Background: an optimization exercise with open tools, aiming at small area, a short achievable clock period and few clock cycles per item. Do not read the settings as production practice. At most, simulation tests tie the RTL to the original design; equivalence was not proved. The series may have gaps, and a smaller design here may also do less where the tests do not look. No functional check of the RTL was part of runs 4 to 6 and 12. No activity file was given, so power comes from the tool's default toggle rates. The flow treats the clock pin as an ideal source, which a real chip does not have.

==> design/flow/design.v <==
`timescale 1ns/1ps
module dut(
    clk    ,
    rst_n  ,
    addr   ,
    din    ,
    rw     ,
    enable ,
    dout   ,
    txd    ,
    tx_vld ,
    rxd    ,
    rx_vld
);
input         clk    ;
input         rst_n  ;
input  [7:0 ] addr   ;
input  [31:0] din    ;
input         rw     ;
input         enable ;
output [31:0] dout   ;
input  [7:0 ] rxd    ;
input         rx_vld ;
output [7:0 ] txd    ;
output        tx_vld ;
reg  [31:0] dout ;
reg  [7:0 ] txd  ;
reg         tx_vld ;
wire write = (rw == 1'b0) && (enable == 1'b1);
reg         pkt_en ;
reg  [9:0 ] min_pkt_size ;
reg  [9:0 ] max_pkt_size ;
always @(posedge clk or negedge rst_n) begin
    if (!rst_n) begin
        pkt_en       <= 1'b0;
        min_pkt_size <= 10'd64;
        max_pkt_size <= 10'd512;
    end
    else if (write) begin
        if (addr == 8'h0)
            pkt_en <= din[0];
        if ((addr == 8'h4) && (din[9:0] >= 10'd64) && (din[9:0] < max_pkt_size))
            min_pkt_size <= din[9:0];
        if ((addr == 8'h8) && (din[9:0] <= 10'd512) && (din[9:0] > min_pkt_size))
            max_pkt_size <= din[9:0];
    end
end
always @(*) begin
    case (addr)
        8'h0    : dout = {31'h0, pkt_en};
        8'h4    : dout = {22'h0, min_pkt_size};
        8'h8    : dout = {22'h0, max_pkt_size};
        default : dout = 32'h0;
    endcase
end
reg  [4095:0] line ;
always @(posedge clk)
    line <= {line[4087:0], rxd};
reg         rx_prev ;    
reg  [9:0 ] cnt ;        
reg         hdr_ok ;
reg  [4:0 ] tap ;        
reg         pend ;
reg  [3:0 ] wait_cnt ;
wire        frame_end = rx_prev & ~rx_vld;
wire        accept    = hdr_ok & (cnt < max_pkt_size) & (cnt >= min_pkt_size - 10'd1);
wire        start     = (frame_end & accept & (cnt[3:0] == 4'hf)) | (pend & (wait_cnt == 4'd1));
wire [9:0 ] cnt_rx    = rx_prev ? cnt + {9'd0, ~cnt[9]} : 10'd0;
always @(posedge clk or negedge rst_n) begin
    if (!rst_n) begin
        rx_prev <= 1'b0;
        pend    <= 1'b0;
        tx_vld  <= 1'b0;
    end
    else begin
        rx_prev <= rx_vld;
        if (frame_end & accept & (cnt[3:0] != 4'hf))
            pend <= 1'b1;
        else if (start)
            pend <= 1'b0;
        if (start)
            tx_vld <= 1'b1;
        else if (tx_vld & (cnt == 10'd0))
            tx_vld <= 1'b0;
    end
end
always @(posedge clk) begin
    if (rx_vld) begin
        cnt <= cnt_rx;
        tap <= cnt_rx[8:4];
        if (!rx_prev)
            hdr_ok <= pkt_en & (rxd == 8'h55);
        else if (cnt == 10'd0)
            hdr_ok <= hdr_ok & (rxd == 8'hd5);
    end
    else if (tx_vld)
        cnt <= cnt - 10'd1;
    if (frame_end)
        wait_cnt <= ~cnt[3:0];
    else
        wait_cnt <= wait_cnt - 4'd1;
end
reg  [7:0 ] tap_data ;
integer     i ;
always @(*) begin
    tap_data = line[63*8 +: 8];
    for (i = 4; i < 32; i = i + 1)
        if (tap == i)
            tap_data = line[(16*i+15)*8 +: 8];
end
always @(posedge clk)
    txd <= tap_data;
endmodule
==> design/flow/run.sh <==
#!/bin/bash
# synth_recipe.tcl (not shown) runs the flow's synth.tcl, then flattens the netlist and writes it again
# the make line also repeats each setting of config.mk as NAME=value (left out here)
make -C /OpenROAD-flow-scripts/flow DESIGN_CONFIG=/design/flow/config.mk WORK_HOME=/design/flow/orfs CLKGATE_MAP_FILE= SYNTH_SCRIPT=/design/flow/synth_recipe.tcl finish
==> design/flow/config.mk <==
export PLATFORM = sky130hd
export DESIGN_NAME = dut
export DESIGN_NICKNAME = dut
export VERILOG_FILES = /design/flow/design.v
export SDC_FILE = /design/flow/constraint.sdc
export NUM_CORES = 8
export LEC_CHECK = 0
export CAP_MARGIN = 40
export CORE_MARGIN = 2
export CORE_UTILIZATION = 50
export PLACE_DENSITY = 0.6
export SLEW_MARGIN = 40
==> design/flow/constraint.sdc <==
create_clock -name core_clock -period 9.0 [get_ports {clk}]
set_input_delay 1.8000 -clock core_clock [delete_from_list [all_inputs] [get_ports {clk}]]
set_output_delay 1.8000 -clock core_clock [all_outputs]
set_load 0.01 [all_outputs]
**Run 1: I/O nets highlighted**

Bar = 100 um.
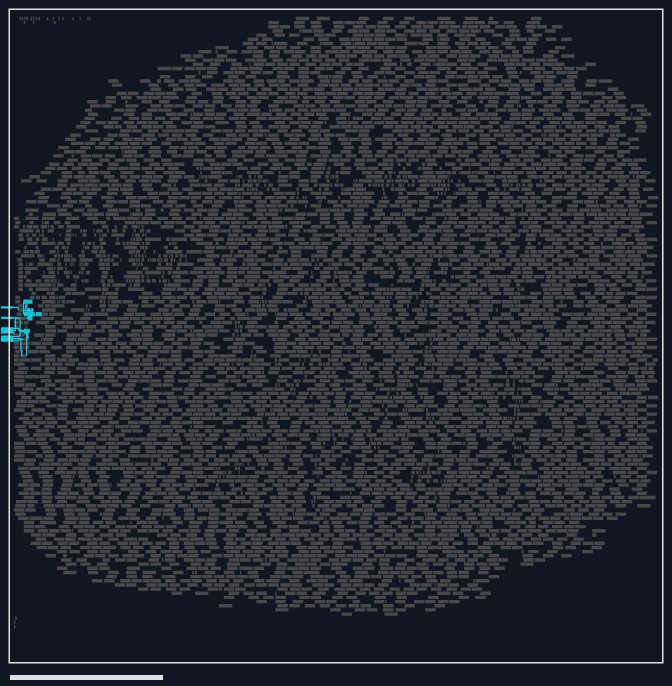
addr -> cyan  # bits 8, direction input, edge west, end cells 9, buffers 8, wire 156 um
IO Port Bufs: 49
top-level I/O count: 94

**Run 1: IR drop map**

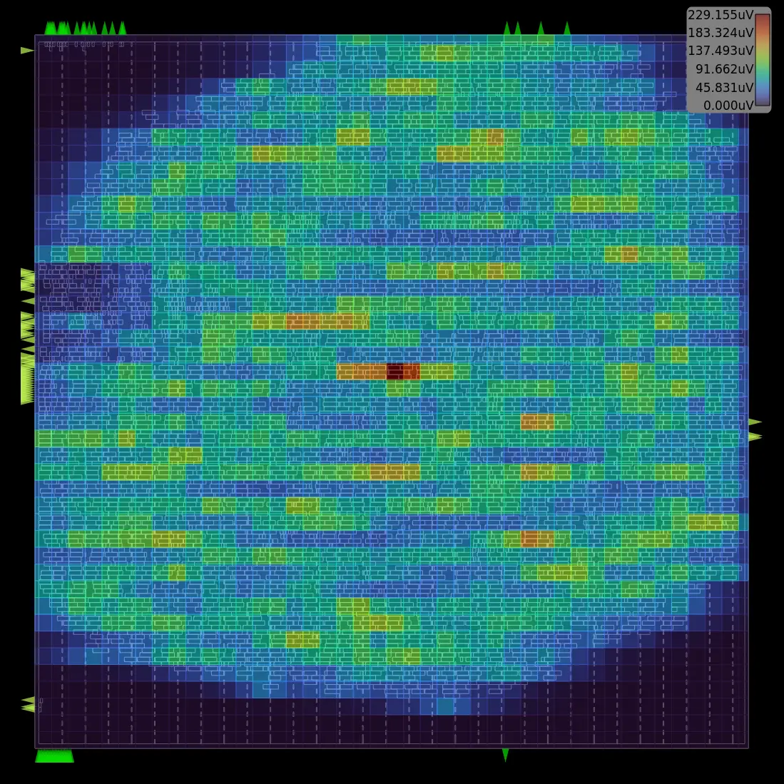
Cell Int Power: 0.02805 W
PwrDens: 333.7 nW/um2
Psw: 0.006797 W

==> results.toml, run 1 <==
[status]
status = "complete, no violations"

[detailed_routing]
drc = 0
viasPerCell = 4.231
drt_pass1_iterations = 4
ant_nets = 0
drtIter0Drc = 1675
routed_wl_um = 120100

[logic_synthesis]
yosys-top-cells-count = "dfxtp_1 (4108), nor2_1 (63), a21oi_1 (61), nand2_1 (61), o21ai_0 (58)"
synthMuxAreaShare = 0.009509
ys_ff_latch = 4148
syn-mean-instance-area_um2 = 17.87
synth.area.top_cells = "dfxtp_1 (92%), ha_1 (0.65%), dfrtp_1 (0.62%), edfxtp_1 (0.54%), mux2_2 (0.41%)"
syn_area_um2 = 88950
synthAdderAreaFrac = 0.006471
synth_compound_gate_area_share = 0.02148
synth_top_family_by_area = "compound AO/OA/AOI/OAI gates"
synth-main-ff-cell = "dfxtp_1"
yosysMostFrequentCell = "dfxtp_1"
ys_async_sr_fraction = 0.005786
synth_edf_count = 16
synth-xor-area-share = 0.001969
yosysTopAreaCellShare = 0.9246
ys_seq_area_frac = 0.9368
yosysWarnings = 1

[clocking]
cts.sinks = 4148
ctsHtreeMaxLevel = 5
clk_pin_slew_worst_paths_ns = 0.06
tritoncts = "yes"
cts_hold_buffers = 0
clock_path_buffers = 4
post-cts-setup-buffers = 0
clk_latency_ns = 0.93

[finish]
post_layout_nonfiller_instances = 7969
seq_cell_count = 4148
max_flop_register = "line"
antenna_cells = 2
largest_reg_flops = 4096
comb.multi_input.count = 725
final_common_cell = "dfxtp_1"
mostFrequentLayoutCells = "dfxtp_1 (4108), clkbuf_16 (379), clkbuf_8 (81), clkbuf_1 (74), clkinv_2 (70)"
drive_gt1_frac = 0.1168
nNetsFinal = 5447
nonClkBufAreaFrac = 0.006135
clock_cell_area_share = 0.1176
inverters = 38
multi_input_area_um2 = 5109
signal_buffers = 67
area_delta_synth_final_pct = 17.40
n_fill_cell = 13040
nClkBuffers = 534
multi_input_area_share = 0.04892
largestClassByArea = "flip-flops and latches"

[setup_path]
endpoint_kind = "output port"
r2r_end = "txd[5]"
worstRegToRegCells = 9
worstPathArrival_ns = 3.92
worstSetupStartpointType = "input port"
path_class = "in -> out"
r2r-start = "tap[1]"
reg2reg_setup_slack_ns = 5.40
critical_path_required_ns = 7.20
cp_max_fo = 10
crit_end = "dout[9]"

[sta]
finalSetupViolCount = 0
tightest_slew_ns = 0.8371
period_share = 0.6360
drv_slew = 0
rsz0062_at_grt = "no"
finClkSkew_ns = 0.06869

[pwr]
share_comb_of_total_power = 0.021
power_w = 0.03484
p_clk_frac = 0.444
power.group.top = "registers"
pg_comb_w = 0.000728
ir_worst_vdd_mv = 0.2499
switching_share = 0.1951
pg_clk_w = 0.0155
p_leak_nw = 41.97

[placement]
dp.cells = 7318
gp_congestion = 0.7579
pre_cts_slack_ns = 3.272
dpl-instance-area_um2 = 92140

[floorplanning]
core_um2 = 176500
taps = 2340
fp.dieH_um = 425.8
die-area_um2 = 181300
rows = 154
die_x_um = 425.8
start_util = 0.5039

[worst_hold_path]
hp-start = "line[2689]"
hp-class = "reg -> reg"
hold_end = "line[2697]"
whs_path_depth = 0

[global_routing]
grt_overflow_total = 0
grt_pass1_wl_um = 187600
grt_max_degree = 80
grt_pass1_vias = 33850
antenna_found_initial = 8

[run]
cap_viol_max_count = 0
Testbench counts for the RTL of run 1, summed over its fixed seeds: cycles 100,898, frames 156.
**Run 1: sequential cells coloured by netlist name**

Other sequential cells in the stronger grey, the rest of the logic in the fainter grey.
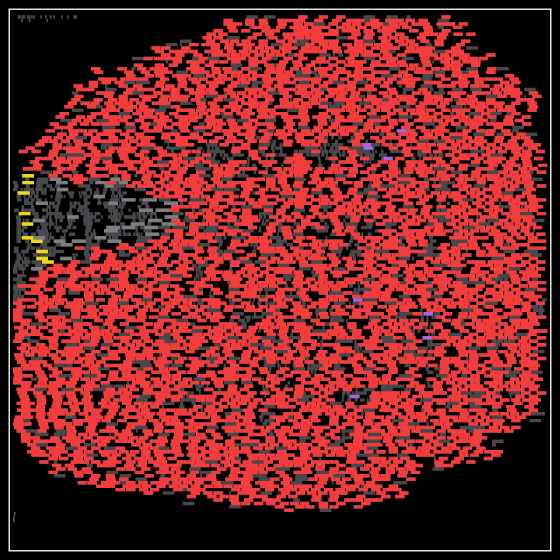
max_pkt_size -> yellow  # sequential cells 10, where west
line -> red  # sequential cells 4096, where spread over the die
txd -> purple  # sequential cells 8
not coloured = 34
Seq/total area: 0.7979
register area: 83320 um2
P_seq: 0.0186 W

**Run 1: metal layers overlaid**

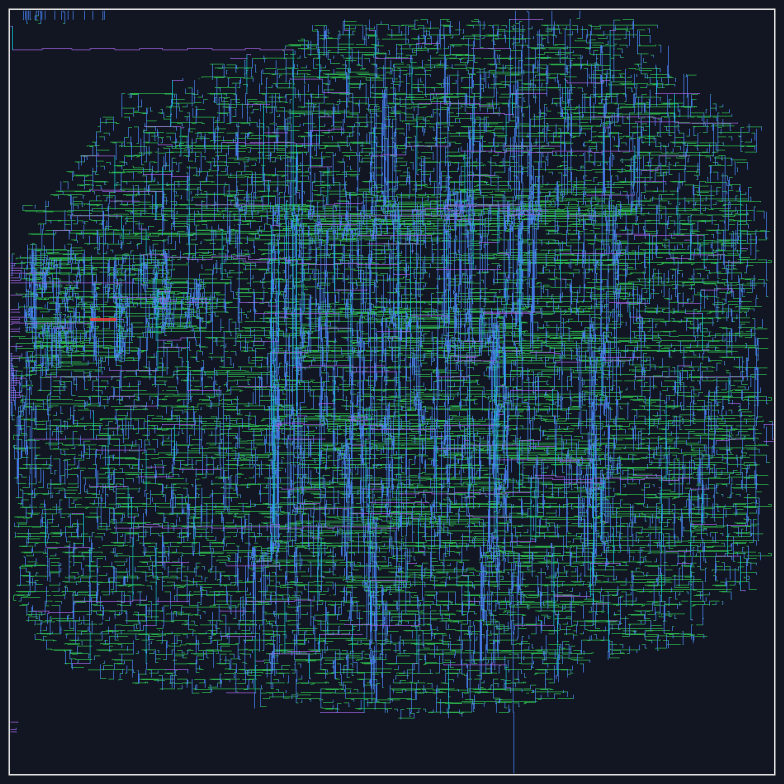
met5 -> red  # wire length 12.9 um
met4 -> cyan  # wire length 4160 um
met3 -> purple  # wire length 5050 um
met2 -> blue  # wire length 50.3 mm
met1 -> green  # wire length 60.5 mm
vias post-DR: 33.72k
routed length per instance: 15.07 um

run 1: cell families (layout without fill, tap and decap cells):
group,Yosys count,in the layout
buffers and inverters,125,754
AND/OR/NAND/NOR,284,284
XOR/XNOR,20,20
adder cells (fa/ha/maj),46,46
flip-flops,4148,4148
multiplexers,73,73
other,1,24
AO/OA/AOI/OAI,280,280
run 1: critical path: stages:
cell             delay [ns]
clkdlybuf4s50_1        0.40
nor4_1                 0.26
nand2_1                0.21
nor3b_4                0.46
a22o_1                 0.23
clkdlybuf4s50_1        0.56
run 1: per-stage QoR:
stage | hold slack (ns) | util
detailed placement | 0.3121 | 0.5220
CTS | 0.2725 | 0.5916
global placement | 0.3097 | 0.5220
floorplan | 0.3096 | -
global route | 0.2741 | 0.5916
finish | 0.2826 | 0.5916
run 1: per-layer routing:
layer	share of wire	vias up	global-route usage
li1	-	16700	-
met5	0.00010	-	0
met4	0.035	2	0.05966
met2	0.42	582	0.1934
met1	0.50	16100	0.1918
met3	0.042	338	0.03183
==> inputs of run 2 (changes only) <==
--- a/design/flow/config.mk
+++ b/design/flow/config.mk
@@ -8,5 +8,9 @@
 export CAP_MARGIN = 40
 export CORE_MARGIN = 2
-export CORE_UTILIZATION = 50
-export PLACE_DENSITY = 0.6
+export CORE_UTILIZATION = 60
+export CTS_BUF_LIST = sky130_fd_sc_hd__clkbuf_8
+export CTS_CLUSTER_DIAMETER = 50
+export CTS_CLUSTER_SIZE = 20
+export PLACE_DENSITY = 0.7
+export SETUP_SLACK_MARGIN = 5
 export SLEW_MARGIN = 40
==> run 2 against run 1 <==
Effect of this change:
- critical path depth rose by 2
- total power fell by 24%
- clock skew fell by 0.029 ns
- die area fell by 17%
- clock-buffer cell count fell by 302
- utilization rose by 5.4 points
- fmax rose by 19%
- worst setup slack improved by 0.93 ns
- clock power fell by 53%
- hold slack improved by 0.019 ns
- combinational power fell by 0.5%
- first-iteration DRC count fell by 14%
==> results.toml, run 2 <==
[status]
status = "complete, no violations"

[setup_path]
crit_end = "dout[8]"
worstRegToRegCells = 8
worstSetupStartpointType = "input port"
cpMaxStageDelayCell = "nor4_4"
path_class = "in -> out"
cp_max_fo = 5
max_stage_delay_ns = 0.27
r2r_end = "txd[0]"
startpoint = "addr[6]"
worstPathArrival_ns = 2.99
path_buf_inv = 4
endpoint_kind = "output port"
r2r-start = "tap[1]"
cp_cell_sequence = "buf_6, nor4_4, nand2_2, nor3_4, buf_4, buf_12, a22o_1, buf_2"
critical_path_required_ns = 7.20
reg2reg_setup_slack_ns = 5.33
critPathTopFamily = "simple AND/OR/NAND/NOR gates"
crit_cells = 8

[pwr]
p_leak_nw = 37.80
pg_clk_w = 0.00729
p_clk_frac = 0.274
ir_worst_vdd_mv = 0.2120
share_comb_of_total_power = 0.027
switching_share = 0.2059
pwr-share-seq = 0.699
power.group.top = "registers"
sequentialPower_w = 0.0186
pg_comb_w = 0.000724

[sta]
final_hold_viol_count = 0
max_freq_mhz = 208.7
tightest_slew_ns = 0.8416
fin_setup_tns_ns = 0
finClkSkew_ns = 0.04005
drv_slew = 0
finalSetupViolCount = 0
rsz0062_at_grt = "yes"
finalCriticalPeriod_ns = 4.792
relSlewSlack = 0.4300
period_share = 0.5324

[logic_synthesis]
ys_async_sr_fraction = 0.005786
yosysMostFrequentCell = "dfxtp_1"
yosysTopAreaCellShare = 0.9246
postSynthCellCount = 4977
ys_seq_area_frac = 0.9368
syn-mean-instance-area_um2 = 17.87
ys_ff_latch = 4148
synthDistinctLibCells = 82
synth_edf_count = 16
yosysWarnings = 1
syn_area_um2 = 88950
yosys-top-cells-count = "dfxtp_1 (4108), nor2_1 (63), a21oi_1 (61), nand2_1 (61), o21ai_0 (58)"
synth-main-ff-cell = "dfxtp_1"
synth_top_area_cell = "dfxtp_1"
synth.area.top_cells = "dfxtp_1 (92%), ha_1 (0.65%), dfrtp_1 (0.62%), edfxtp_1 (0.54%), mux2_2 (0.41%)"

[clocking]
cts_buffers = 229
cts.sinks = 4148
cts_hold_buffers = 0
ctsHtreeMaxLevel = 4
cts_root_buffer = "clkbuf_8"
clock_path_buffers = 3
post-cts-setup-buffers = 6
clk_pin_slew_worst_paths_ns = 0.10
clk_latency_ns = 0.97
ctsResizeCount = 66
tritoncts = "yes"

[global_routing]
use_met1 = 0.2223
grt_overflow_total = 0
grt_pass1_wl_um = 177500
grtUsageMet2 = 0.2243
gr-usage-met3 = 0.03569
grt_pass1_vias = 32360
antenna_found_initial = 5
grt_max_degree = 111
grt_usage = 0.1524
busiest_layer = "met2"

[detailed_routing]
wl_met3_um = 5427
vias = 32360
wl_per_cell_um = 15.89
drtIter0Drc = 1438
drc = 0
drt_pass1_iterations = 5
viasPerCell = 4.503
routed_wl_um = 114200
highest_layer = "met4"
wl_met1_um = 57790
route.met2.wl_um = 47910
ant_nets = 0

[floorplanning]
start_util = 0.6031
die_x_um = 389.0
die-area_um2 = 151300
pin_count = 94
fp.dieH_um = 389.0

[placement]
port_buffers = 49
dp_hpwl_um = 67470
dpl-instance-area_um2 = 91660
gp_congestion = 0.7867

[finish]
n_fill_cell = 9995
drive_gt1_frac = 0.06874
nNetsFinal = 5318
mostFrequentLayoutCells = "dfxtp_1 (4108), clkbuf_8 (232), nor2_1 (62), a21oi_1 (61), nand2_1 (60)"
area_delta_synth_final_pct = 7.010
max_flop_register = "line"
largest_reg_flops = 4096
final_common_cell = "dfxtp_1"

[worst_hold_path]
whs_path_depth = 0
hp-start = "line[410]"
hold_end = "line[418]"
hp-class = "reg -> reg"

[run]
cap_viol_max_count = 0
[run 2: cell counts after synthesis]
Identical to the previous run, type by type.
[run 2: area by class of cell]
cell class                 count  area [um2]  share of cell area
timing repair buffer          77       703.2            0.007388
sequential                  4148       83320              0.8754
antenna                        4       10.01           0.0001052
clock buffer                 232        3193             0.03355
tap                         1930        2415             0.02537
multi-input combinational    725        5116             0.05375
inverter                      38       142.6            0.001499
clock inverter                32       277.8            0.002918
[run 2: per-stage QoR]
step                setup WS, ns  std cells  hold WS (ns)    util  total power, W
floorplan                  4.425       4998        0.3096       -         0.01945
global placement           3.304       6909        0.3095  0.6214         0.01974
detailed placement         3.306       6910        0.3121  0.6215         0.01977
CTS                        4.139       7181        0.2840  0.6453         0.02690
global route               4.131       7185        0.2750  0.6453         0.02762
finish                     4.208       7186        0.3018  0.6453         0.02664
[run 2: cell families after synthesis]
family                     Yosys count  synth area share
adders and majority gates           46          0.006471
and+or+nand+nor                    284           0.01688
other                                1        0.00004216
muxes                               73          0.009509
AOI/OAI and AO/OA                  280           0.02148
buffers and inverters              125          0.006865
xor gates and xnor gates            20          0.001969
DFF                               4148            0.9368
**Run 2: placement by cell class**

Bar = 100 um.
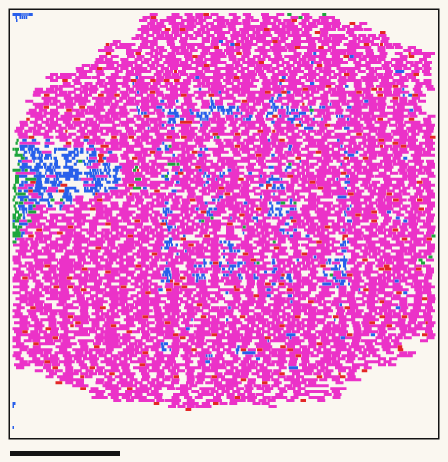
flip-flops -> magenta  # cells 4148
other buffers and delay cells -> green  # cells 77
all other logic -> blue  # cells 763
clock drivers and dummy loads -> red  # cells 264
Seq/total area: 0.8754
site row count: 141
Core Area: 147500 um2
final instance area: 95180 um2

**Run 2: IR drop map**

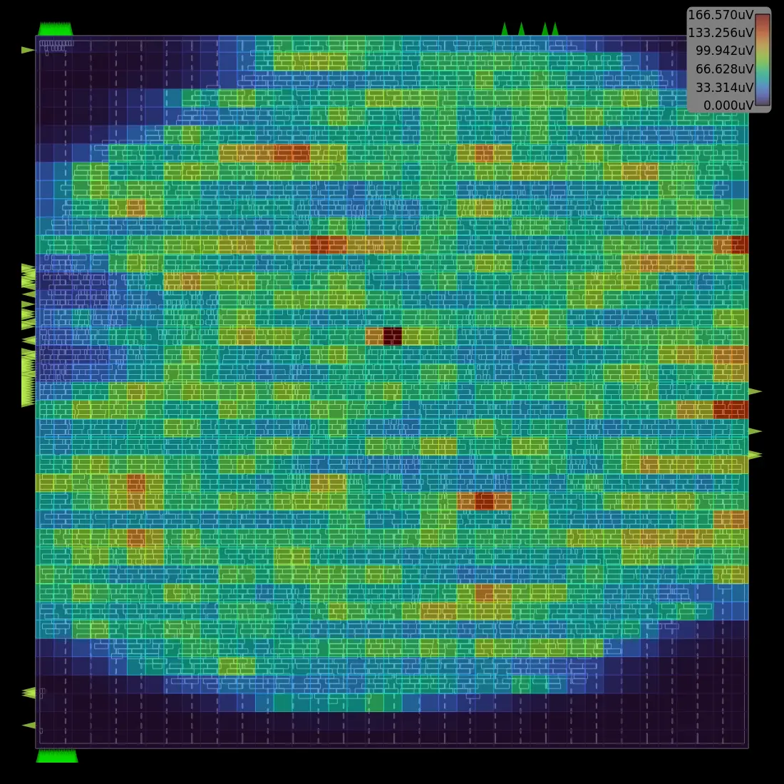
Pwr Total: 0.02664 W
Psw: 0.005484 W
PwrDens: 279.9 nW/um2
Cell Int Power: 0.02115 W

==> inputs of run 3 (changes only) <==
--- a/design/flow/config.mk
+++ b/design/flow/config.mk
@@ -9,7 +9,7 @@
 export CORE_MARGIN = 2
 export CORE_UTILIZATION = 60
-export CTS_BUF_LIST = sky130_fd_sc_hd__clkbuf_8
+export CTS_BUF_LIST = sky130_fd_sc_hd__clkbuf_16
 export CTS_CLUSTER_DIAMETER = 50
-export CTS_CLUSTER_SIZE = 20
+export CTS_CLUSTER_SIZE = 30
 export PLACE_DENSITY = 0.7
 export SETUP_SLACK_MARGIN = 5
**Run 3: I/O nets highlighted**

Bar = 100 um.
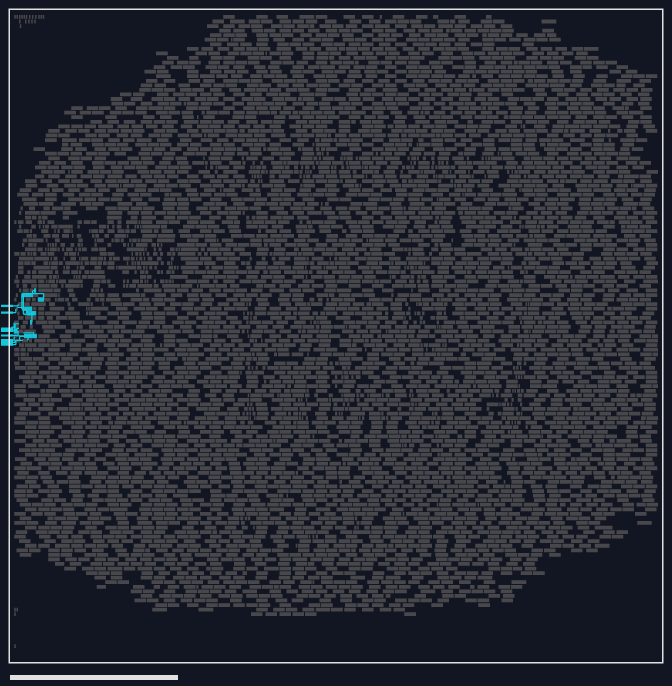
addr -> cyan  # bits 8, direction input, edge west, end cells 9, buffers 8, wire 143 um

==> run 3 against run 2 <==
Effect of this change:
- clock skew down 0.011 ns
- worst setup slack better by 0.0060 ns
- clock power up 35%
- fmax grew 0.13%
- non-clock buffer count stayed put
- register-to-register slack worse by 0.04 ns
- still clean
- die area unchanged
- utilization is 1.8 points higher
- largest power group unchanged
- first-iteration DRC count grew 12%
- routed wire length up 4.5%
- total power up 9.7%
- largest cell class unchanged
==> results.toml, run 3 <==
[status]
status = "complete, no violations"

[placement]
gp_congestion = 0.7867
dp_hpwl_um = 67470
port_buffers = 49
pre_cts_slack_ns = 3.306
dpl-instance-area_um2 = 91660

[setup_path]
critPathTopFamily = "simple AND/OR/NAND/NOR gates"
r2r-start = "tap[1]"
path_buf_inv = 4
worstSetupStartpointType = "input port"
cpMaxStageDelayCell = "nor4_4"
worstPathArrival_ns = 2.99
cp_cell_sequence = "buf_6, nor4_4, nand2_2, nor3_4, buf_4, buf_12, a22o_1, buf_2"
path_class = "in -> out"
max_stage_delay_ns = 0.27
critical_path_required_ns = 7.20
endpoint_kind = "output port"
cp_max_fo = 5
startpoint = "addr[6]"

[pwr]
p_leak_nw = 38.97
power.density_nw_per_um2 = 298.8
ir_worst_vdd_mv = 0.2351

[finish]
drive_gt1_frac = 0.07565
multi_input_area_share = 0.05231
nClkBuffers = 189
multi_input_area_um2 = 5116
signal_buffers = 77
mostFrequentLayoutCells = "dfxtp_1 (4108), clkbuf_16 (189), nor2_1 (62), a21oi_1 (61), nand2_1 (60)"
max_flop_register = "line"
largestClassByArea = "flip-flops and latches"
seqCellArea_um2 = 83320
final_common_cell = "dfxtp_1"
clock_cell_area_share = 0.06242
inverters = 38
nonClkBufAreaFrac = 0.007189
seq_cell_count = 4148
area_delta_synth_final_pct = 9.969
antenna_cells = 3
n_fill_cell = 9634
largest_reg_flops = 4096
final_core_utilization = 0.6632
nNetsFinal = 5273
comb.multi_input.count = 725

[sta]
max_freq_mhz = 208.9
final_hold_viol_count = 0
relSlewSlack = 0.4223
setup_ws_ns = 4.214
rsz0062_at_grt = "yes"
drv_slew = 0
finClkSkew_ns = 0.02892
finalSetupViolCount = 0
fin_setup_tns_ns = 0
tightest_slew_ns = 0.8639
finalCriticalPeriod_ns = 4.786
period_share = 0.5318

[detailed_routing]
routed_wl_um = 119300
wl_per_cell_um = 16.50
viasPerCell = 4.500
vias = 32550
wl_met1_um = 58600
ant_nets = 0
highest_layer = "met5"
drtIter0Drc = 1617
drc = 0
drt_pass1_iterations = 8
wl_met3_um = 5470
route.met2.wl_um = 51680

[floorplanning]
fp.dieH_um = 389.0
start_util = 0.6031
taps = 1930
die_x_um = 389.0
rows = 141
die-area_um2 = 151300
core_um2 = 147500
pin_count = 94

[clocking]
cts_hold_buffers = 0
cts_buffers = 184
cts_root_buffer = "clkbuf_16"
ctsHtreeMaxLevel = 4
tritoncts = "yes"
clk_pin_slew_worst_paths_ns = 0.10
clock_path_buffers = 3
clk_latency_ns = 0.83
cts.sinks = 4148

[logic_synthesis]
postSynthCellCount = 4977
synth_compound_gate_area_share = 0.02148
synth_simple_gate_area_frac = 0.01688
syn_area_um2 = 88950
syn-mean-instance-area_um2 = 17.87
yosysTopAreaCellShare = 0.9246
yosysMostFrequentCell = "dfxtp_1"
ys_seq_area_frac = 0.9368
synth-main-ff-cell = "dfxtp_1"
synthAdderAreaFrac = 0.006471
synth-xor-area-share = 0.001969
ys_async_sr_fraction = 0.005786
synth.area.top_cells = "dfxtp_1 (92%), ha_1 (0.65%), dfrtp_1 (0.62%), edfxtp_1 (0.54%), mux2_2 (0.41%)"
synth_top_area_cell = "dfxtp_1"
yosysWarnings = 1
ys_ff_latch = 4148
synthDistinctLibCells = 82
synth_edf_count = 16
synthMuxAreaShare = 0.009509
yosys-top-cells-count = "dfxtp_1 (4108), nor2_1 (63), a21oi_1 (61), nand2_1 (61), o21ai_0 (58)"
synth_top_family_by_area = "compound AO/OA/AOI/OAI gates"

[global_routing]
grt_pass1_wl_um = 183800
gr-usage-met3 = 0.03403
use_met1 = 0.2257
grt_overflow_total = 0
busiest_layer = "met2"
grt_pass1_vias = 32910
antenna_found_initial = 4
grt_usage = 0.1585
grt_max_degree = 111
grtUsageMet2 = 0.2408

[worst_hold_path]
hp-start = "line[315]"
hp-class = "reg -> reg"

[run]
cap_viol_max_count = 0
**Run 3: placement by cell class**

Bar = 100 um.
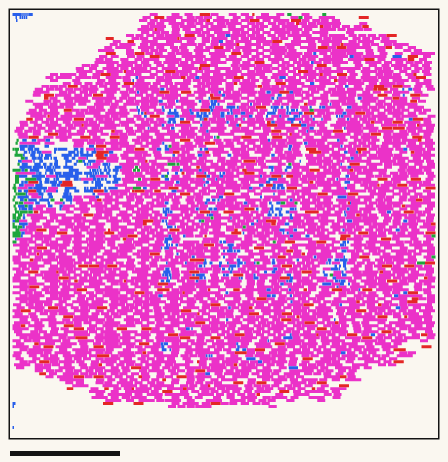
flip-flops -> magenta  # cells 4148
all other logic -> blue  # cells 763
clock drivers and dummy loads -> red  # cells 313
other buffers and delay cells -> green  # cells 77
Seq/total area: 0.8519
final instance area: 97810 um2

run 3: repair_timing:
action / 4_1_cts / 5_1_grt
gates resized for setup: 66 / 1
setup buffers: 6 / 1
gates cloned: 1 / 0
pin swaps: 7 / 2
setup endpoints to repair: 10 / 10
run 3: path summary, 6_finish.rpt:
kind                                    to  slack (ns)  depth (start not counted)
max                                dout[8]        4.21                          8
min                              line[323]        0.31                          0
max reg2reg                         txd[0]        5.29                          8
min in group asynchronous  min_pkt_size[7]        0.97                          1
max in group asynchronous  min_pkt_size[1]        7.62                          1
min reg2reg                      line[323]        0.31                          0
run 3: per-stage QoR:
| step | cells | hold slack [ns] | power [W] |
|---|---|---|---|
| detailed placement | 6910 | 0.3121 | 0.01977 |
| floorplan | 4998 | 0.3096 | 0.01945 |
| CTS | 7230 | 0.2912 | 0.02947 |
| global placement | 6909 | 0.3095 | 0.01974 |
| finish | 7234 | 0.3064 | 0.02922 |
| global route | 7231 | 0.3076 | 0.03017 |
run 3: report_power, final:
part	switching, W	internal, W
logic	0.000466	0.000263
clock network	0.00563	0.00424
registers	0.000111	0.0185
**Run 3: sequential cells coloured by netlist name**

Other sequential cells in the stronger grey, the rest of the logic in the fainter grey.
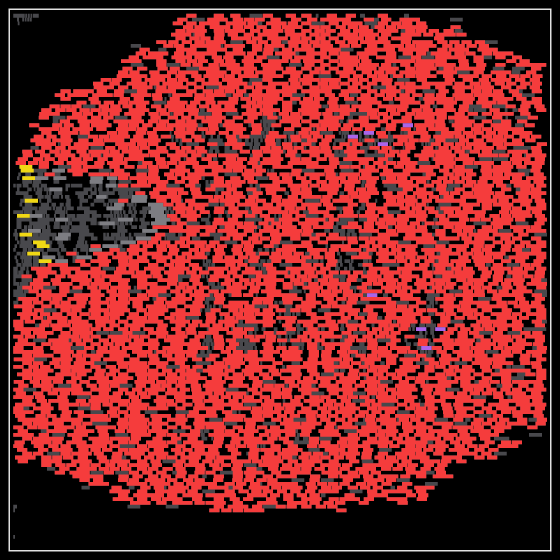

==> inputs of run 4 (changes only) <==
==> design/flow/design.v (replaced) <==
`timescale 1ns/1ps
module dut(
    clk    ,
    rst_n  ,
    addr   ,
    din    ,
    rw     ,
    enable ,
    dout   ,
    txd    ,
    tx_vld ,
    rxd    ,
    rx_vld
);
input         clk    ;
input         rst_n  ;
input  [7:0 ] addr   ;
input  [31:0] din    ;
input         rw     ;
input         enable ;
output [31:0] dout   ;
input  [7:0 ] rxd    ;
input         rx_vld ;
output [7:0 ] txd    ;
output        tx_vld ;
reg  [7:0 ] txd  ;
reg         tx_vld ;
function lt10;
    input [9:0] a;
    input [9:0] b;
    integer k;
    reg r;
    begin
        r = 1'b0;
        for (k = 0; k < 10; k = k + 1)
            r = (~a[k] & b[k]) | ((~a[k] | b[k]) & r);
        lt10 = r;
    end
endfunction
reg         pkt_en ;
reg  [8:0 ] min_pkt_size ;    
reg  [9:0 ] max_pkt_size ;
wire        write = ~rw & enable;
wire [9:0 ] d     = din[9:0];
always @(posedge clk or negedge rst_n) begin
    if (!rst_n) begin
        pkt_en       <= 1'b0;
        min_pkt_size <= 9'd64;
        max_pkt_size <= 10'd512;
    end
    else if (write) begin
        if (addr == 8'h0)
            pkt_en <= d[0];
        if ((addr == 8'h4) && (|d[9:6]) && lt10(d, max_pkt_size))
            min_pkt_size <= d[8:0];
        if ((addr == 8'h8) && (~d[9] | ~|d[8:0]) && lt10({1'b0, min_pkt_size}, d))
            max_pkt_size <= d;
    end
end
wire        sel_hi = ~|{addr[7:4], addr[1:0]};
wire        sel0   = sel_hi & ~addr[3] & ~addr[2];
wire        sel4   = sel_hi & ~addr[3] &  addr[2];
wire        sel8   = sel_hi &  addr[3] & ~addr[2];
assign dout = {22'h0, ({10{sel8}} & max_pkt_size) |
                      ({10{sel4}} & {1'b0, min_pkt_size}) |
                      {9'h0, sel0 & pkt_en}};
reg  [4095:0] line ;
always @(posedge clk)
    line <= {line[4087:0], rxd};
reg         rx_prev ;    
reg         second ;     
reg  [9:0 ] cnt ;        
reg         over ;       
reg         hdr_ok ;
reg  [4:0 ] tap ;        
reg         pend ;
reg  [3:0 ] wait_cnt ;
wire        frame_end = rx_prev & ~rx_vld;
wire        accept    = pkt_en & hdr_ok & ~over & ~lt10(max_pkt_size, cnt) &
                        ~lt10(cnt, {1'b0, min_pkt_size});
wire        aligned   = (cnt[3:0] == 4'h0);
wire        start     = (frame_end & accept & aligned) | (pend & (wait_cnt == 4'h0));
always @(posedge clk or negedge rst_n) begin
    if (!rst_n) begin
        rx_prev <= 1'b0;
        pend    <= 1'b0;
        tx_vld  <= 1'b0;
    end
    else begin
        rx_prev <= rx_vld;
        if (frame_end & accept & ~aligned)
            pend <= 1'b1;
        else if (start)
            pend <= 1'b0;
        if (start)
            tx_vld <= 1'b1;
        else if (cnt == 10'd1)
            tx_vld <= 1'b0;
    end
end
always @(posedge clk) begin
    second <= rx_vld & ~rx_prev;
    if (rx_vld) begin
        tap <= cnt[8:4];
        if (!rx_prev) begin
            cnt  <= 10'd1;
            over <= 1'b0;
        end
        else begin
            cnt  <= cnt + 10'd1;
            over <= over | cnt[9];
        end
        if (second)
            hdr_ok <= (line[7:0] == 8'h55) & (rxd == 8'hd5);
    end
    else if (tx_vld)
        cnt <= cnt - 10'd1;
    if (frame_end)
        wait_cnt <= ~cnt[3:0];
    else
        wait_cnt <= wait_cnt - 4'd1;
end
reg  [7:0 ] tap_data ;
integer     i ;
always @(*) begin
    tap_data = 8'h0;
    for (i = 3; i < 32; i = i + 1)
        tap_data = tap_data | (line[(16*i+15)*8 +: 8] & {8{tap == i}});
end
always @(posedge clk)
    txd <= tap_data;
endmodule
--- a/design/flow/config.mk
+++ b/design/flow/config.mk
@@ -9,7 +9,7 @@
 export CORE_MARGIN = 2
 export CORE_UTILIZATION = 60
-export CTS_BUF_LIST = sky130_fd_sc_hd__clkbuf_16
+export CTS_BUF_LIST = sky130_fd_sc_hd__clkbuf_8
 export CTS_CLUSTER_DIAMETER = 50
-export CTS_CLUSTER_SIZE = 30
+export CTS_CLUSTER_SIZE = 20
 export PLACE_DENSITY = 0.7
 export SETUP_SLACK_MARGIN = 5
**Run 4: sequential cells coloured by netlist name**

Other sequential cells in the stronger grey, the rest of the logic in the fainter grey.
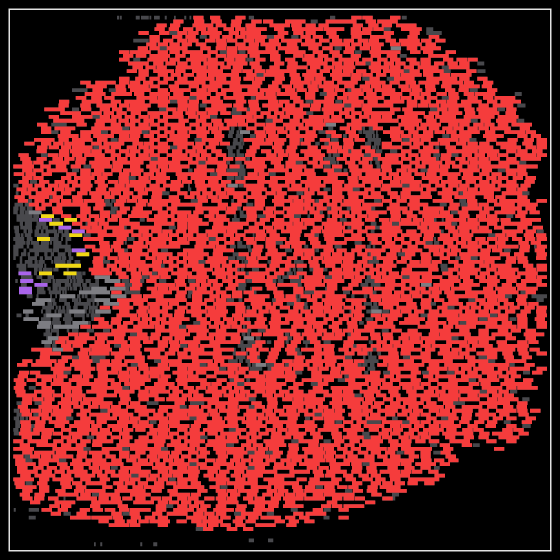
max_pkt_size -> yellow  # sequential cells 10, where west
min_pkt_size -> purple  # sequential cells 9, where west
line -> red  # sequential cells 4096, where spread over the die
not coloured = 34
register area: 83350 um2
Seq/total area: 0.8889
Finished Core Util: 0.6519

**Run 4: placement by cell class**

Bar = 100 um.
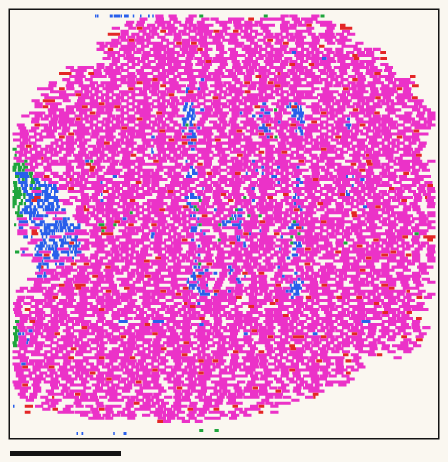
flip-flops -> magenta  # cells 4149
clock drivers and dummy loads -> red  # cells 270
other buffers and delay cells -> green  # cells 85
all other logic -> blue  # cells 543
site row count: 139
final instance area: 93770 um2
Core Area: 143800 um2

==> run 4 against run 3 <==
Effect of this change:
- non-clock buffer count up 8
- first-iteration DRC count is 13% lower
- routed wire length down 6.5%
- clock-buffer cell count rose by 46
- fmax fell by 0.13%
- register-to-register slack improved by 0.36 ns
- design area is 4.1% lower
- clock power is 24% lower
- global-route usage fell by 0.64 points
- total power is 8.8% lower
- critical path type unchanged
- critical endpoint unchanged
==> results.toml, run 4 <==
[finish]
n_fill_cell = 9516
biggestRegsByFlops = "line x4096, cnt x10, max_pkt_size x10"
drive_gt1_frac = 0.07192
nNetsFinal = 5070
largestClassByArea = "flip-flops and latches"
area_delta_synth_final_pct = 7.697
nonClkBufAreaFrac = 0.007659
signal_buffers = 85
inverters = 29
post_layout_nonfiller_instances = 6957
clock_cell_area_share = 0.03960
multi_input_area_um2 = 3481
seq_cell_count = 4149
nClkBuffers = 235
antenna_cells = 7
largest_reg_flops = 4096
max_flop_register = "line"
comb.multi_input.count = 514
final_common_cell = "dfxtp_1"
mostFrequentLayoutCells = "dfxtp_1 (4109), clkbuf_8 (235), a22oi_1 (51), nand2_1 (44), nor2_1 (42)"
multi_input_area_share = 0.03712

[sta]
relSlewSlack = 0.3709
finalCriticalPeriod_ns = 4.792
max_freq_mhz = 208.7
setup_ws_ns = 4.208
tightest_slew_ns = 0.9401
finalSetupViolCount = 0
fin_hold_ws_ns = 0.3065
final_hold_viol_count = 0
finClkSkew_ns = 0.03695
rsz0062_at_grt = "yes"
period_share = 0.5324
drv_slew = 0
fin_setup_tns_ns = 0

[setup_path]
endpoint_kind = "output port"
worstSetupStartpointType = "input port"
cp_max_fo = 5
path_class = "in -> out"
worstPathArrival_ns = 2.99
critical_path_required_ns = 7.20

[logic_synthesis]
synth_top_family_by_area = "compound AO/OA/AOI/OAI gates"
synth_edf_count = 17
postSynthCellCount = 4724
ys_ff_latch = 4149
synthDistinctLibCells = 74
synth.area.top_cells = "dfxtp_1 (94%), dfrtp_1 (0.60%), edfxtp_1 (0.59%), a22oi_1 (0.44%), a22o_1 (0.25%)"
yosys-top-cells-count = "dfxtp_1 (4109), nor2_1 (52), a22oi_1 (51), nand2_1 (45), o21ai_0 (31)"
synth_simple_gate_area_frac = 0.01434
synth-main-ff-cell = "dfxtp_1"
yosysWarnings = 1
ys_async_sr_fraction = 0.005544
yosysMostFrequentCell = "dfxtp_1"
synth-xor-area-share = 0.0006036
synthAdderAreaFrac = 0.001552
synth_compound_gate_area_share = 0.01740
synthMuxAreaShare = 0.004096
syn-mean-instance-area_um2 = 18.43
synth_top_area_cell = "dfxtp_1"
syn_area_um2 = 87070
yosysTopAreaCellShare = 0.9448
ys_seq_area_frac = 0.9573

[global_routing]
grt_max_degree = 38
antenna_found_initial = 16
grt_usage = 0.1521
grt_pass1_wl_um = 170300
grt_pass1_vias = 30450
grt_overflow_total = 0

[placement]
dpl-instance-area_um2 = 89970
gp_congestion = 0.8042
port_buffers = 49
dp_hpwl_um = 67550
dp.cells = 6669
pre_cts_slack_ns = 3.311

[pwr]
intPower_w = 0.02125
p_clk_frac = 0.283
ir_worst_vdd_mv = 0.2143
pg_comb_w = 0.000519
sequentialPower_w = 0.0186
pwr-share-seq = 0.698
share_comb_of_total_power = 0.019
power.group.top = "registers"
pg_clk_w = 0.00753
power.density_nw_per_um2 = 284.3
p_sw_w = 0.005410
power_w = 0.02666
switching_share = 0.2030
p_leak_nw = 37.21

[detailed_routing]
ant_nets = 0
drtIter0Drc = 1403
viasPerCell = 4.450
drt_pass1_iterations = 7
vias = 30960
routed_wl_um = 111500
wl_per_cell_um = 16.03
drc = 0

[clocking]
ctsHtreeMaxLevel = 4
ctsResizeCount = 69
cts_root_buffer = "clkbuf_8"
post-cts-setup-buffers = 7
cts_hold_buffers = 0
clk_latency_ns = 0.96
clk_pin_slew_worst_paths_ns = 0.10
cts.sinks = 4149
cts_buffers = 232
tritoncts = "yes"
clock_path_buffers = 3

[floorplanning]
fp.dieH_um = 384.9
die-area_um2 = 148200
start_util = 0.6053
die_x_um = 384.9
taps = 1903
pin_count = 94

[run]
cap_viol_max_count = 0

[worst_hold_path]
hp-class = "reg -> reg"

[status]
status = "complete, no violations"
## run 4: cell count changes after synthesis, sizes merged, moves of 14 or more
cell / previous run / this run
nand4: 5 / 21
a22o: 11 / 25
a21oi: 61 / 28
nand2: 61 / 45
mux2: 32 / 17
o21ai: 58 / 31
buf: 58 / 36
a22oi: 5 / 51
mux2i: 35 / 12
ha: 46 / 6
nor3: 28 / 13
## run 4: worst paths after layout
path	from	to	slack [ns]	depth (start not counted)
min in group asynchronous	rst_n	max_pkt_size[6]	0.79	1
hold / removal	line[1768]	line[1776]	0.31	0
setup / recovery	addr[0]	dout[8]	4.21	7
hold reg to reg	line[1768]	line[1776]	0.31	0
max in group asynchronous	rst_n	max_pkt_size[1]	7.84	1
setup reg to reg	tap[0]	txd[0]	5.65	9
## run 4: per-layer routing
metal  vias up  global-route usage  part of all wire
met5         -                   0           0.00012
met4         2             0.06026             0.032
met3       254             0.03073             0.045
met2       611              0.2167              0.40
met1     14740              0.2292              0.52
li1      15350                   -                 -
## run 4: worst max-delay path, stage by stage
cell and delay (ns):
buf_6 0.10, nor4_4 0.31, nand2_2 0.11, nor3b_4 0.24
buf_6 0.15, a22o_1 0.16, buf_6 0.11
==> inputs of run 5 (changes only) <==
--- a/design/flow/config.mk
+++ b/design/flow/config.mk
@@ -6,4 +6,5 @@
 export NUM_CORES = 8
 export LEC_CHECK = 0
+export ABC_CLOCK_PERIOD_IN_PS = 500
 export CAP_MARGIN = 40
 export CORE_MARGIN = 2
**Run 5: I/O nets highlighted**

Bar = 100 um.
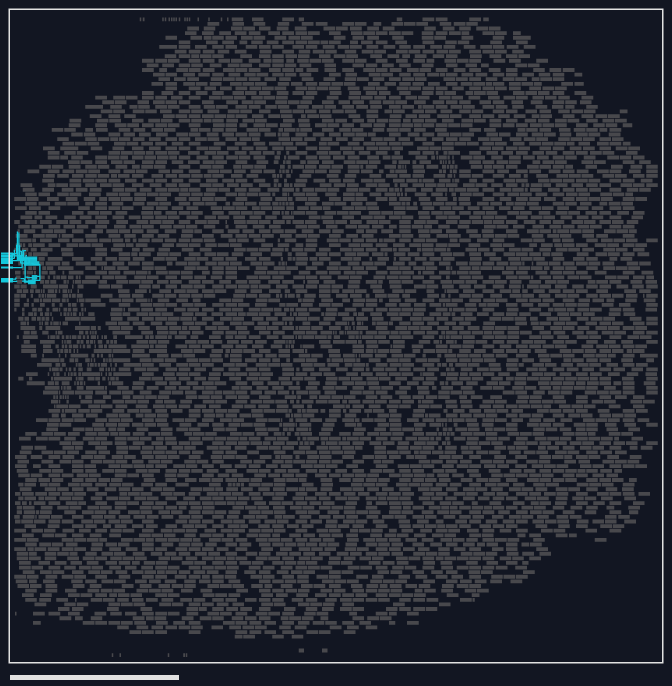
addr -> cyan  # bits 8, direction input, edge west, end cells 7, buffers 8, wire 197 um

==> run 5 against run 4 <==
Effect of this change:
- still clean on timing, DRC and antenna
- utilization unchanged
- die area did not move
- register-to-register slack about the same
- via count stayed put
- synthesized cell count is the same
- design area unchanged
- sequential share of layout area is the same
- clock power is essentially flat
- combinational power is essentially flat
- synthesized area stayed put
- sequential power is essentially flat
- critical endpoint unchanged
- highest routed layer unchanged
==> results.toml, run 5 <==
[pwr]
power_w = 0.02666
pwr-share-seq = 0.698
sequentialPower_w = 0.0186
power.density_nw_per_um2 = 284.3
p_sw_w = 0.005410
intPower_w = 0.02125
switching_share = 0.2030
power.group.top = "registers"
pg_comb_w = 0.000519
p_leak_nw = 37.21

[logic_synthesis]
yosysWarnings = 1
yosys-top-cells-count = "dfxtp_1 (4109), nor2_1 (52), a22oi_1 (51), nand2_1 (45), o21ai_0 (31)"
syn_area_um2 = 87070
syn-mean-instance-area_um2 = 18.43
yosysTopAreaCellShare = 0.9448
synth.area.top_cells = "dfxtp_1 (94%), dfrtp_1 (0.60%), edfxtp_1 (0.59%), a22oi_1 (0.44%), a22o_1 (0.25%)"
synth_top_area_cell = "dfxtp_1"
ys_seq_area_frac = 0.9573
synth-main-ff-cell = "dfxtp_1"
yosysMostFrequentCell = "dfxtp_1"
synthDistinctLibCells = 74
ys_async_sr_fraction = 0.005544
synth_edf_count = 17
postSynthCellCount = 4724
ys_ff_latch = 4149

[sta]
period_share = 0.5324
final_hold_viol_count = 0
max_freq_mhz = 208.7
fin_hold_ws_ns = 0.3065
tightest_slew_ns = 0.9401
finClkSkew_ns = 0.03695
finalCriticalPeriod_ns = 4.792
relSlewSlack = 0.3709
setup_ws_ns = 4.208
fin_setup_tns_ns = 0
finalSetupViolCount = 0
rsz0062_at_grt = "yes"

[worst_hold_path]
hp-start = "line[1768]"
hp-class = "reg -> reg"

[setup_path]
path_buf_inv = 3
crit_cells = 7
worst_path_most_repeated_cell = "buf_6"
worstPathArrival_ns = 2.99
critical_path_required_ns = 7.20
worstSetupStartpointType = "input port"
max_stage_delay_ns = 0.31
cp_cell_sequence = "buf_6, nor4_4, nand2_2, nor3b_4, buf_6, a22o_1, buf_6"
cp_max_fo = 5
reg2reg_setup_slack_ns = 5.65
endpoint_kind = "output port"
r2r_end = "txd[0]"
critPathTopFamily = "simple AND/OR/NAND/NOR gates"
startpoint = "addr[0]"
r2r-start = "tap[0]"
path_class = "in -> out"
worstRegToRegCells = 9

[detailed_routing]
drtIter0Drc = 1403
drc = 0
ant_nets = 0
viasPerCell = 4.450

[global_routing]
antenna_found_initial = 16
use_met1 = 0.2292
grt_pass1_wl_um = 170300
busiest_layer = "met1"
grt_overflow_total = 0
grtUsageMet2 = 0.2167
grt_pass1_vias = 30450
grt_max_degree = 38

[clocking]
post-cts-setup-buffers = 7
cts.sinks = 4149
cts_root_buffer = "clkbuf_8"
ctsResizeCount = 69
clock_path_buffers = 3
clk_latency_ns = 0.96
ctsHtreeMaxLevel = 4
tritoncts = "yes"
cts_hold_buffers = 0
cts_buffers = 232

[finish]
final_core_utilization = 0.6519
largest_reg_flops = 4096
drive_gt1_frac = 0.07192
mostFrequentLayoutCells = "dfxtp_1 (4109), clkbuf_8 (235), a22oi_1 (51), nand2_1 (44), nor2_1 (42)"
biggestRegsByFlops = "line x4096, cnt x10, max_pkt_size x10"
final_common_cell = "dfxtp_1"
area_delta_synth_final_pct = 7.697
post_layout_nonfiller_instances = 6957

[placement]
gp_congestion = 0.8042
dp_hpwl_um = 67550
dpl-instance-area_um2 = 89970
port_buffers = 49

[status]
status = "complete, no violations"

[floorplanning]
die_x_um = 384.9
core_um2 = 143800
start_util = 0.6053
rows = 139
fp.dieH_um = 384.9
die-area_um2 = 148200
pin_count = 94

[run]
cap_viol_max_count = 0
**Run 5: metal layers overlaid**

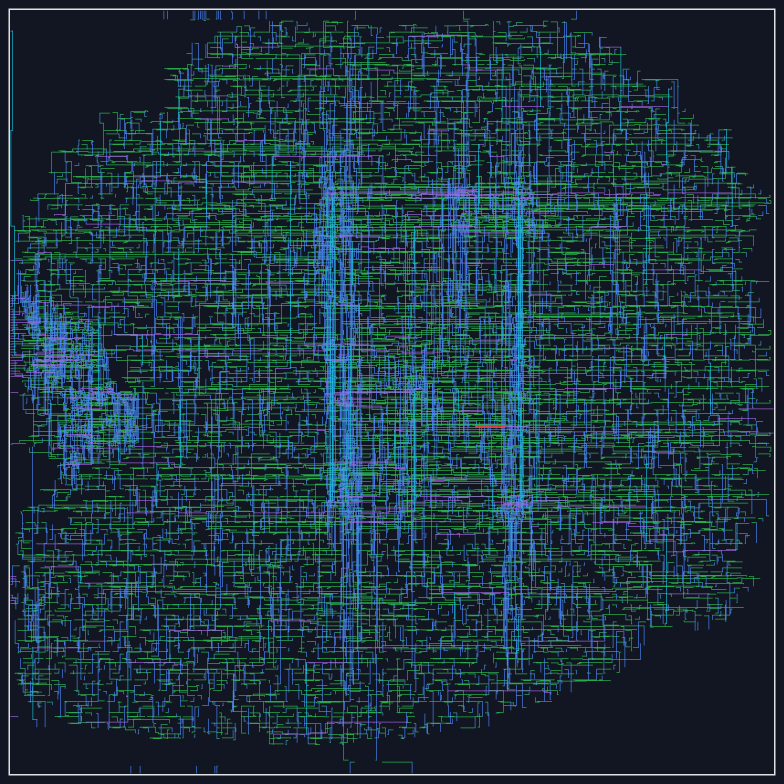
met3 -> purple  # wire length 5020 um
met2 -> blue  # wire length 45.1 mm
met1 -> green  # wire length 57.9 mm
met4 -> cyan  # wire length 3520 um
met5 -> red  # wire length 13.8 um
vias post-DR: 30.96k
routed length per instance: 16.03 um
final wirelength: 111500 um
Overall Global Routing Usage: 0.1521

==> run 5: logic make-up (layout without fill, tap and decap cells) <==
| family | Yosys count | in the layout | share of synthesized area |
|---|---|---|---|
| AND/OR/NAND/NOR | 235 | 235 | 0.01434 |
| AO/OA/AOI/OAI | 208 | 208 | 0.01740 |
| multiplexers | 31 | 31 | 0.004096 |
| buffers and inverters | 82 | 384 | 0.004670 |
| adder cells (fa/ha/maj) | 12 | 12 | 0.001552 |
| flip-flops | 4149 | 4149 | 0.9573 |
| other | 1 | 29 | 0.00004307 |
| XOR/XNOR | 6 | 6 | 0.0006036 |
==> run 5: metal layers <==
| layer | vias to the layer above | share of wire |
|---|---|---|
| li1 | 15350 | - |
| met1 | 14740 | 0.52 |
| met2 | 611 | 0.40 |
| met3 | 254 | 0.045 |
| met4 | 2 | 0.032 |
| met5 | - | 0.00012 |
==> run 5: cell type report <==
class	count	area, um2
repair buffers	85	718.2
clock buffers	235	3234
inverters	29	108.9
multi-input cells	514	3481
clock inverters	35	479.2
fillers	9516	50060
diodes	7	17.52
well taps	1903	2381
flip-flops and latches	4149	83350
**Run 5: IR drop map**

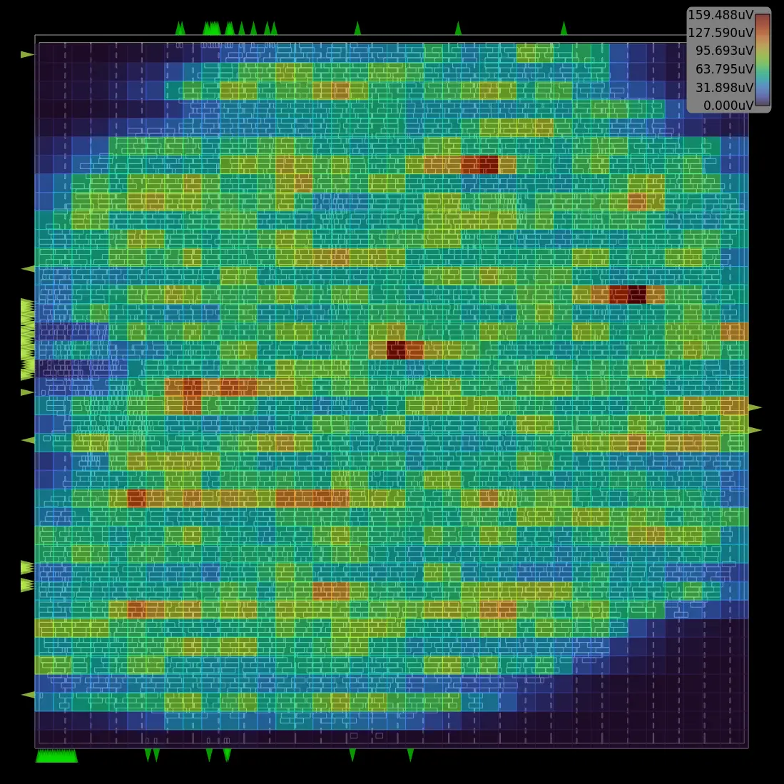

==> inputs of run 6 (changes only) <==
--- a/design/flow/design.v
+++ b/design/flow/design.v
@@ -58,11 +58,13 @@
     end
 end
-wire        sel_hi = ~|{addr[7:4], addr[1:0]};
-wire        sel0   = sel_hi & ~addr[3] & ~addr[2];
-wire        sel4   = sel_hi & ~addr[3] &  addr[2];
-wire        sel8   = sel_hi &  addr[3] & ~addr[2];
-assign dout = {22'h0, ({10{sel8}} & max_pkt_size) |
-                      ({10{sel4}} & {1'b0, min_pkt_size}) |
-                      {9'h0, sel0 & pkt_en}};
+assign dout[31:10] = 22'h0;
+dout_bit3 u_dout0 (.a(addr), .r0(pkt_en), .r1(min_pkt_size[0]), .r2(max_pkt_size[0]), .y(dout[0]));
+genvar g;
+generate
+    for (g = 1; g < 9; g = g + 1) begin : g_dout
+        dout_bit2 u_dout (.a(addr), .r1(min_pkt_size[g]), .r2(max_pkt_size[g]), .y(dout[g]));
+    end
+endgenerate
+dout_bit1 u_dout9 (.a(addr), .r2(max_pkt_size[9]), .y(dout[9]));
 reg  [4095:0] line ;
 always @(posedge clk)
@@ -131,2 +133,20 @@
     txd <= tap_data;
 endmodule
+module dout_bit3(a, r0, r1, r2, y);
+input  [7:0] a;
+input        r0, r1, r2;
+output       y;
+assign y = ~|{a[7:4], a[1:0]} & (a[3] ? (~a[2] & r2) : (a[2] ? r1 : r0));
+endmodule
+module dout_bit2(a, r1, r2, y);
+input  [7:0] a;
+input        r1, r2;
+output       y;
+assign y = ~|{a[7:4], a[1:0]} & (a[3] ? (~a[2] & r2) : (a[2] & r1));
+endmodule
+module dout_bit1(a, r2, y);
+input  [7:0] a;
+input        r2;
+output       y;
+assign y = ~|{a[7:4], a[2:0]} & a[3] & r2;
+endmodule
--- a/design/flow/config.mk
+++ b/design/flow/config.mk
@@ -6,5 +6,4 @@
 export NUM_CORES = 8
 export LEC_CHECK = 0
-export ABC_CLOCK_PERIOD_IN_PS = 500
 export CAP_MARGIN = 40
 export CORE_MARGIN = 2
@@ -16,2 +15,4 @@
 export SETUP_SLACK_MARGIN = 5
 export SLEW_MARGIN = 40
+export SYNTH_HIERARCHICAL = 1
+export SYNTH_MINIMUM_KEEP_SIZE = 0
**Run 6: IR drop map**

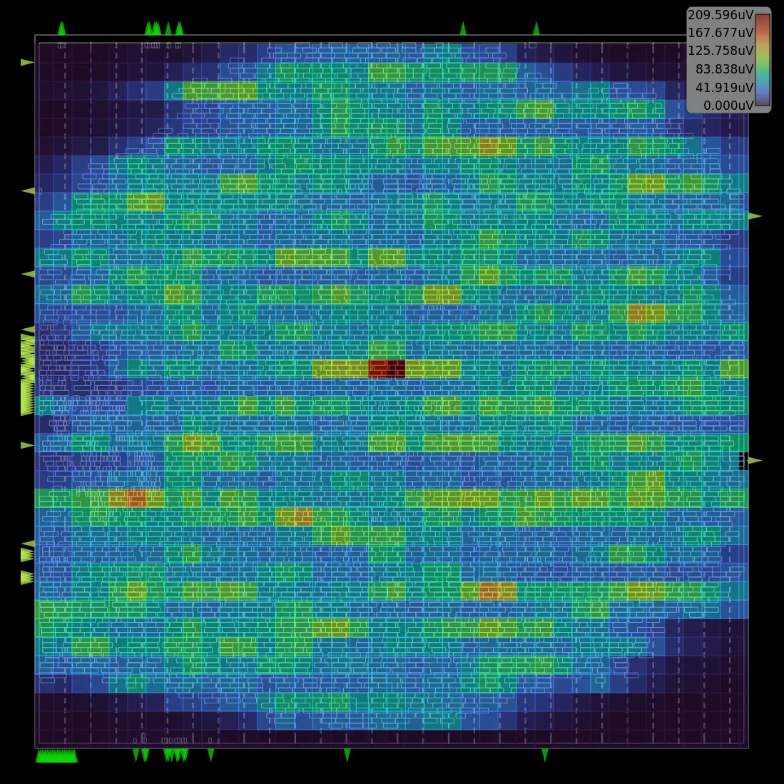
Cell Int Power: 0.02119 W
PwrDens: 282.6 nW/um2

**Run 6: sequential cells coloured by netlist name**

Other sequential cells in the stronger grey, the rest of the logic in the fainter grey.
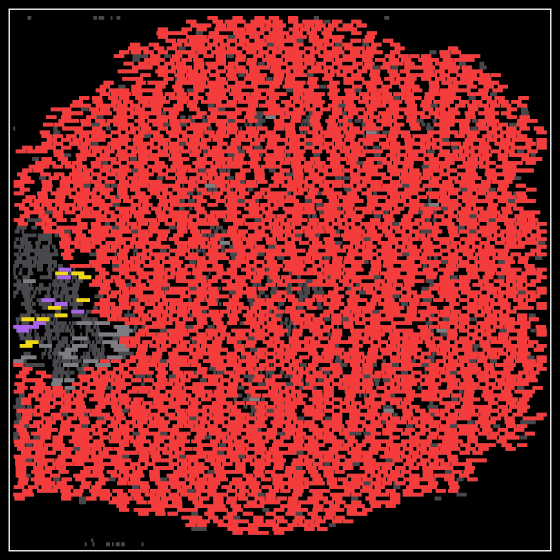
line -> red  # sequential cells 4096, where spread over the die
min_pkt_size -> purple  # sequential cells 9, where west
max_pkt_size -> yellow  # sequential cells 10, where west
Seq/total area: 0.8878
Finished Core Util: 0.6527

==> run 6 against run 5 <==
Effect of this change:
- still clean
- register-to-register slack improved by 0.19 ns
- sequential share of layout area fell by 0.11 points
- final cell count fell by 0.16%
==> results.toml, run 6 <==
[status]
status = "complete, no violations"

[setup_path]
cp_max_fo = 11
r2r-start = "tap[1]"
worstRegToRegCells = 7
startpoint = "addr[6]"
critPathTopFamily = "simple AND/OR/NAND/NOR gates"
worstSetupStartpointType = "input port"
cpMaxStageDelayCell = "or4_4"
crit_end = "dout[0]"
endpoint_kind = "output port"
max_stage_delay_ns = 0.53
path_class = "in -> out"
crit_cells = 5
cp_cell_sequence = "buf_4, or4_4, nor4_4, o311a_1, buf_2"
worstPathArrival_ns = 2.95

[clocking]
tritoncts = "yes"
clk_latency_ns = 0.97
cts_root_buffer = "clkbuf_8"
post-cts-setup-buffers = 0
cts_buffers = 231
cts.sinks = 4149
cts_hold_buffers = 0
ctsResizeCount = 97

[logic_synthesis]
synth_simple_gate_area_frac = 0.01518
synth-xor-area-share = 0.0004021
synthDistinctLibCells = 71
yosysWarnings = 7
syn_area_um2 = 87130
ys_ff_latch = 4149
yosysTopAreaCellShare = 0.9441
synth_compound_gate_area_share = 0.01768
synth_top_area_cell = "dfxtp_1"
synthMuxAreaShare = 0.004121
yosys-top-cells-count = "dfxtp_1 (4109), nor2_1 (61), a22oi_1 (55), nand2_1 (52), inv_1 (33)"
ys_async_sr_fraction = 0.005544
yosysMostFrequentCell = "dfxtp_1"
ys_seq_area_frac = 0.9566
syn-mean-instance-area_um2 = 18.46

[detailed_routing]
wl_per_cell_um = 16.01
drt_pass1_iterations = 5
vias = 30660
drtIter0Drc = 1369

[floorplanning]
taps = 1903
pin_count = 94
die-area_um2 = 148300
core_um2 = 143800
die_x_um = 385.1

[finish]
drive_gt1_frac = 0.07526
mostFrequentLayoutCells = "dfxtp_1 (4109), clkbuf_8 (234), a22oi_1 (55), nand2_1 (52), inv_1 (42)"
comb.multi_input.count = 514
final_common_cell = "dfxtp_1"
seq_cell_count = 4149
antenna_cells = 7
largestClassByArea = "flip-flops and latches"
nClkBuffers = 234
multi_input_area_share = 0.04016
inverters = 33
seqCellArea_um2 = 83350
signal_buffers = 73
multi_input_area_um2 = 3770
area_delta_synth_final_pct = 7.749
clock_cell_area_share = 0.03845

[pwr]
share_comb_of_total_power = 0.018
sequentialPower_w = 0.0186
pg_clk_w = 0.00745
p_sw_w = 0.005346
switching_share = 0.2015

[sta]
fin_setup_tns_ns = 0
max_freq_mhz = 210.4
tightest_slew_ns = 0.9039
relSlewSlack = 0.3967
drv_slew = 0

[global_routing]
grt_pass1_wl_um = 169600
grt_usage = 0.1518
grt_pass1_vias = 29980
grt_max_degree = 31

[worst_hold_path]
hp-start = "line[1637]"
whs_path_depth = 0
hp-class = "reg -> reg"

[placement]
gp_congestion = 0.7859
port_buffers = 49
dp_hpwl_um = 66530

[run]
cap_viol_max_count = 0
[run 6: cell count changes after synthesis, moves of 9 or more]
cell,delta
a221oi_1,+17
buf_2,-13
a21oi_1,-11
nand2b_1,-9
mux2_2,-10
nand3b_1,+14
nor2_1,+9
or4_1,+9
mux2i_1,+10
a22o_1,-11
[run 6: per-stage QoR]
| step | worst slack, ns | area [um2] | hold WS (ns) | power (W) | instances |
|---|---|---|---|---|---|
| after floorplan | 4.510 | 87320 | 0.3096 | 0.01924 | 4740 |
| after global placement | 3.017 | 90180 | 0.3096 | 0.01948 | 6671 |
| after detailed placement | 2.986 | 90210 | 0.3121 | 0.01951 | 6671 |
| after CTS | 4.250 | 93820 | 0.2962 | 0.02678 | 6938 |
| after global routing | 4.224 | 93880 | 0.3128 | 0.02749 | 6944 |
| final | 4.247 | 93880 | 0.3099 | 0.02653 | 6946 |
[run 6: metal layers]
layer | wire, um | global-route usage | vias up
met5 | 0 | 0 | -
met2 | 46970 | 0.2237 | 496
li1 | - | - | 15370
met4 | 2542 | 0.04999 | 0
met3 | 4590 | 0.03169 | 207
met1 | 57080 | 0.2256 | 14580
==> inputs of run 7 (changes only) <==
--- a/design/flow/design.v
+++ b/design/flow/design.v
@@ -59,12 +59,27 @@
 end
 assign dout[31:10] = 22'h0;
-dout_bit3 u_dout0 (.a(addr), .r0(pkt_en), .r1(min_pkt_size[0]), .r2(max_pkt_size[0]), .y(dout[0]));
+wire [9:0] dz76, dz54, dz10, dt8, dt4;
 genvar g;
 generate
-    for (g = 1; g < 9; g = g + 1) begin : g_dout
-        dout_bit2 u_dout (.a(addr), .r1(min_pkt_size[g]), .r2(max_pkt_size[g]), .y(dout[g]));
+    for (g = 0; g < 10; g = g + 1) begin : g_dout
+        g_nor2  u_z76 (.a(addr[7]), .b(addr[6]), .y(dz76[g]));
+        g_nor2  u_z54 (.a(addr[5]), .b(addr[4]), .y(dz54[g]));
+        g_nor2  u_z10 (.a(addr[1]), .b(addr[0]), .y(dz10[g]));
+        g_and3b u_t8  (.an(addr[2]), .b(addr[3]), .c(max_pkt_size[g]), .y(dt8[g]));
+        if (g == 0) begin : g_b0
+            wire t4, t0;
+            g_and3b u_t4 (.an(addr[3]), .b(addr[2]), .c(min_pkt_size[0]), .y(t4));
+            g_nor3b u_t0 (.a(addr[3]), .b(addr[2]), .cn(pkt_en), .y(t0));
+            g_o3111a u_y (.a1(dt8[0]), .a2(t4), .a3(t0), .b1(dz76[0]), .c1(dz54[0]), .d1(dz10[0]), .x(dout[0]));
+        end
+        else if (g < 9) begin : g_b
+            g_and3b u_t4 (.an(addr[3]), .b(addr[2]), .c(min_pkt_size[g]), .y(dt4[g]));
+            g_o2111a u_y (.a1(dt8[g]), .a2(dt4[g]), .b1(dz76[g]), .c1(dz54[g]), .d1(dz10[g]), .x(dout[g]));
+        end
+        else begin : g_b9
+            g_and4 u_y (.a(dt8[9]), .b(dz76[9]), .c(dz54[9]), .d(dz10[9]), .x(dout[9]));
+        end
     end
 endgenerate
-dout_bit1 u_dout9 (.a(addr), .r2(max_pkt_size[9]), .y(dout[9]));
 reg  [4095:0] line ;
 always @(posedge clk)
@@ -133,20 +148,32 @@
     txd <= tap_data;
 endmodule
-module dout_bit3(a, r0, r1, r2, y);
-input  [7:0] a;
-input        r0, r1, r2;
-output       y;
-assign y = ~|{a[7:4], a[1:0]} & (a[3] ? (~a[2] & r2) : (a[2] ? r1 : r0));
+module g_nor2(a, b, y);
+input a, b;
+output y;
+assign y = ~(a | b);
 endmodule
-module dout_bit2(a, r1, r2, y);
-input  [7:0] a;
-input        r1, r2;
-output       y;
-assign y = ~|{a[7:4], a[1:0]} & (a[3] ? (~a[2] & r2) : (a[2] & r1));
+module g_and3b(an, b, c, y);
+input an, b, c;
+output y;
+assign y = ~an & b & c;
 endmodule
-module dout_bit1(a, r2, y);
-input  [7:0] a;
-input        r2;
-output       y;
-assign y = ~|{a[7:4], a[2:0]} & a[3] & r2;
+module g_nor3b(a, b, cn, y);
+input a, b, cn;
+output y;
+assign y = ~(a | b | ~cn);
 endmodule
+module g_o2111a(a1, a2, b1, c1, d1, x);
+input a1, a2, b1, c1, d1;
+output x;
+assign x = (a1 | a2) & b1 & c1 & d1;
+endmodule
+module g_o3111a(a1, a2, a3, b1, c1, d1, x);
+input a1, a2, a3, b1, c1, d1;
+output x;
+assign x = (a1 | a2 | a3) & b1 & c1 & d1;
+endmodule
+module g_and4(a, b, c, d, x);
+input a, b, c, d;
+output x;
+assign x = a & b & c & d;
+endmodule
==> design/flow/flow/run.sh (new file) <==
#!/bin/bash
# The standard layout, with two changes to how ORFS is driven:
#  - clock tree synthesis without dummy loads, with clkbuf_8 clusters of <= 20 sinks
#  - port buffers start as buf_1 (the resizer sizes them up where timing needs it)
set -euo pipefail
export CTS_ARGS="-sink_clustering_enable -repair_clock_nets -buf_list sky130_fd_sc_hd__clkbuf_8 -sink_clustering_size 20 -sink_clustering_max_diameter 50 -dont_use_dummy_load"
export BUFFER_PORTS_ARGS="-buffer_cell sky130_fd_sc_hd__buf_1"
bash standard.sh > flow_make.log 2>&1
==> design/flow/standard.sh (new file) <==
#!/bin/bash
# synth_recipe.tcl (not shown) runs the flow's synth.tcl, then flattens the netlist and writes it again
# the make line also repeats each setting of config.mk as NAME=value (left out here)
make -C /OpenROAD-flow-scripts/flow DESIGN_CONFIG=/design/flow/config.mk WORK_HOME=/design/flow/orfs CLKGATE_MAP_FILE= SYNTH_SCRIPT=/design/flow/synth_recipe.tcl "${@:-finish}"
removed: design/flow/run.sh
**Run 7: placement by cell class**

Bar = 100 um.
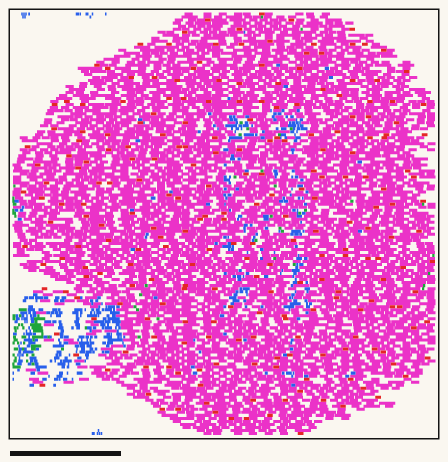
cells driving clock nets -> red  # cells 235
other buffers and delay cells -> green  # cells 84
all other logic -> blue  # cells 580
flip-flops -> magenta  # cells 4149
site row count: 140
Finished Core Util: 0.6448
final instance area: 93630 um2

**Run 7: IR drop map**

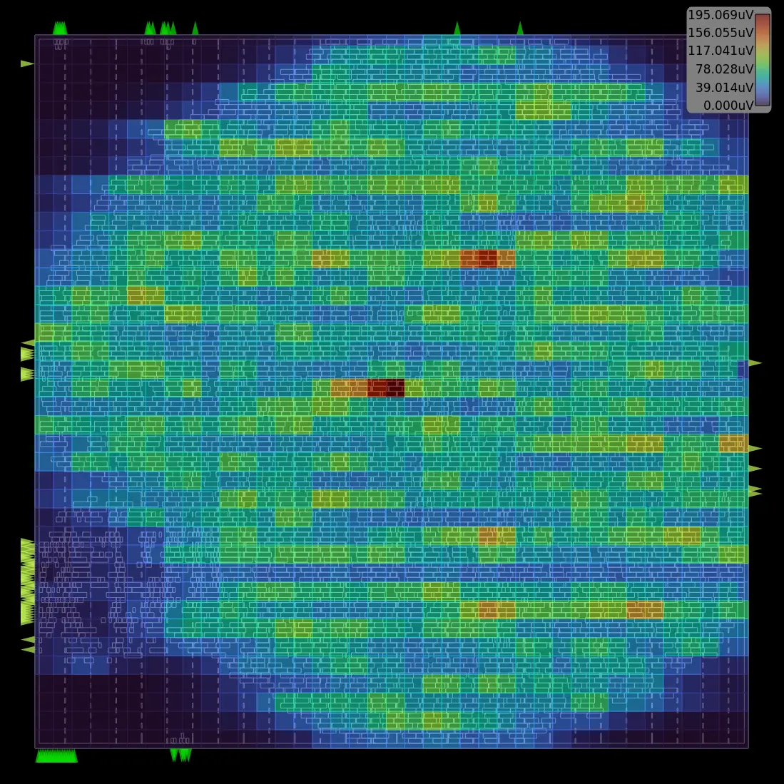
Pwr Total: 0.02632 W
Cell Int Power: 0.02101 W
PwrDens: 281.1 nW/um2
Psw: 0.005314 W

==> run 7 against run 6 <==
Effect of this change:
- still clean on timing, DRC and antenna
- synthesized area up 0.40%
- non-clock buffer count up 11
- die area up 0.40%
- clock skew up 0.060 ns
- clock power down 4.2%
- flip-flop and latch count unchanged
- global-route usage up 0.12 points
- via count up 1.7%
- clock-buffer cell count up 1
- hold slack worse by 0.062 ns
- critical endpoint unchanged
==> results.toml, run 7 <==
[status]
status = "complete, no violations"

[logic_synthesis]
yosys-top-cells-count = "dfxtp_1 (4109), nor2_1 (81), a22oi_1 (42), a21oi_1 (31), nand2_1 (29)"
synthDistinctLibCells = 76
syn_area_um2 = 87480
synth-xor-area-share = 0.0004005
yosysMostFrequentCell = "dfxtp_1"
synth_simple_gate_area_frac = 0.01606
yosysWarnings = 7
synth_compound_gate_area_share = 0.01891
syn-mean-instance-area_um2 = 18.35
synth_top_family_by_area = "compound AO/OA/AOI/OAI gates"
synth-main-ff-cell = "dfxtp_1"
ys_seq_area_frac = 0.9528
synth.area.top_cells = "dfxtp_1 (94%), dfrtp_1 (0.60%), edfxtp_1 (0.58%), a22oi_1 (0.36%), mux2_2 (0.36%)"
synthMuxAreaShare = 0.005664
postSynthCellCount = 4766
synth_edf_count = 17

[clocking]
cts_root_buffer = "clkbuf_8"
clk_pin_slew_worst_paths_ns = 0.11
cts_buffers = 235
cts_hold_buffers = 0
clk_latency_ns = 0.94
tritoncts = "yes"
cts.sinks = 4149
ctsHtreeMaxLevel = 4
clock_path_buffers = 3

[pwr]
pwr-share-seq = 0.707
ir_worst_vdd_mv = 0.1953
pg_clk_w = 0.00714
sequentialPower_w = 0.0186
p_leak_nw = 37.26
share_comb_of_total_power = 0.022
p_clk_frac = 0.271
power.group.top = "registers"
switching_share = 0.2019

[finish]
mostFrequentLayoutCells = "dfxtp_1 (4109), clkbuf_8 (235), nor2_1 (66), a22oi_1 (42)"
nNetsFinal = 5109
post_layout_nonfiller_instances = 6976
final_common_cell = "dfxtp_1"
largest_reg_flops = 4096
drive_gt1_frac = 0.07032
max_flop_register = "line"
biggestRegsByFlops = "line x4096, cnt x10, max_pkt_size x10"
area_delta_synth_final_pct = 7.033

[sta]
finalCriticalPeriod_ns = 4.292
tightest_slew_ns = 0.8968
final_hold_viol_count = 0
finClkSkew_ns = 0.1041
fin_hold_ws_ns = 0.2482
relSlewSlack = 0.3999
period_share = 0.4769
fin_setup_tns_ns = 0
setup_ws_ns = 4.708
max_freq_mhz = 233.0

[floorplanning]
core_um2 = 145200
start_util = 0.6024
die-area_um2 = 148900
pin_count = 94
die_x_um = 385.8
fp.dieH_um = 385.8

[setup_path]
r2r_end = "txd[6]"
endpoint_kind = "output port"
critical_path_required_ns = 7.20
max_stage_delay_ns = 0.22
worstRegToRegCells = 9
worstSetupStartpointType = "input port"
r2r-start = "tap[4]"
reg2reg_setup_slack_ns = 5.76
cp_cell_sequence = "buf_16, and3b_1, nor3_2, nor2_2, buf_2"
path_buf_inv = 2
cpMaxStageDelayCell = "nor3_2"
critPathTopFamily = "simple AND/OR/NAND/NOR gates"

[placement]
gp_congestion = 0.7963
port_buffers = 49
pre_cts_slack_ns = 4.107

[worst_hold_path]
hp-start = "line[202]"
hp-class = "reg -> reg"
whs_path_depth = 0

[detailed_routing]
drt_pass1_iterations = 5
wl_per_cell_um = 16.41
drc = 0

[global_routing]
grt_max_degree = 32
grt_overflow_total = 0
grt_pass1_vias = 30150
antenna_found_initial = 12
grt_pass1_wl_um = 170500
Testbench counts for the RTL of run 7, summed over its fixed seeds: cycles 100,898, frames 156.
-- run 7: cell count changes in the layout (fill, tap and decap cells not counted), sizes merged, moves of 14 or more --
cell,before,now
nor3,11,25
clkdlybuf4s50,29,0
nand3b,20,1
nand2,52,29
and3b,0,20
nand3,25,11
mux2,11,28
a21oi,17,32
nor2,61,81
buf,44,80
inv,52,25
-- run 7: per-layer routing --
metal	global-route usage	vias to the layer above	wire (um)
met5	0	-	0
met4	0.05858	0	3490
met3	0.03275	255	5521
met2	0.2181	603	46260
met1	0.2298	14810	59230
li1	-	15510	-
-- run 7: area by class of cell --
| cell class | instances | area, um2 |
|---|---|---|
| Fill cell | 9750 | 51580 |
| Antenna cell | 11 | 27.53 |
| Multi-Input combinational cell | 555 | 3904 |
| Timing Repair Buffer | 84 | 624.3 |
| Inverter | 25 | 93.84 |
| Tap cell | 1917 | 2399 |
| Clock buffer | 235 | 3234 |
| Sequential cell | 4149 | 83350 |
-- run 7: timing repair --
item / CTS / global route
setup endpoints to repair: 10 / 10
cloned: 4 / 2
buffers inserted: 3 / 0
hold endpoints to repair: 0 / 0
gates resized for setup: 30 / 12
pin swaps: 10 / 2
**Run 7: sequential cells coloured by netlist name**

Other sequential cells in the stronger grey, the rest of the logic in the fainter grey.
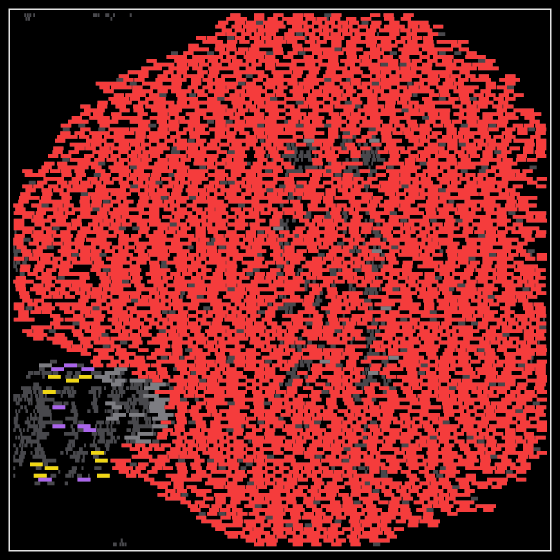

==> inputs of run 8 (changes only) <==
==> design/flow/flow/run.sh (replaced) <==
#!/bin/bash
# The standard layout, with two changes to how ORFS is driven:
#  - clock tree synthesis without dummy loads, with clkbuf_8 clusters of <= 20 sinks
#  - port buffers start as buf_1 (the resizer sizes them up where timing needs it)
set -euo pipefail
export CTS_ARGS="-sink_clustering_enable -repair_clock_nets -buf_list sky130_fd_sc_hd__clkbuf_16 -sink_clustering_size 32 -sink_clustering_max_diameter 60 -dont_use_dummy_load"
export BUFFER_PORTS_ARGS="-buffer_cell sky130_fd_sc_hd__buf_1"
bash standard.sh > flow_make.log 2>&1
**Run 8: sequential cells coloured by netlist name**

Other sequential cells in the stronger grey, the rest of the logic in the fainter grey.
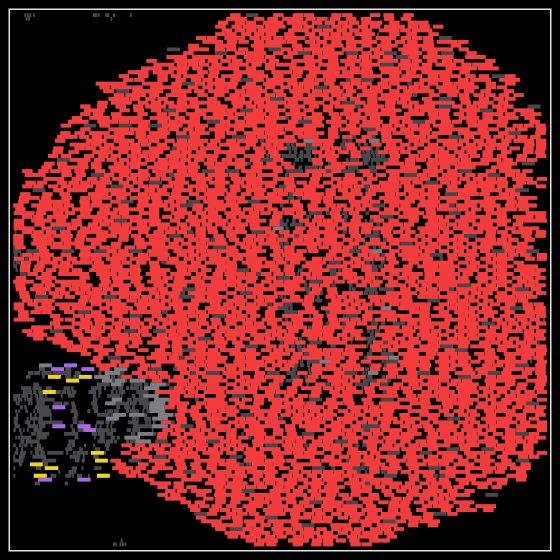
max_pkt_size -> yellow  # sequential cells 10, where south-west
line -> red  # sequential cells 4096, where spread over the die
min_pkt_size -> purple  # sequential cells 9, where south-west
Seq/total area: 0.8825
Finished Core Util: 0.6504

==> run 8 against run 7 <==
Effect of this change:
- still clean on timing, DRC and antenna
- die area did not move
- hold slack improved by 0.022 ns
- synthesized area did not move
- first-iteration DRC count fell by 0.26%
- non-clock buffer count did not move
- register-to-register slack improved by 0.03 ns
- final cell count fell by 1.1%
- clock skew fell by 0.0014 ns
- synthesized cell count did not move
- worst setup slack barely moved
- clock power rose by 14%
- critical path type unchanged
- critical endpoint unchanged
- largest cell class unchanged
- highest routed layer unchanged
==> results.toml, run 8 <==
[placement]
dp.cells = 6721
gp_congestion = 0.7963
pre_cts_slack_ns = 4.107
dpl-instance-area_um2 = 90110
dp_hpwl_um = 70250
port_buffers = 49

[detailed_routing]
wl_per_cell_um = 16.82
drtIter0Drc = 1523
drt_pass1_iterations = 5
routed_wl_um = 116000
ant_nets = 0
drc = 0

[global_routing]
grt_pass1_vias = 29870
grt_usage = 0.1551
grt_overflow_total = 0
grt_pass1_wl_um = 172300
grt_max_degree = 33

[floorplanning]
die_x_um = 385.8
fp.dieH_um = 385.8
start_util = 0.6024
rows = 140
pin_count = 94
core_um2 = 145200

[logic_synthesis]
synth_top_area_cell = "dfxtp_1"
ys_ff_latch = 4149
yosysWarnings = 7
ys_seq_area_frac = 0.9528
postSynthCellCount = 4766
ys_async_sr_fraction = 0.005544
yosysMostFrequentCell = "dfxtp_1"
syn_area_um2 = 87480
synth_edf_count = 17
yosysTopAreaCellShare = 0.9403
synth.area.top_cells = "dfxtp_1 (94%), dfrtp_1 (0.60%), edfxtp_1 (0.58%), a22oi_1 (0.36%), mux2_2 (0.36%)"
synthDistinctLibCells = 76
yosys-top-cells-count = "dfxtp_1 (4109), nor2_1 (81), a22oi_1 (42), a21oi_1 (31), nand2_1 (29)"
syn-mean-instance-area_um2 = 18.35

[setup_path]
r2r_end = "txd[2]"
reg2reg_setup_slack_ns = 5.79
cp_max_fo = 5
max_stage_delay_ns = 0.22
path_class = "in -> out"
critical_path_required_ns = 7.20
crit_end = "dout[0]"
cp_cell_sequence = "buf_16, and3b_1, nor3_2, nor2_2, buf_2"
worstSetupStartpointType = "input port"
startpoint = "addr[3]"
worstPathArrival_ns = 2.49
endpoint_kind = "output port"
r2r-start = "tap[4]"
crit_cells = 5
critPathTopFamily = "simple AND/OR/NAND/NOR gates"
cpMaxStageDelayCell = "nor3_2"
worstRegToRegCells = 9
path_buf_inv = 2

[clocking]
ctsResizeCount = 30
cts_hold_buffers = 0
ctsHtreeMaxLevel = 4
post-cts-setup-buffers = 3
clk_pin_slew_worst_paths_ns = 0.11
cts.sinks = 4149
cts_root_buffer = "clkbuf_16"
clock_path_buffers = 3
clk_latency_ns = 0.84

[sta]
period_share = 0.4769
finClkSkew_ns = 0.1027
relSlewSlack = 0.4151
drv_slew = 0
rsz0062_at_grt = "yes"
fin_hold_ws_ns = 0.2705
finalSetupViolCount = 0
tightest_slew_ns = 0.8741
fin_setup_tns_ns = 0
final_hold_viol_count = 0
max_freq_mhz = 233.0
setup_ws_ns = 4.708
finalCriticalPeriod_ns = 4.292

[finish]
area_delta_synth_final_pct = 7.961
mostFrequentLayoutCells = "dfxtp_1 (4109), clkbuf_16 (164), nor2_1 (66), a22oi_1 (42)"
biggestRegsByFlops = "line x4096, cnt x10, max_pkt_size x10"
drive_gt1_frac = 0.05668
post_layout_nonfiller_instances = 6898
final_common_cell = "dfxtp_1"
max_flop_register = "line"
n_fill_cell = 9640
nNetsFinal = 5036
final_area_um2 = 94440
largest_reg_flops = 4096

[pwr]
share_comb_of_total_power = 0.021
power.density_nw_per_um2 = 289.2
sequentialPower_w = 0.0186
pg_clk_w = 0.00812
p_clk_frac = 0.297
switching_share = 0.1977
pwr-share-seq = 0.681
power.group.top = "registers"
pg_comb_w = 0.000582
intPower_w = 0.02191
ir_worst_vdd_mv = 0.2113
p_leak_nw = 37.57
p_sw_w = 0.005399
power_w = 0.02731

[worst_hold_path]
hold_end = "line[326]"
whs_path_depth = 0
hp-start = "line[318]"
hp-class = "reg -> reg"

[status]
status = "complete, no violations"

[run]
cap_viol_max_count = 0
**Run 8: I/O nets highlighted**

Bar = 100 um.
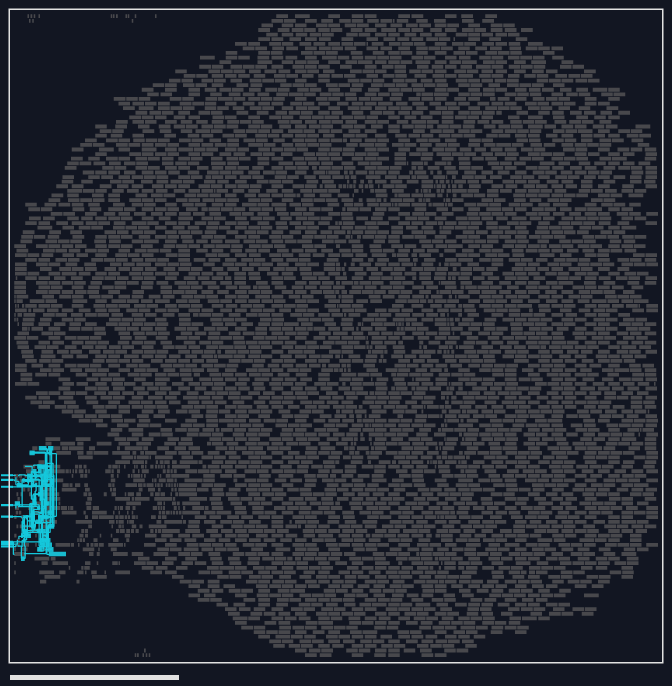
addr -> cyan  # bits 8, direction input, edge west, end cells 57, buffers 17, wire 1300 um

==> run 8: layer usage <==
metal | up-vias | part of all wire | track usage
met1 | 14750 | 0.52 | 0.2333
met2 | 511 | 0.41 | 0.2229
li1 | 15390 | - | -
met4 | 0 | 0.028 | 0.05476
met3 | 235 | 0.044 | 0.03288
met5 | - | 0 | 0
==> run 8: layout make-up <==
cell class	count	area, um2	area share
tap	1917	2399	0.02540
clock buffer	162	4054	0.04292
antenna	6	15.01	0.0001590
inverter	25	93.84	0.0009936
sequential	4149	83350	0.8825
timing repair buffer	84	624.3	0.006611
multi-input combinational	555	3909	0.04139
==> run 8: cell families (layout without fill, tap and decap cells) <==
family                   Yosys count  after routing  share of synthesized area
multiplexers                      46             46                   0.005664
XOR/XNOR                           4              4                  0.0004006
adder cells (fa/ha/maj)           11             11                   0.001445
AND/OR/NAND/NOR                  259            259                    0.01606
AO/OA/AOI/OAI                    213            213                    0.01891
flip-flops                      4149           4149                     0.9528
buffers and inverters             83            271                   0.004691
other                              1             28                 0.00004287
==> inputs of run 9 (changes only) <==
==> design/flow/flow/run.sh (replaced) <==
#!/bin/bash
# The standard layout, with two changes to how ORFS is driven:
#  - clock tree synthesis without dummy loads, with clkbuf_8 clusters of <= 20 sinks
#  - port buffers start as buf_1 (the resizer sizes them up where timing needs it)
set -euo pipefail
export CTS_ARGS="-sink_clustering_enable -repair_clock_nets -buf_list sky130_fd_sc_hd__clkbuf_8 -sink_clustering_size 24 -sink_clustering_max_diameter 40 -dont_use_dummy_load"
export BUFFER_PORTS_ARGS="-buffer_cell sky130_fd_sc_hd__buf_1"
bash standard.sh > flow_make.log 2>&1
--- a/design/flow/config.mk
+++ b/design/flow/config.mk
@@ -8,9 +8,9 @@
 export CAP_MARGIN = 40
 export CORE_MARGIN = 2
-export CORE_UTILIZATION = 60
+export CORE_UTILIZATION = 80
 export CTS_BUF_LIST = sky130_fd_sc_hd__clkbuf_8
 export CTS_CLUSTER_DIAMETER = 50
 export CTS_CLUSTER_SIZE = 20
-export PLACE_DENSITY = 0.7
+export PLACE_DENSITY = 0.9
 export SETUP_SLACK_MARGIN = 5
 export SLEW_MARGIN = 40
==> run 9 against run 8 <==
Effect of this change:
- the run now fails in 3_5_place_dp
- synthesized area unchanged
- synthesized cell count unchanged
==> results.toml, run 9 <==
[status]
status = "aborted with a tool error"
haltStage = "3_5_place_dp"
error = "[ERROR DPL-0033] detailed placement checks failed during check placement."

[logic_synthesis]
yosys-top-cells-count = "dfxtp_1 (4109), nor2_1 (81), a22oi_1 (42), a21oi_1 (31), nand2_1 (29)"
synth_top_area_cell = "dfxtp_1"
yosysTopAreaCellShare = 0.9403
ys_seq_area_frac = 0.9528
synth.area.top_cells = "dfxtp_1 (94%), dfrtp_1 (0.60%), edfxtp_1 (0.58%), a22oi_1 (0.36%), mux2_2 (0.36%)"
synth_edf_count = 17
postSynthCellCount = 4766
ys_ff_latch = 4149
yosysWarnings = 7
synthDistinctLibCells = 76
syn-mean-instance-area_um2 = 18.35
ys_async_sr_fraction = 0.005544
synth-main-ff-cell = "dfxtp_1"
syn_area_um2 = 87480
yosysMostFrequentCell = "dfxtp_1"

[placement]
dp_hpwl_um = 115500
port_buffers = 49
gp_congestion = 0.8256

[floorplanning]
start_util = 0.8047
pin_count = 94
fp.dieH_um = 334.7
die_x_um = 334.7
rows = 121
run 9: how the worst max path moves through the flow:
stage / end / from / slack (ns) / cells past startpoint
2_1_floorplan: dout[1] / addr[3] / 4.98 / 2
3_3_place_gp: dout[0] / addr[2] / 4.11 / 5
run 9: through the flow:
| step | instances | total power, W |
|---|---|---|
| after floorplan | 4787 | 0.01929 |
| after global placement | 6213 | 0.01954 |
run 9: logic make-up after synthesis:
kind of cell / after synthesis / synth area share
DFF: 4149 / 0.9528
buffers and inverters: 83 / 0.004691
and+or+nand+nor: 259 / 0.01606
xor gates and xnor gates: 4 / 0.0004006
adders and majority gates: 11 / 0.001445
other: 1 / 0.00004287
AOI/OAI and AO/OA: 213 / 0.01891
muxes: 46 / 0.005664
run 9: power by group through the flow:
stage	logic (W)	clock network [W]	registers, W
global placement	0.000521	0	0.0190
floorplan	0.000315	0	0.0190
==> inputs of run 10 (changes only) <==
==> design/flow/flow/run.sh (replaced) <==
#!/bin/bash
# The standard layout, with two changes to how ORFS is driven:
#  - clock tree synthesis without dummy loads, with clkbuf_8 clusters of <= 20 sinks
#  - port buffers start as buf_1 (the resizer sizes them up where timing needs it)
set -euo pipefail
export CTS_ARGS="-sink_clustering_enable -repair_clock_nets -buf_list sky130_fd_sc_hd__clkbuf_8 -sink_clustering_size 20 -sink_clustering_max_diameter 40 -dont_use_dummy_load"
export BUFFER_PORTS_ARGS="-buffer_cell sky130_fd_sc_hd__buf_1"
bash standard.sh > flow_make.log 2>&1
--- a/design/flow/config.mk
+++ b/design/flow/config.mk
@@ -8,9 +8,9 @@
 export CAP_MARGIN = 40
 export CORE_MARGIN = 2
-export CORE_UTILIZATION = 80
+export CORE_UTILIZATION = 75
 export CTS_BUF_LIST = sky130_fd_sc_hd__clkbuf_8
 export CTS_CLUSTER_DIAMETER = 50
 export CTS_CLUSTER_SIZE = 20
-export PLACE_DENSITY = 0.9
+export PLACE_DENSITY = 0.85
 export SETUP_SLACK_MARGIN = 5
 export SLEW_MARGIN = 40
**Run 10: sequential cells coloured by netlist name**

Other sequential cells in the stronger grey, the rest of the logic in the fainter grey.
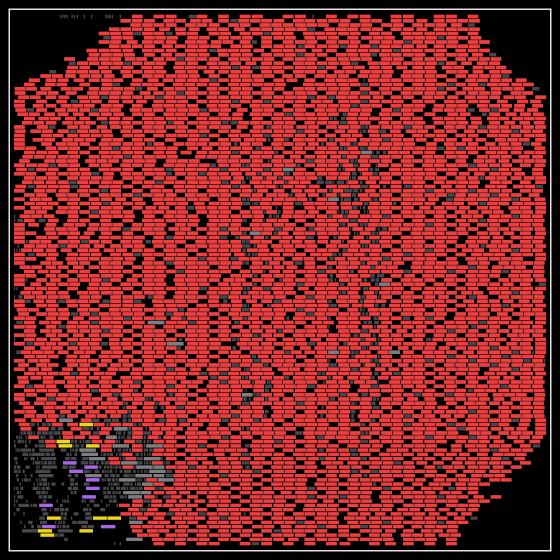
line -> red  # sequential cells 4096, where spread over the die
max_pkt_size -> yellow  # sequential cells 10, where south-west
min_pkt_size -> purple  # sequential cells 9, where south-west
Seq/total area: 0.8894
Finished Core Util: 0.8086
P_seq: 0.0187 W

**Run 10: I/O nets highlighted**

Bar = 100 um.
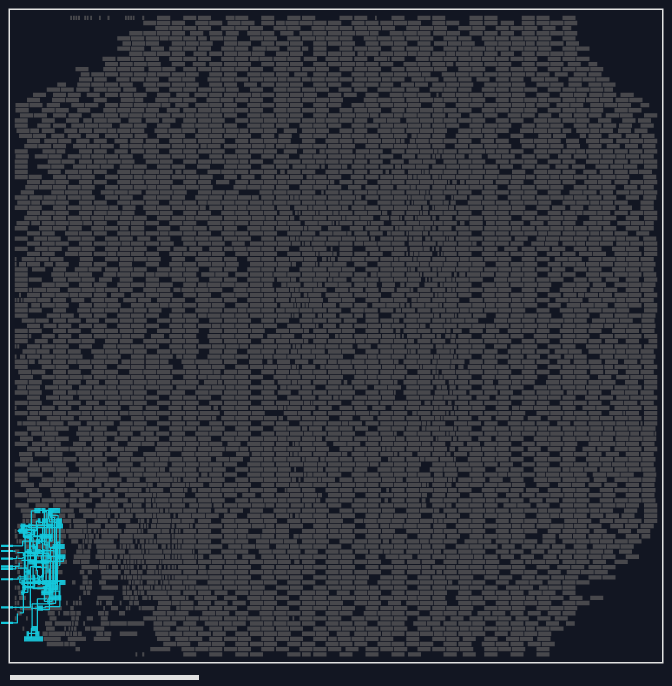
addr -> cyan  # bits 8, direction input, edge west, end cells 57, buffers 16, wire 1290 um

==> run 10 against run 9 <==
Effect of this change:
- the run now finishes clean
- synthesized cell count stayed put
- synthesized area stayed put
==> results.toml, run 10 <==
[status]
status = "complete, no violations"

[floorplanning]
core_um2 = 115900
taps = 1524
rows = 125
die_x_um = 345.5

[finish]
final_common_cell = "dfxtp_1"
nonClkBufAreaFrac = 0.006649
largest_reg_flops = 4096
signal_buffers = 83
comb.multi_input.count = 555
multi_input_area_um2 = 3885
mostFrequentLayoutCells = "dfxtp_1 (4109), clkbuf_8 (279), nor2_1 (67), a22oi_1 (42)"
post_layout_nonfiller_instances = 6623
area_delta_synth_final_pct = 7.131
n_fill_cell = 4655
antenna_cells = 8
largestClassByArea = "flip-flops and latches"
seq_cell_count = 4149
clock_cell_area_share = 0.04097

[clocking]
ctsHtreeMaxLevel = 5
tritoncts = "yes"
clock_path_buffers = 4
cts_buffers = 279

[sta]
drv_slew = 0
finalSetupViolCount = 0
finClkSkew_ns = 0.08455
finalCriticalPeriod_ns = 4.288
final_hold_viol_count = 0
max_freq_mhz = 233.2

[setup_path]
reg2reg_setup_slack_ns = 5.18
startpoint = "addr[3]"
worstSetupStartpointType = "input port"
crit_end = "dout[0]"
worstPathArrival_ns = 2.49
endpoint_kind = "output port"
critical_path_required_ns = 7.20
r2r_end = "txd[5]"
path_class = "in -> out"
cp_max_fo = 5

[pwr]
pwr-share-seq = 0.686
power_w = 0.02719
share_comb_of_total_power = 0.022
p_leak_nw = 37.57
p_sw_w = 0.005714

[logic_synthesis]
synth_simple_gate_area_frac = 0.01606
yosysWarnings = 7
syn-mean-instance-area_um2 = 18.35
yosys-top-cells-count = "dfxtp_1 (4109), nor2_1 (81), a22oi_1 (42), a21oi_1 (31), nand2_1 (29)"
synth.area.top_cells = "dfxtp_1 (94%), dfrtp_1 (0.60%), edfxtp_1 (0.58%), a22oi_1 (0.36%), mux2_2 (0.36%)"
ys_ff_latch = 4149
syn_area_um2 = 87480
postSynthCellCount = 4766
synth-main-ff-cell = "dfxtp_1"
synth_top_area_cell = "dfxtp_1"

[placement]
dp_hpwl_um = 94530
dp.cells = 6328

[detailed_routing]
routed_wl_um = 156200
drc = 0
wl_per_cell_um = 23.59

[global_routing]
antenna_found_initial = 26
grt_max_degree = 30
grt_usage = 0.2660
grt_pass1_wl_um = 229400

[worst_hold_path]
hold_end = "line[297]"
hp-class = "reg -> reg"
-- run 10: cell counts after synthesis --
No cell type changed its count.
-- run 10: per-module statistics from Yosys (local to each module, per instance) --
module,cell area [um2],times used,flip-flops and latches,cells inside
g_o3111a,18.77,1,0,3
g_nor3b,12.51,1,0,1
g_and4,8.758,1,0,1
dut,87070,1,4149,4704
g_o2111a,11.26,8,0,1
g_nor2,3.754,30,0,1
g_and3b,8.758,19,0,1
-- run 10: kinds of logic after synthesis --
logic type / after synthesis
compound gates: 213
mux: 46
simple gates: 259
fa+ha+maj: 11
flops: 4149
buf+inv: 83
other cells: 1
xor+xnor: 4
-- run 10: routing by layer --
metal	track usage	routed length (um)	vias to the layer above
li1	-	-	15570
met1	0.3263	62280	16190
met2	0.4611	79350	1092
met3	0.04534	7280	439
met4	0.1269	7253	8
met5	0	55	-
-- run 10: repair_timing --
item,in CTS,in global routing
pin swaps,8,5
cloned,5,1
endpoints found under the setup margin,10,10
resized for setup,31,13
buffers inserted,2,0
-- run 10: worst max-delay path, cell delays in order --
cell and delay (ns):
buf_16 0.11, and3b_1 0.16, nor3_2 0.22, nor2_2 0.06, buf_2 0.14
==> inputs of run 11 (changes only) <==
==> design/flow/run.sh (new file) <==
#!/bin/bash
# synth_recipe.tcl (not shown) runs the flow's synth.tcl, then flattens the netlist and writes it again
# the make line also repeats each setting of config.mk as NAME=value (left out here)
make -C /OpenROAD-flow-scripts/flow DESIGN_CONFIG=/design/flow/config.mk WORK_HOME=/design/flow/orfs CLKGATE_MAP_FILE= SYNTH_SCRIPT=/design/flow/synth_recipe.tcl finish
--- a/design/flow/config.mk
+++ b/design/flow/config.mk
@@ -8,9 +8,9 @@
 export CAP_MARGIN = 40
 export CORE_MARGIN = 2
-export CORE_UTILIZATION = 75
+export CORE_UTILIZATION = 60
 export CTS_BUF_LIST = sky130_fd_sc_hd__clkbuf_8
 export CTS_CLUSTER_DIAMETER = 50
 export CTS_CLUSTER_SIZE = 20
-export PLACE_DENSITY = 0.85
+export PLACE_DENSITY = 0.7
 export SETUP_SLACK_MARGIN = 5
 export SLEW_MARGIN = 40
removed: design/flow/flow/run.sh
removed: design/flow/standard.sh
**Run 11: placement by cell class**

Bar = 100 um.
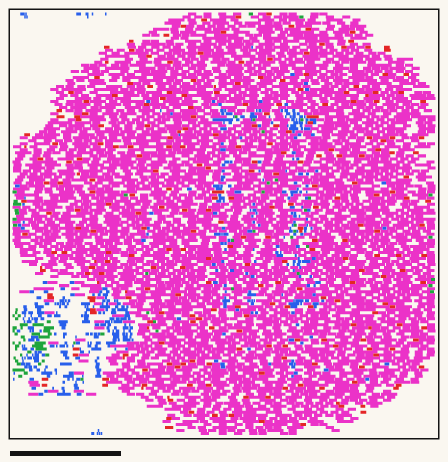
all other logic -> blue  # cells 580
clock drivers and dummy loads -> red  # cells 275
flip-flops -> magenta  # cells 4149
other buffers and delay cells -> green  # cells 80
Core Area: 145200 um2
final instance area: 94270 um2
Seq/total area: 0.8841

**Run 11: I/O nets highlighted**

Bar = 100 um.
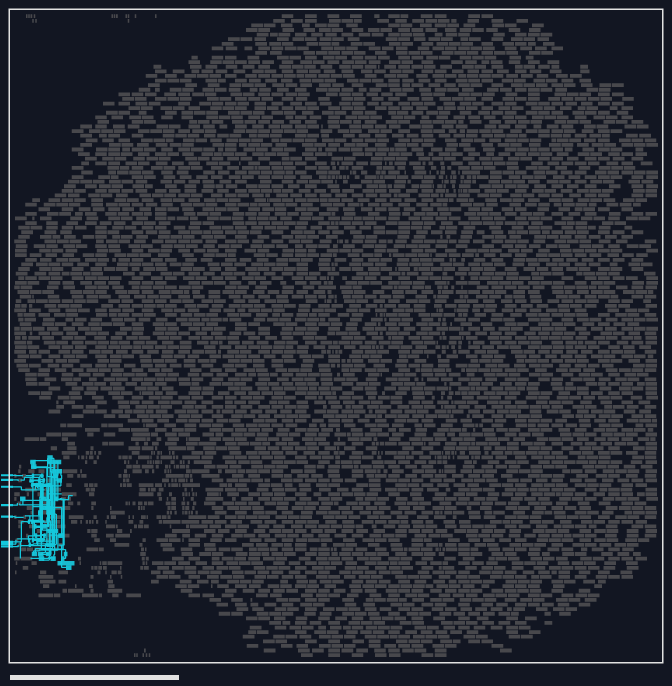
addr -> cyan  # bits 8, direction input, edge west, end cells 57, buffers 16, wire 1350 um

==> run 11 against run 10 <==
Effect of this change:
- sequential power about the same
- clock power decreased by 5.2%
- design area is 0.60% higher
- largest cell class unchanged
- global-route usage is 11 points lower
- register-to-register slack better by 0.61 ns
- die area rose by 25%
- sequential share of layout area shrank 0.53 points
- total power shrank 1.8%
- clock-buffer cell count decreased by 37
- first-iteration DRC count is 40% lower
- routed wire length decreased by 27%
- fmax barely moved
==> results.toml, run 11 <==
[worst_hold_path]
hold_end = "line[3754]"
hp-start = "line[3746]"
hp-class = "reg -> reg"
whs_path_depth = 0

[logic_synthesis]
yosysMostFrequentCell = "dfxtp_1"
syn_area_um2 = 87480
ys_seq_area_frac = 0.9528
ys_ff_latch = 4149
postSynthCellCount = 4766
synth.area.top_cells = "dfxtp_1 (94%), dfrtp_1 (0.60%), edfxtp_1 (0.58%), a22oi_1 (0.36%), mux2_2 (0.36%)"
yosysTopAreaCellShare = 0.9403
synthDistinctLibCells = 76
synth_top_area_cell = "dfxtp_1"
syn-mean-instance-area_um2 = 18.35
synth_edf_count = 17
synth-main-ff-cell = "dfxtp_1"
yosysWarnings = 7
yosys-top-cells-count = "dfxtp_1 (4109), nor2_1 (81), a22oi_1 (42), a21oi_1 (31), nand2_1 (29)"
ys_async_sr_fraction = 0.005544

[run]
cap_viol_max_count = 0

[finish]
drive_gt1_frac = 0.07435
area_delta_synth_final_pct = 7.769
biggestRegsByFlops = "line x4096, cnt x10, max_pkt_size x10"
largest_reg_flops = 4096
nNetsFinal = 5104
final_common_cell = "dfxtp_1"
post_layout_nonfiller_instances = 7011
mostFrequentLayoutCells = "dfxtp_1 (4109), clkbuf_8 (242), nor2_1 (72), a22oi_1 (42), inv_1 (33)"
n_fill_cell = 9686
final_core_utilization = 0.6492
max_flop_register = "line"

[clocking]
cts_root_buffer = "clkbuf_8"
tritoncts = "yes"
cts.sinks = 4149
cts_buffers = 234
clock_path_buffers = 3
cts_hold_buffers = 0
clk_pin_slew_worst_paths_ns = 0.11
clk_latency_ns = 0.97
ctsHtreeMaxLevel = 4

[pwr]
intPower_w = 0.02122
pg_clk_w = 0.00752
power.group.top = "registers"
p_sw_w = 0.005491
pg_comb_w = 0.000579
power_w = 0.02671
power.density_nw_per_um2 = 283.3
pwr-share-seq = 0.697
sequentialPower_w = 0.0186
switching_share = 0.2056
ir_worst_vdd_mv = 0.1804
p_leak_nw = 37.59
p_clk_frac = 0.281
share_comb_of_total_power = 0.022

[setup_path]
r2r-start = "tap[4]"
r2r_end = "txd[4]"
crit_end = "dout[7]"
critical_path_required_ns = 7.20
endpoint_kind = "output port"
path_buf_inv = 2
startpoint = "addr[3]"
worstSetupStartpointType = "input port"
worstPathArrival_ns = 2.48
cpMaxStageDelayCell = "o2111a_1"
crit_cells = 4
critPathTopFamily = "buffers and inverters"
cp_cell_sequence = "buf_12, and3b_1, o2111a_1, buf_2"
max_stage_delay_ns = 0.24
worstRegToRegCells = 8
reg2reg_setup_slack_ns = 5.79
cp_max_fo = 6
path_class = "in -> out"

[global_routing]
grt_usage = 0.1546
grt_pass1_wl_um = 172100
grt_overflow_total = 0
grt_max_degree = 29
grt_pass1_vias = 30330
antenna_found_initial = 16

[placement]
dpl-instance-area_um2 = 90390
dp_hpwl_um = 70490
dp.cells = 6718
port_buffers = 49
pre_cts_slack_ns = 3.399
gp_congestion = 0.7785

[sta]
setup_ws_ns = 4.716
finalSetupViolCount = 0
fin_setup_tns_ns = 0
finalCriticalPeriod_ns = 4.284
period_share = 0.4760
fin_hold_ws_ns = 0.2961
relSlewSlack = 0.4138
final_hold_viol_count = 0
tightest_slew_ns = 0.8761
rsz0062_at_grt = "yes"
finClkSkew_ns = 0.04866
max_freq_mhz = 233.4
drv_slew = 0

[status]
status = "complete, no violations"

[floorplanning]
rows = 140
fp.dieH_um = 385.8
die_x_um = 385.8
die-area_um2 = 148900
pin_count = 94
start_util = 0.6024

[detailed_routing]
drtIter0Drc = 1335
drc = 0
viasPerCell = 4.441
wl_per_cell_um = 16.30
drt_pass1_iterations = 5
vias = 31140
ant_nets = 0
routed_wl_um = 114300
==> run 11: cell families (layout without fill, tap and decap cells) <==
kind of cell	after synthesis	count (layout)	synth area share
multiplexers	46	46	0.005664
adder cells (fa/ha/maj)	11	11	0.001445
other	1	32	0.00004287
AND/OR/NAND/NOR	259	259	0.01606
flip-flops	4149	4149	0.9528
buffers and inverters	83	380	0.004691
AO/OA/AOI/OAI	213	213	0.01891
XOR/XNOR	4	4	0.0004006
==> run 11: cell type report <==
class,instances,area [um2],area share
timing repair buffer,80,792.0,0.008401
clock buffer,242,3331,0.03533
sequential,4149,83350,0.8841
inverter,25,93.84,0.0009954
clock inverter,33,387.9,0.004114
tap,1917,2399,0.02544
multi-input combinational,555,3899,0.04136
antenna,10,25.02,0.0002654
==> run 11: layer usage <==
metal / track usage / share of wire / vias up
met1: 0.2304 / 0.51 / 14800
met2: 0.2217 / 0.41 / 543
met3: 0.03542 / 0.048 / 240
met5: 0 / 0.00011 / -
li1: - / - / 15550
met4: 0.05656 / 0.029 / 2
==> run 11: repair_timing <==
action	CTS	global route
resized for setup	95	6
cloned	5	1
setup endpoints to repair	10	10
pin swaps	8	6
buffers inserted	2	0
==> inputs of run 12 (changes only) <==
--- a/design/flow/design.v
+++ b/design/flow/design.v
@@ -24,6 +24,4 @@
 output [7:0 ] txd    ;
 output        tx_vld ;
-reg  [7:0 ] txd  ;
-reg         tx_vld ;
 function lt10;
     input [9:0] a;
@@ -82,7 +80,7 @@
     end
 endgenerate
-reg  [4095:0] line ;
+reg  [4087:0] line ;
 always @(posedge clk)
-    line <= {line[4087:0], rxd};
+    line <= {line[4079:0], rxd};
 reg         rx_prev ;    
 reg         second ;     
@@ -90,28 +88,34 @@
 reg         over ;       
 reg         hdr_ok ;
+reg         acc ;        
 reg  [4:0 ] tap ;        
 reg         pend ;
 reg  [3:0 ] wait_cnt ;
+reg         tx_on ;      
+reg  [7:0 ] tx_byte ;
+wire [9:0 ] cnt_inc   = cnt + 10'd1;
+wire [9:0 ] cnt_rx    = rx_prev ? cnt_inc : 10'd1;
+wire        over_rx   = rx_prev & (over | cnt[9]);
 wire        frame_end = rx_prev & ~rx_vld;
-wire        accept    = pkt_en & hdr_ok & ~over & ~lt10(max_pkt_size, cnt) &
-                        ~lt10(cnt, {1'b0, min_pkt_size});
-wire        aligned   = (cnt[3:0] == 4'h0);
-wire        start     = (frame_end & accept & aligned) | (pend & (wait_cnt == 4'h0));
+wire        now       = frame_end & acc & (cnt[3:0] == 4'h0);
+wire        start     = (frame_end & acc & (cnt[3:0] == 4'hf)) | (pend & (wait_cnt == 4'h1));
+assign tx_vld = tx_on | now;
+assign txd    = tx_on ? tx_byte : 8'h55;
 always @(posedge clk or negedge rst_n) begin
     if (!rst_n) begin
         rx_prev <= 1'b0;
         pend    <= 1'b0;
-        tx_vld  <= 1'b0;
+        tx_on   <= 1'b0;
     end
     else begin
         rx_prev <= rx_vld;
-        if (frame_end & accept & ~aligned)
+        if (frame_end & acc & (cnt[3:0] != 4'h0) & (cnt[3:0] != 4'hf))
             pend <= 1'b1;
         else if (start)
             pend <= 1'b0;
-        if (start)
-            tx_vld <= 1'b1;
+        if (start | now)
+            tx_on <= 1'b1;
         else if (cnt == 10'd1)
-            tx_vld <= 1'b0;
+            tx_on <= 1'b0;
     end
 end
@@ -119,13 +123,9 @@
     second <= rx_vld & ~rx_prev;
     if (rx_vld) begin
-        tap <= cnt[8:4];
-        if (!rx_prev) begin
-            cnt  <= 10'd1;
-            over <= 1'b0;
-        end
-        else begin
-            cnt  <= cnt + 10'd1;
-            over <= over | cnt[9];
-        end
+        tap  <= cnt[8:4];
+        cnt  <= cnt_rx;
+        over <= over_rx;
+        acc  <= pkt_en & hdr_ok & ~over_rx & ~lt10(max_pkt_size, cnt_rx) &
+                ~lt10(cnt_rx, {1'b0, min_pkt_size});
         if (second)
             hdr_ok <= (line[7:0] == 8'h55) & (rxd == 8'hd5);
@@ -143,8 +143,8 @@
     tap_data = 8'h0;
     for (i = 3; i < 32; i = i + 1)
-        tap_data = tap_data | (line[(16*i+15)*8 +: 8] & {8{tap == i}});
+        tap_data = tap_data | (line[(16*i+14)*8 +: 8] & {8{tap == i}});
 end
 always @(posedge clk)
-    txd <= tap_data;
+    tx_byte <= tap_data;
 endmodule
 module g_nor2(a, b, y);
==> design/flow/flow/run.sh (new file) <==
#!/bin/bash
# The standard layout, with two changes to how ORFS is driven:
#  - clock tree synthesis without dummy loads, with clkbuf_8 clusters of <= 20 sinks
#  - port buffers start as buf_1 (the resizer sizes them up where timing needs it)
set -euo pipefail
export CTS_ARGS="-sink_clustering_enable -repair_clock_nets -buf_list sky130_fd_sc_hd__clkbuf_8 -sink_clustering_size 20 -sink_clustering_max_diameter 50 -dont_use_dummy_load"
export BUFFER_PORTS_ARGS="-buffer_cell sky130_fd_sc_hd__buf_1"
bash standard.sh > flow_make.log 2>&1
==> design/flow/standard.sh (new file) <==
#!/bin/bash
# synth_recipe.tcl (not shown) runs the flow's synth.tcl, then flattens the netlist and writes it again
# the make line also repeats each setting of config.mk as NAME=value (left out here)
make -C /OpenROAD-flow-scripts/flow DESIGN_CONFIG=/design/flow/config.mk WORK_HOME=/design/flow/orfs CLKGATE_MAP_FILE= SYNTH_SCRIPT=/design/flow/synth_recipe.tcl "${@:-finish}"
removed: design/flow/run.sh
==> run 12 against run 11 <==
Effect of this change:
- still clean on timing, DRC and antenna
- global-route usage shrank 0.26 points
- clock-buffer cell count shrank 7
- critical path depth grew 2
- clock skew grew 0.047 ns
- synthesized area shrank 0.72%
- sequential share of layout area grew 0.87 points
- clock power shrank 5.5%
==> results.toml, run 12 <==
[status]
status = "complete, no violations"

[pwr]
p_leak_nw = 37.16
sequentialPower_w = 0.0186
share_comb_of_total_power = 0.016
switching_share = 0.1966
pwr-share-seq = 0.712
pg_clk_w = 0.00711
power.group.top = "registers"
ir_worst_vdd_mv = 0.1975
p_clk_frac = 0.273
pg_comb_w = 0.000410

[floorplanning]
start_util = 0.6046
die_x_um = 384.5
core_um2 = 143700
pin_count = 94
die-area_um2 = 147800
rows = 139
fp.dieH_um = 384.5

[clocking]
cts_buffers = 235
tritoncts = "yes"
clk_pin_slew_worst_paths_ns = 0.11
cts_root_buffer = "clkbuf_8"
clk_latency_ns = 0.96
cts_hold_buffers = 0
ctsHtreeMaxLevel = 4
cts.sinks = 4142
clock_path_buffers = 3

[global_routing]
grt_max_degree = 24
grt_usage = 0.1520
antenna_found_initial = 10
grt_pass1_vias = 29850
grt_overflow_total = 0
grt_pass1_wl_um = 168800

[logic_synthesis]
synth-main-ff-cell = "dfxtp_1"
postSynthCellCount = 4681
syn-mean-instance-area_um2 = 18.55
ys_async_sr_fraction = 0.005553
synthDistinctLibCells = 75
synth_top_area_cell = "dfxtp_1"
ys_seq_area_frac = 0.9582
ys_ff_latch = 4142
yosys-top-cells-count = "dfxtp_1 (4101), nor2_1 (78), a22oi_1 (66), nand3_1 (27), nand2_1 (26)"
yosysTopAreaCellShare = 0.9453
yosysMostFrequentCell = "dfxtp_1"
synth.area.top_cells = "dfxtp_1 (95%), edfxtp_1 (0.62%), dfrtp_1 (0.61%), a22oi_1 (0.57%), nor2_1 (0.34%)"
synth_edf_count = 18
yosysWarnings = 7
syn_area_um2 = 86850

[placement]
gp_congestion = 0.7289
pre_cts_slack_ns = 4.113
dp_hpwl_um = 66290
dpl-instance-area_um2 = 89600
port_buffers = 49
dp.cells = 6650

[detailed_routing]
routed_wl_um = 111600
wl_met3_um = 4127
wl_met1_um = 58870
drt_pass1_iterations = 5
drc = 0
ant_nets = 0
vias = 30530
wl_per_cell_um = 16.16
viasPerCell = 4.420
drtIter0Drc = 1501
highest_layer = "met4"
route.met2.wl_um = 45800

[finish]
final_common_cell = "dfxtp_1"
post_layout_nonfiller_instances = 6906
drive_gt1_frac = 0.07427
max_flop_register = "line"
final_area_um2 = 93210
nNetsFinal = 5056
area_delta_synth_final_pct = 7.315
mostFrequentLayoutCells = "dfxtp_1 (4101), clkbuf_8 (235), a22oi_1 (66), nor2_1 (43), buf_4 (37)"
largest_reg_flops = 4088
n_fill_cell = 9736
biggestRegsByFlops = "line x4088, cnt x10, max_pkt_size x10"
multi_input_area_um2 = 3510

[worst_hold_path]
hp-start = "line[3135]"
whs_path_depth = 0
hp-class = "reg -> reg"
hold_end = "line[3143]"

[sta]
period_share = 0.4801
fin_setup_tns_ns = 0
tightest_slew_ns = 0.8963
fin_hold_ws_ns = 0.2542
relSlewSlack = 0.4003
final_hold_viol_count = 0
setup_ws_ns = 4.679
finClkSkew_ns = 0.09552
finalCriticalPeriod_ns = 4.321
drv_slew = 0
rsz0062_at_grt = "yes"
max_freq_mhz = 231.5
finalSetupViolCount = 0

[setup_path]
cp_cell_sequence = "buf_8, buf_12, inv_8, and3_4, a31o_4, buf_6"
cp_max_fo = 2
path_class = "in -> out"
max_stage_delay_ns = 0.22
worstRegToRegCells = 9
crit_cells = 6
crit_end = "tx_vld"
worstSetupStartpointType = "input port"
startpoint = "rx_vld"
r2r-start = "cnt[0]"
r2r_end = "acc"
critPathTopFamily = "buffers and inverters"
endpoint_kind = "output port"
reg2reg_setup_slack_ns = 5.98
cpMaxStageDelayCell = "a31o_4"
critical_path_required_ns = 7.20
worstPathArrival_ns = 2.52
path_buf_inv = 4

[run]
cap_viol_max_count = 0
## run 12: timing repair
item,4_1_cts,5_1_grt
pin swaps,9,5
cloned,7,0
buffers inserted,6,0
endpoints found under the hold margin,0,0
resized for setup,42,11
setup endpoints to repair,14,12
## run 12: final cells by class
| cell class | instances | share of cell area |
|---|---|---|
| diodes | 8 | 0.0002148 |
| clock buffers | 235 | 0.03470 |
| inverters | 23 | 0.001007 |
| multi-input cells | 502 | 0.03765 |
| flip-flops and latches | 4142 | 0.8928 |
| well taps | 1903 | 0.02555 |
| repair buffers | 93 | 0.008041 |
## run 12: metal layers
| layer | GRT usage | vias up |
|---|---|---|
| li1 | - | 15280 |
| met1 | 0.2319 | 14600 |
| met2 | 0.2169 | 436 |
| met3 | 0.03049 | 212 |
| met4 | 0.05353 | 0 |
| met5 | 0 | - |
## run 12: cells by family (layout without fill, tap and decap cells)
family                     after synthesis  after routing  share of synthesized area
AOI/OAI and AO/OA                      202            202                    0.01817
xor gates and xnor gates                14             14                   0.001498
adders and majority gates               17             17                   0.002262
buffers and inverters                   58            351                   0.003702
DFF                                   4142           4142                     0.9582
muxes                                   15             15                   0.001902
other                                    1             30                 0.00004318
and+or+nand+nor                        232            232                    0.01428
**Run 12: sequential cells coloured by netlist name**

Other sequential cells in the stronger grey, the rest of the logic in the fainter grey.
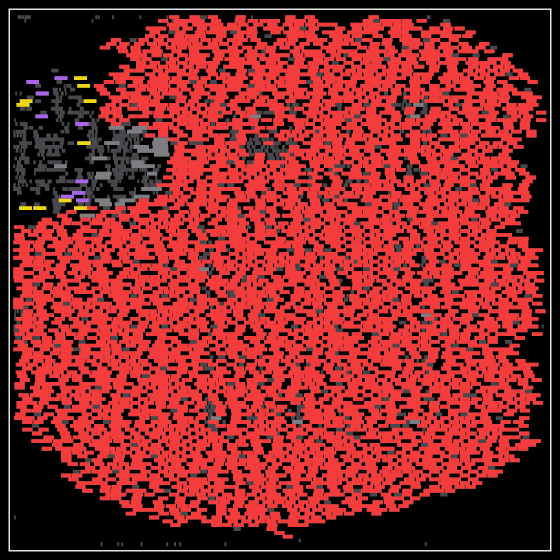
line -> red  # sequential cells 4088, where spread over the die
min_pkt_size -> purple  # sequential cells 9, where north-west
max_pkt_size -> yellow  # sequential cells 10, where north-west
not coloured = 35
Finished Core Util: 0.6488
Seq/total area: 0.8928
register area: 83220 um2

**Run 12: IR drop map**

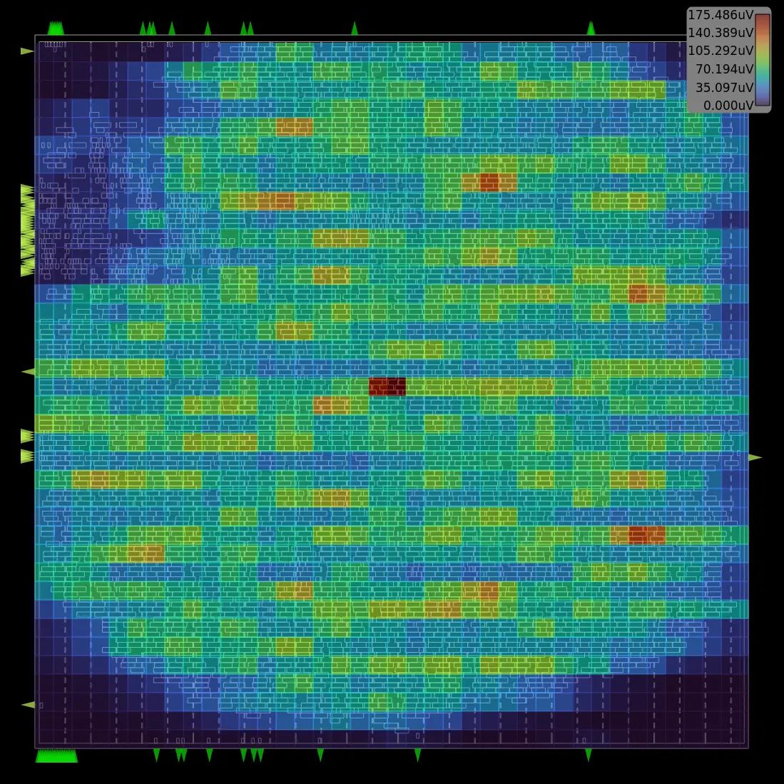
PwrDens: 279.9 nW/um2
Cell Int Power: 0.02096 W
Pwr Total: 0.02608 W
Psw: 0.005129 W


==> layout pictures side by side <==
Placement by cell class.
Bar = 100 um.
picture 1
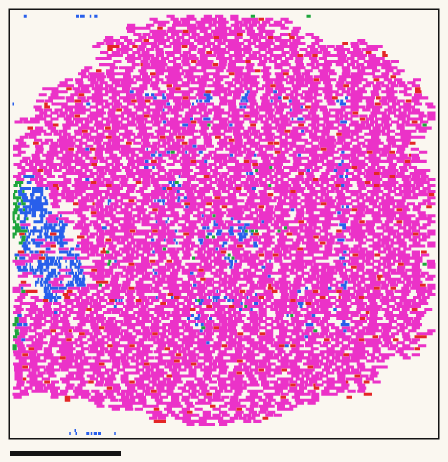
picture 2
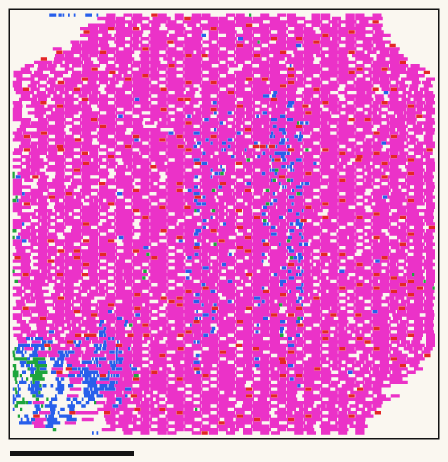
- run 10 = picture 2
- run 6 = picture 1

Key to picture 1:
other buffers and delay cells -> green  # cells 73
all other logic -> blue  # cells 547
flip-flops -> magenta  # cells 4149
clock drivers and dummy loads -> red  # cells 267


==> screenshots <==
IR drop map.
(a)
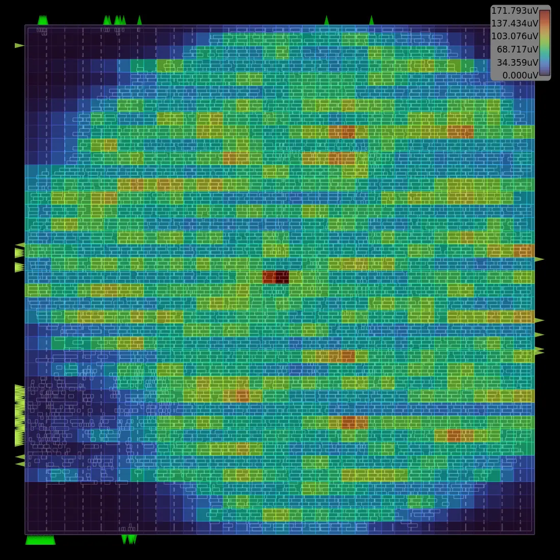
(b)
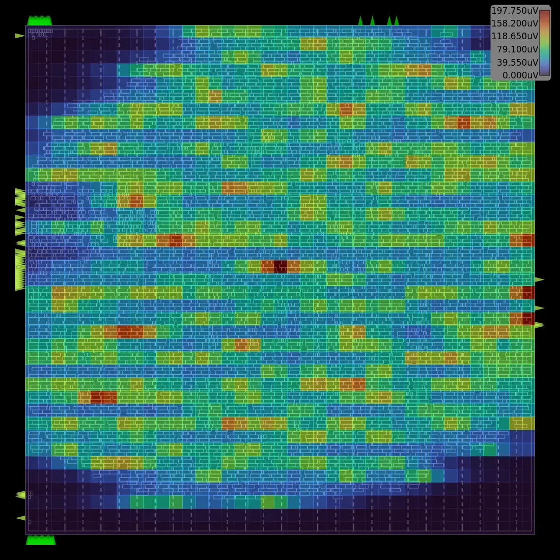
(c)
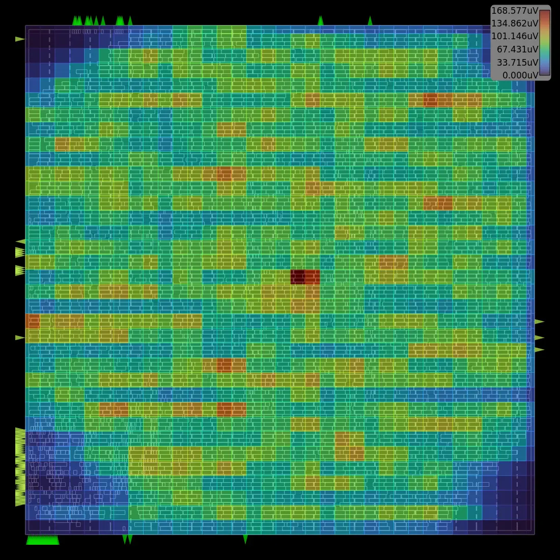
(c) is run 10.
(b) is run 3.
(a) is run 11.

## separate check: timing with driven ports
Ports are ideal in the flow. The routed layouts listed here were re-timed in OpenROAD.
Step 1 assumes that a clkbuf_16 drives the clock port and a buf_2 every other input.
Step 2 also shifts input and output timing later by t, the mid clock arrival at the registers, as if the neighbouring blocks saw the same clock.
a / b / c = ideal / step 1 / step 2; a / b = the first two.
| run | shift t [ns] | slack for setup (ns) | hold WS [ns] | worst register clock-pin slew, ns | cell pins on the clock port's net |
|---|---|---|---|---|---|
| run 1 | 0.968 | 3.276 / 3.248 / 3.248 | 0.283 / 0.283 / 0.283 | 0.07 / 0.07 | 1 |
| run 2 | 1.019 | 4.208 / 4.177 / 4.177 | 0.302 / 0.302 / 0.302 | 0.12 / 0.12 | 1 |
| run 3 | 0.889 | 4.214 / 4.183 / 4.183 | 0.306 / 0.306 / 0.306 | 0.11 / 0.11 | 1 |
| run 4 | 1.018 | 4.208 / 4.175 / 4.175 | 0.307 / 0.307 / 0.307 | 0.11 / 0.11 | 1 |
| run 5 | 1.018 | 4.208 / 4.175 / 4.175 | 0.307 / 0.307 / 0.307 | 0.11 / 0.11 | 1 |
| run 6 | 1.019 | 4.247 / 4.223 / 4.223 | 0.310 / 0.310 / 0.310 | 0.12 / 0.12 | 1 |
| run 7 | 0.964 | 4.708 / 4.451 / 4.451 | 0.248 / 0.248 / 0.248 | 0.12 / 0.12 | 1 |
| run 8 | 0.850 | 4.708 / 4.451 / 4.451 | 0.271 / 0.271 / 0.271 | 0.11 / 0.11 | 1 |
| run 10 | 1.018 | 4.712 / 4.471 / 4.471 | 0.272 / 0.272 / 0.272 | 0.13 / 0.13 | 1 |
| run 11 | 1.019 | 4.716 / 4.455 / 4.421 | 0.296 / 0.296 / 0.296 | 0.11 / 0.11 | 1 |
| run 12 | 0.988 | 4.679 / 4.457 / 4.457 | 0.254 / 0.254 / 0.254 | 0.11 / 0.11 | 1 |
After both steps every run listed still meets setup and hold. For run 11, which loses most, drivers alone change the setup slack by -0.261 ns; drivers and shift together by -0.295 ns.
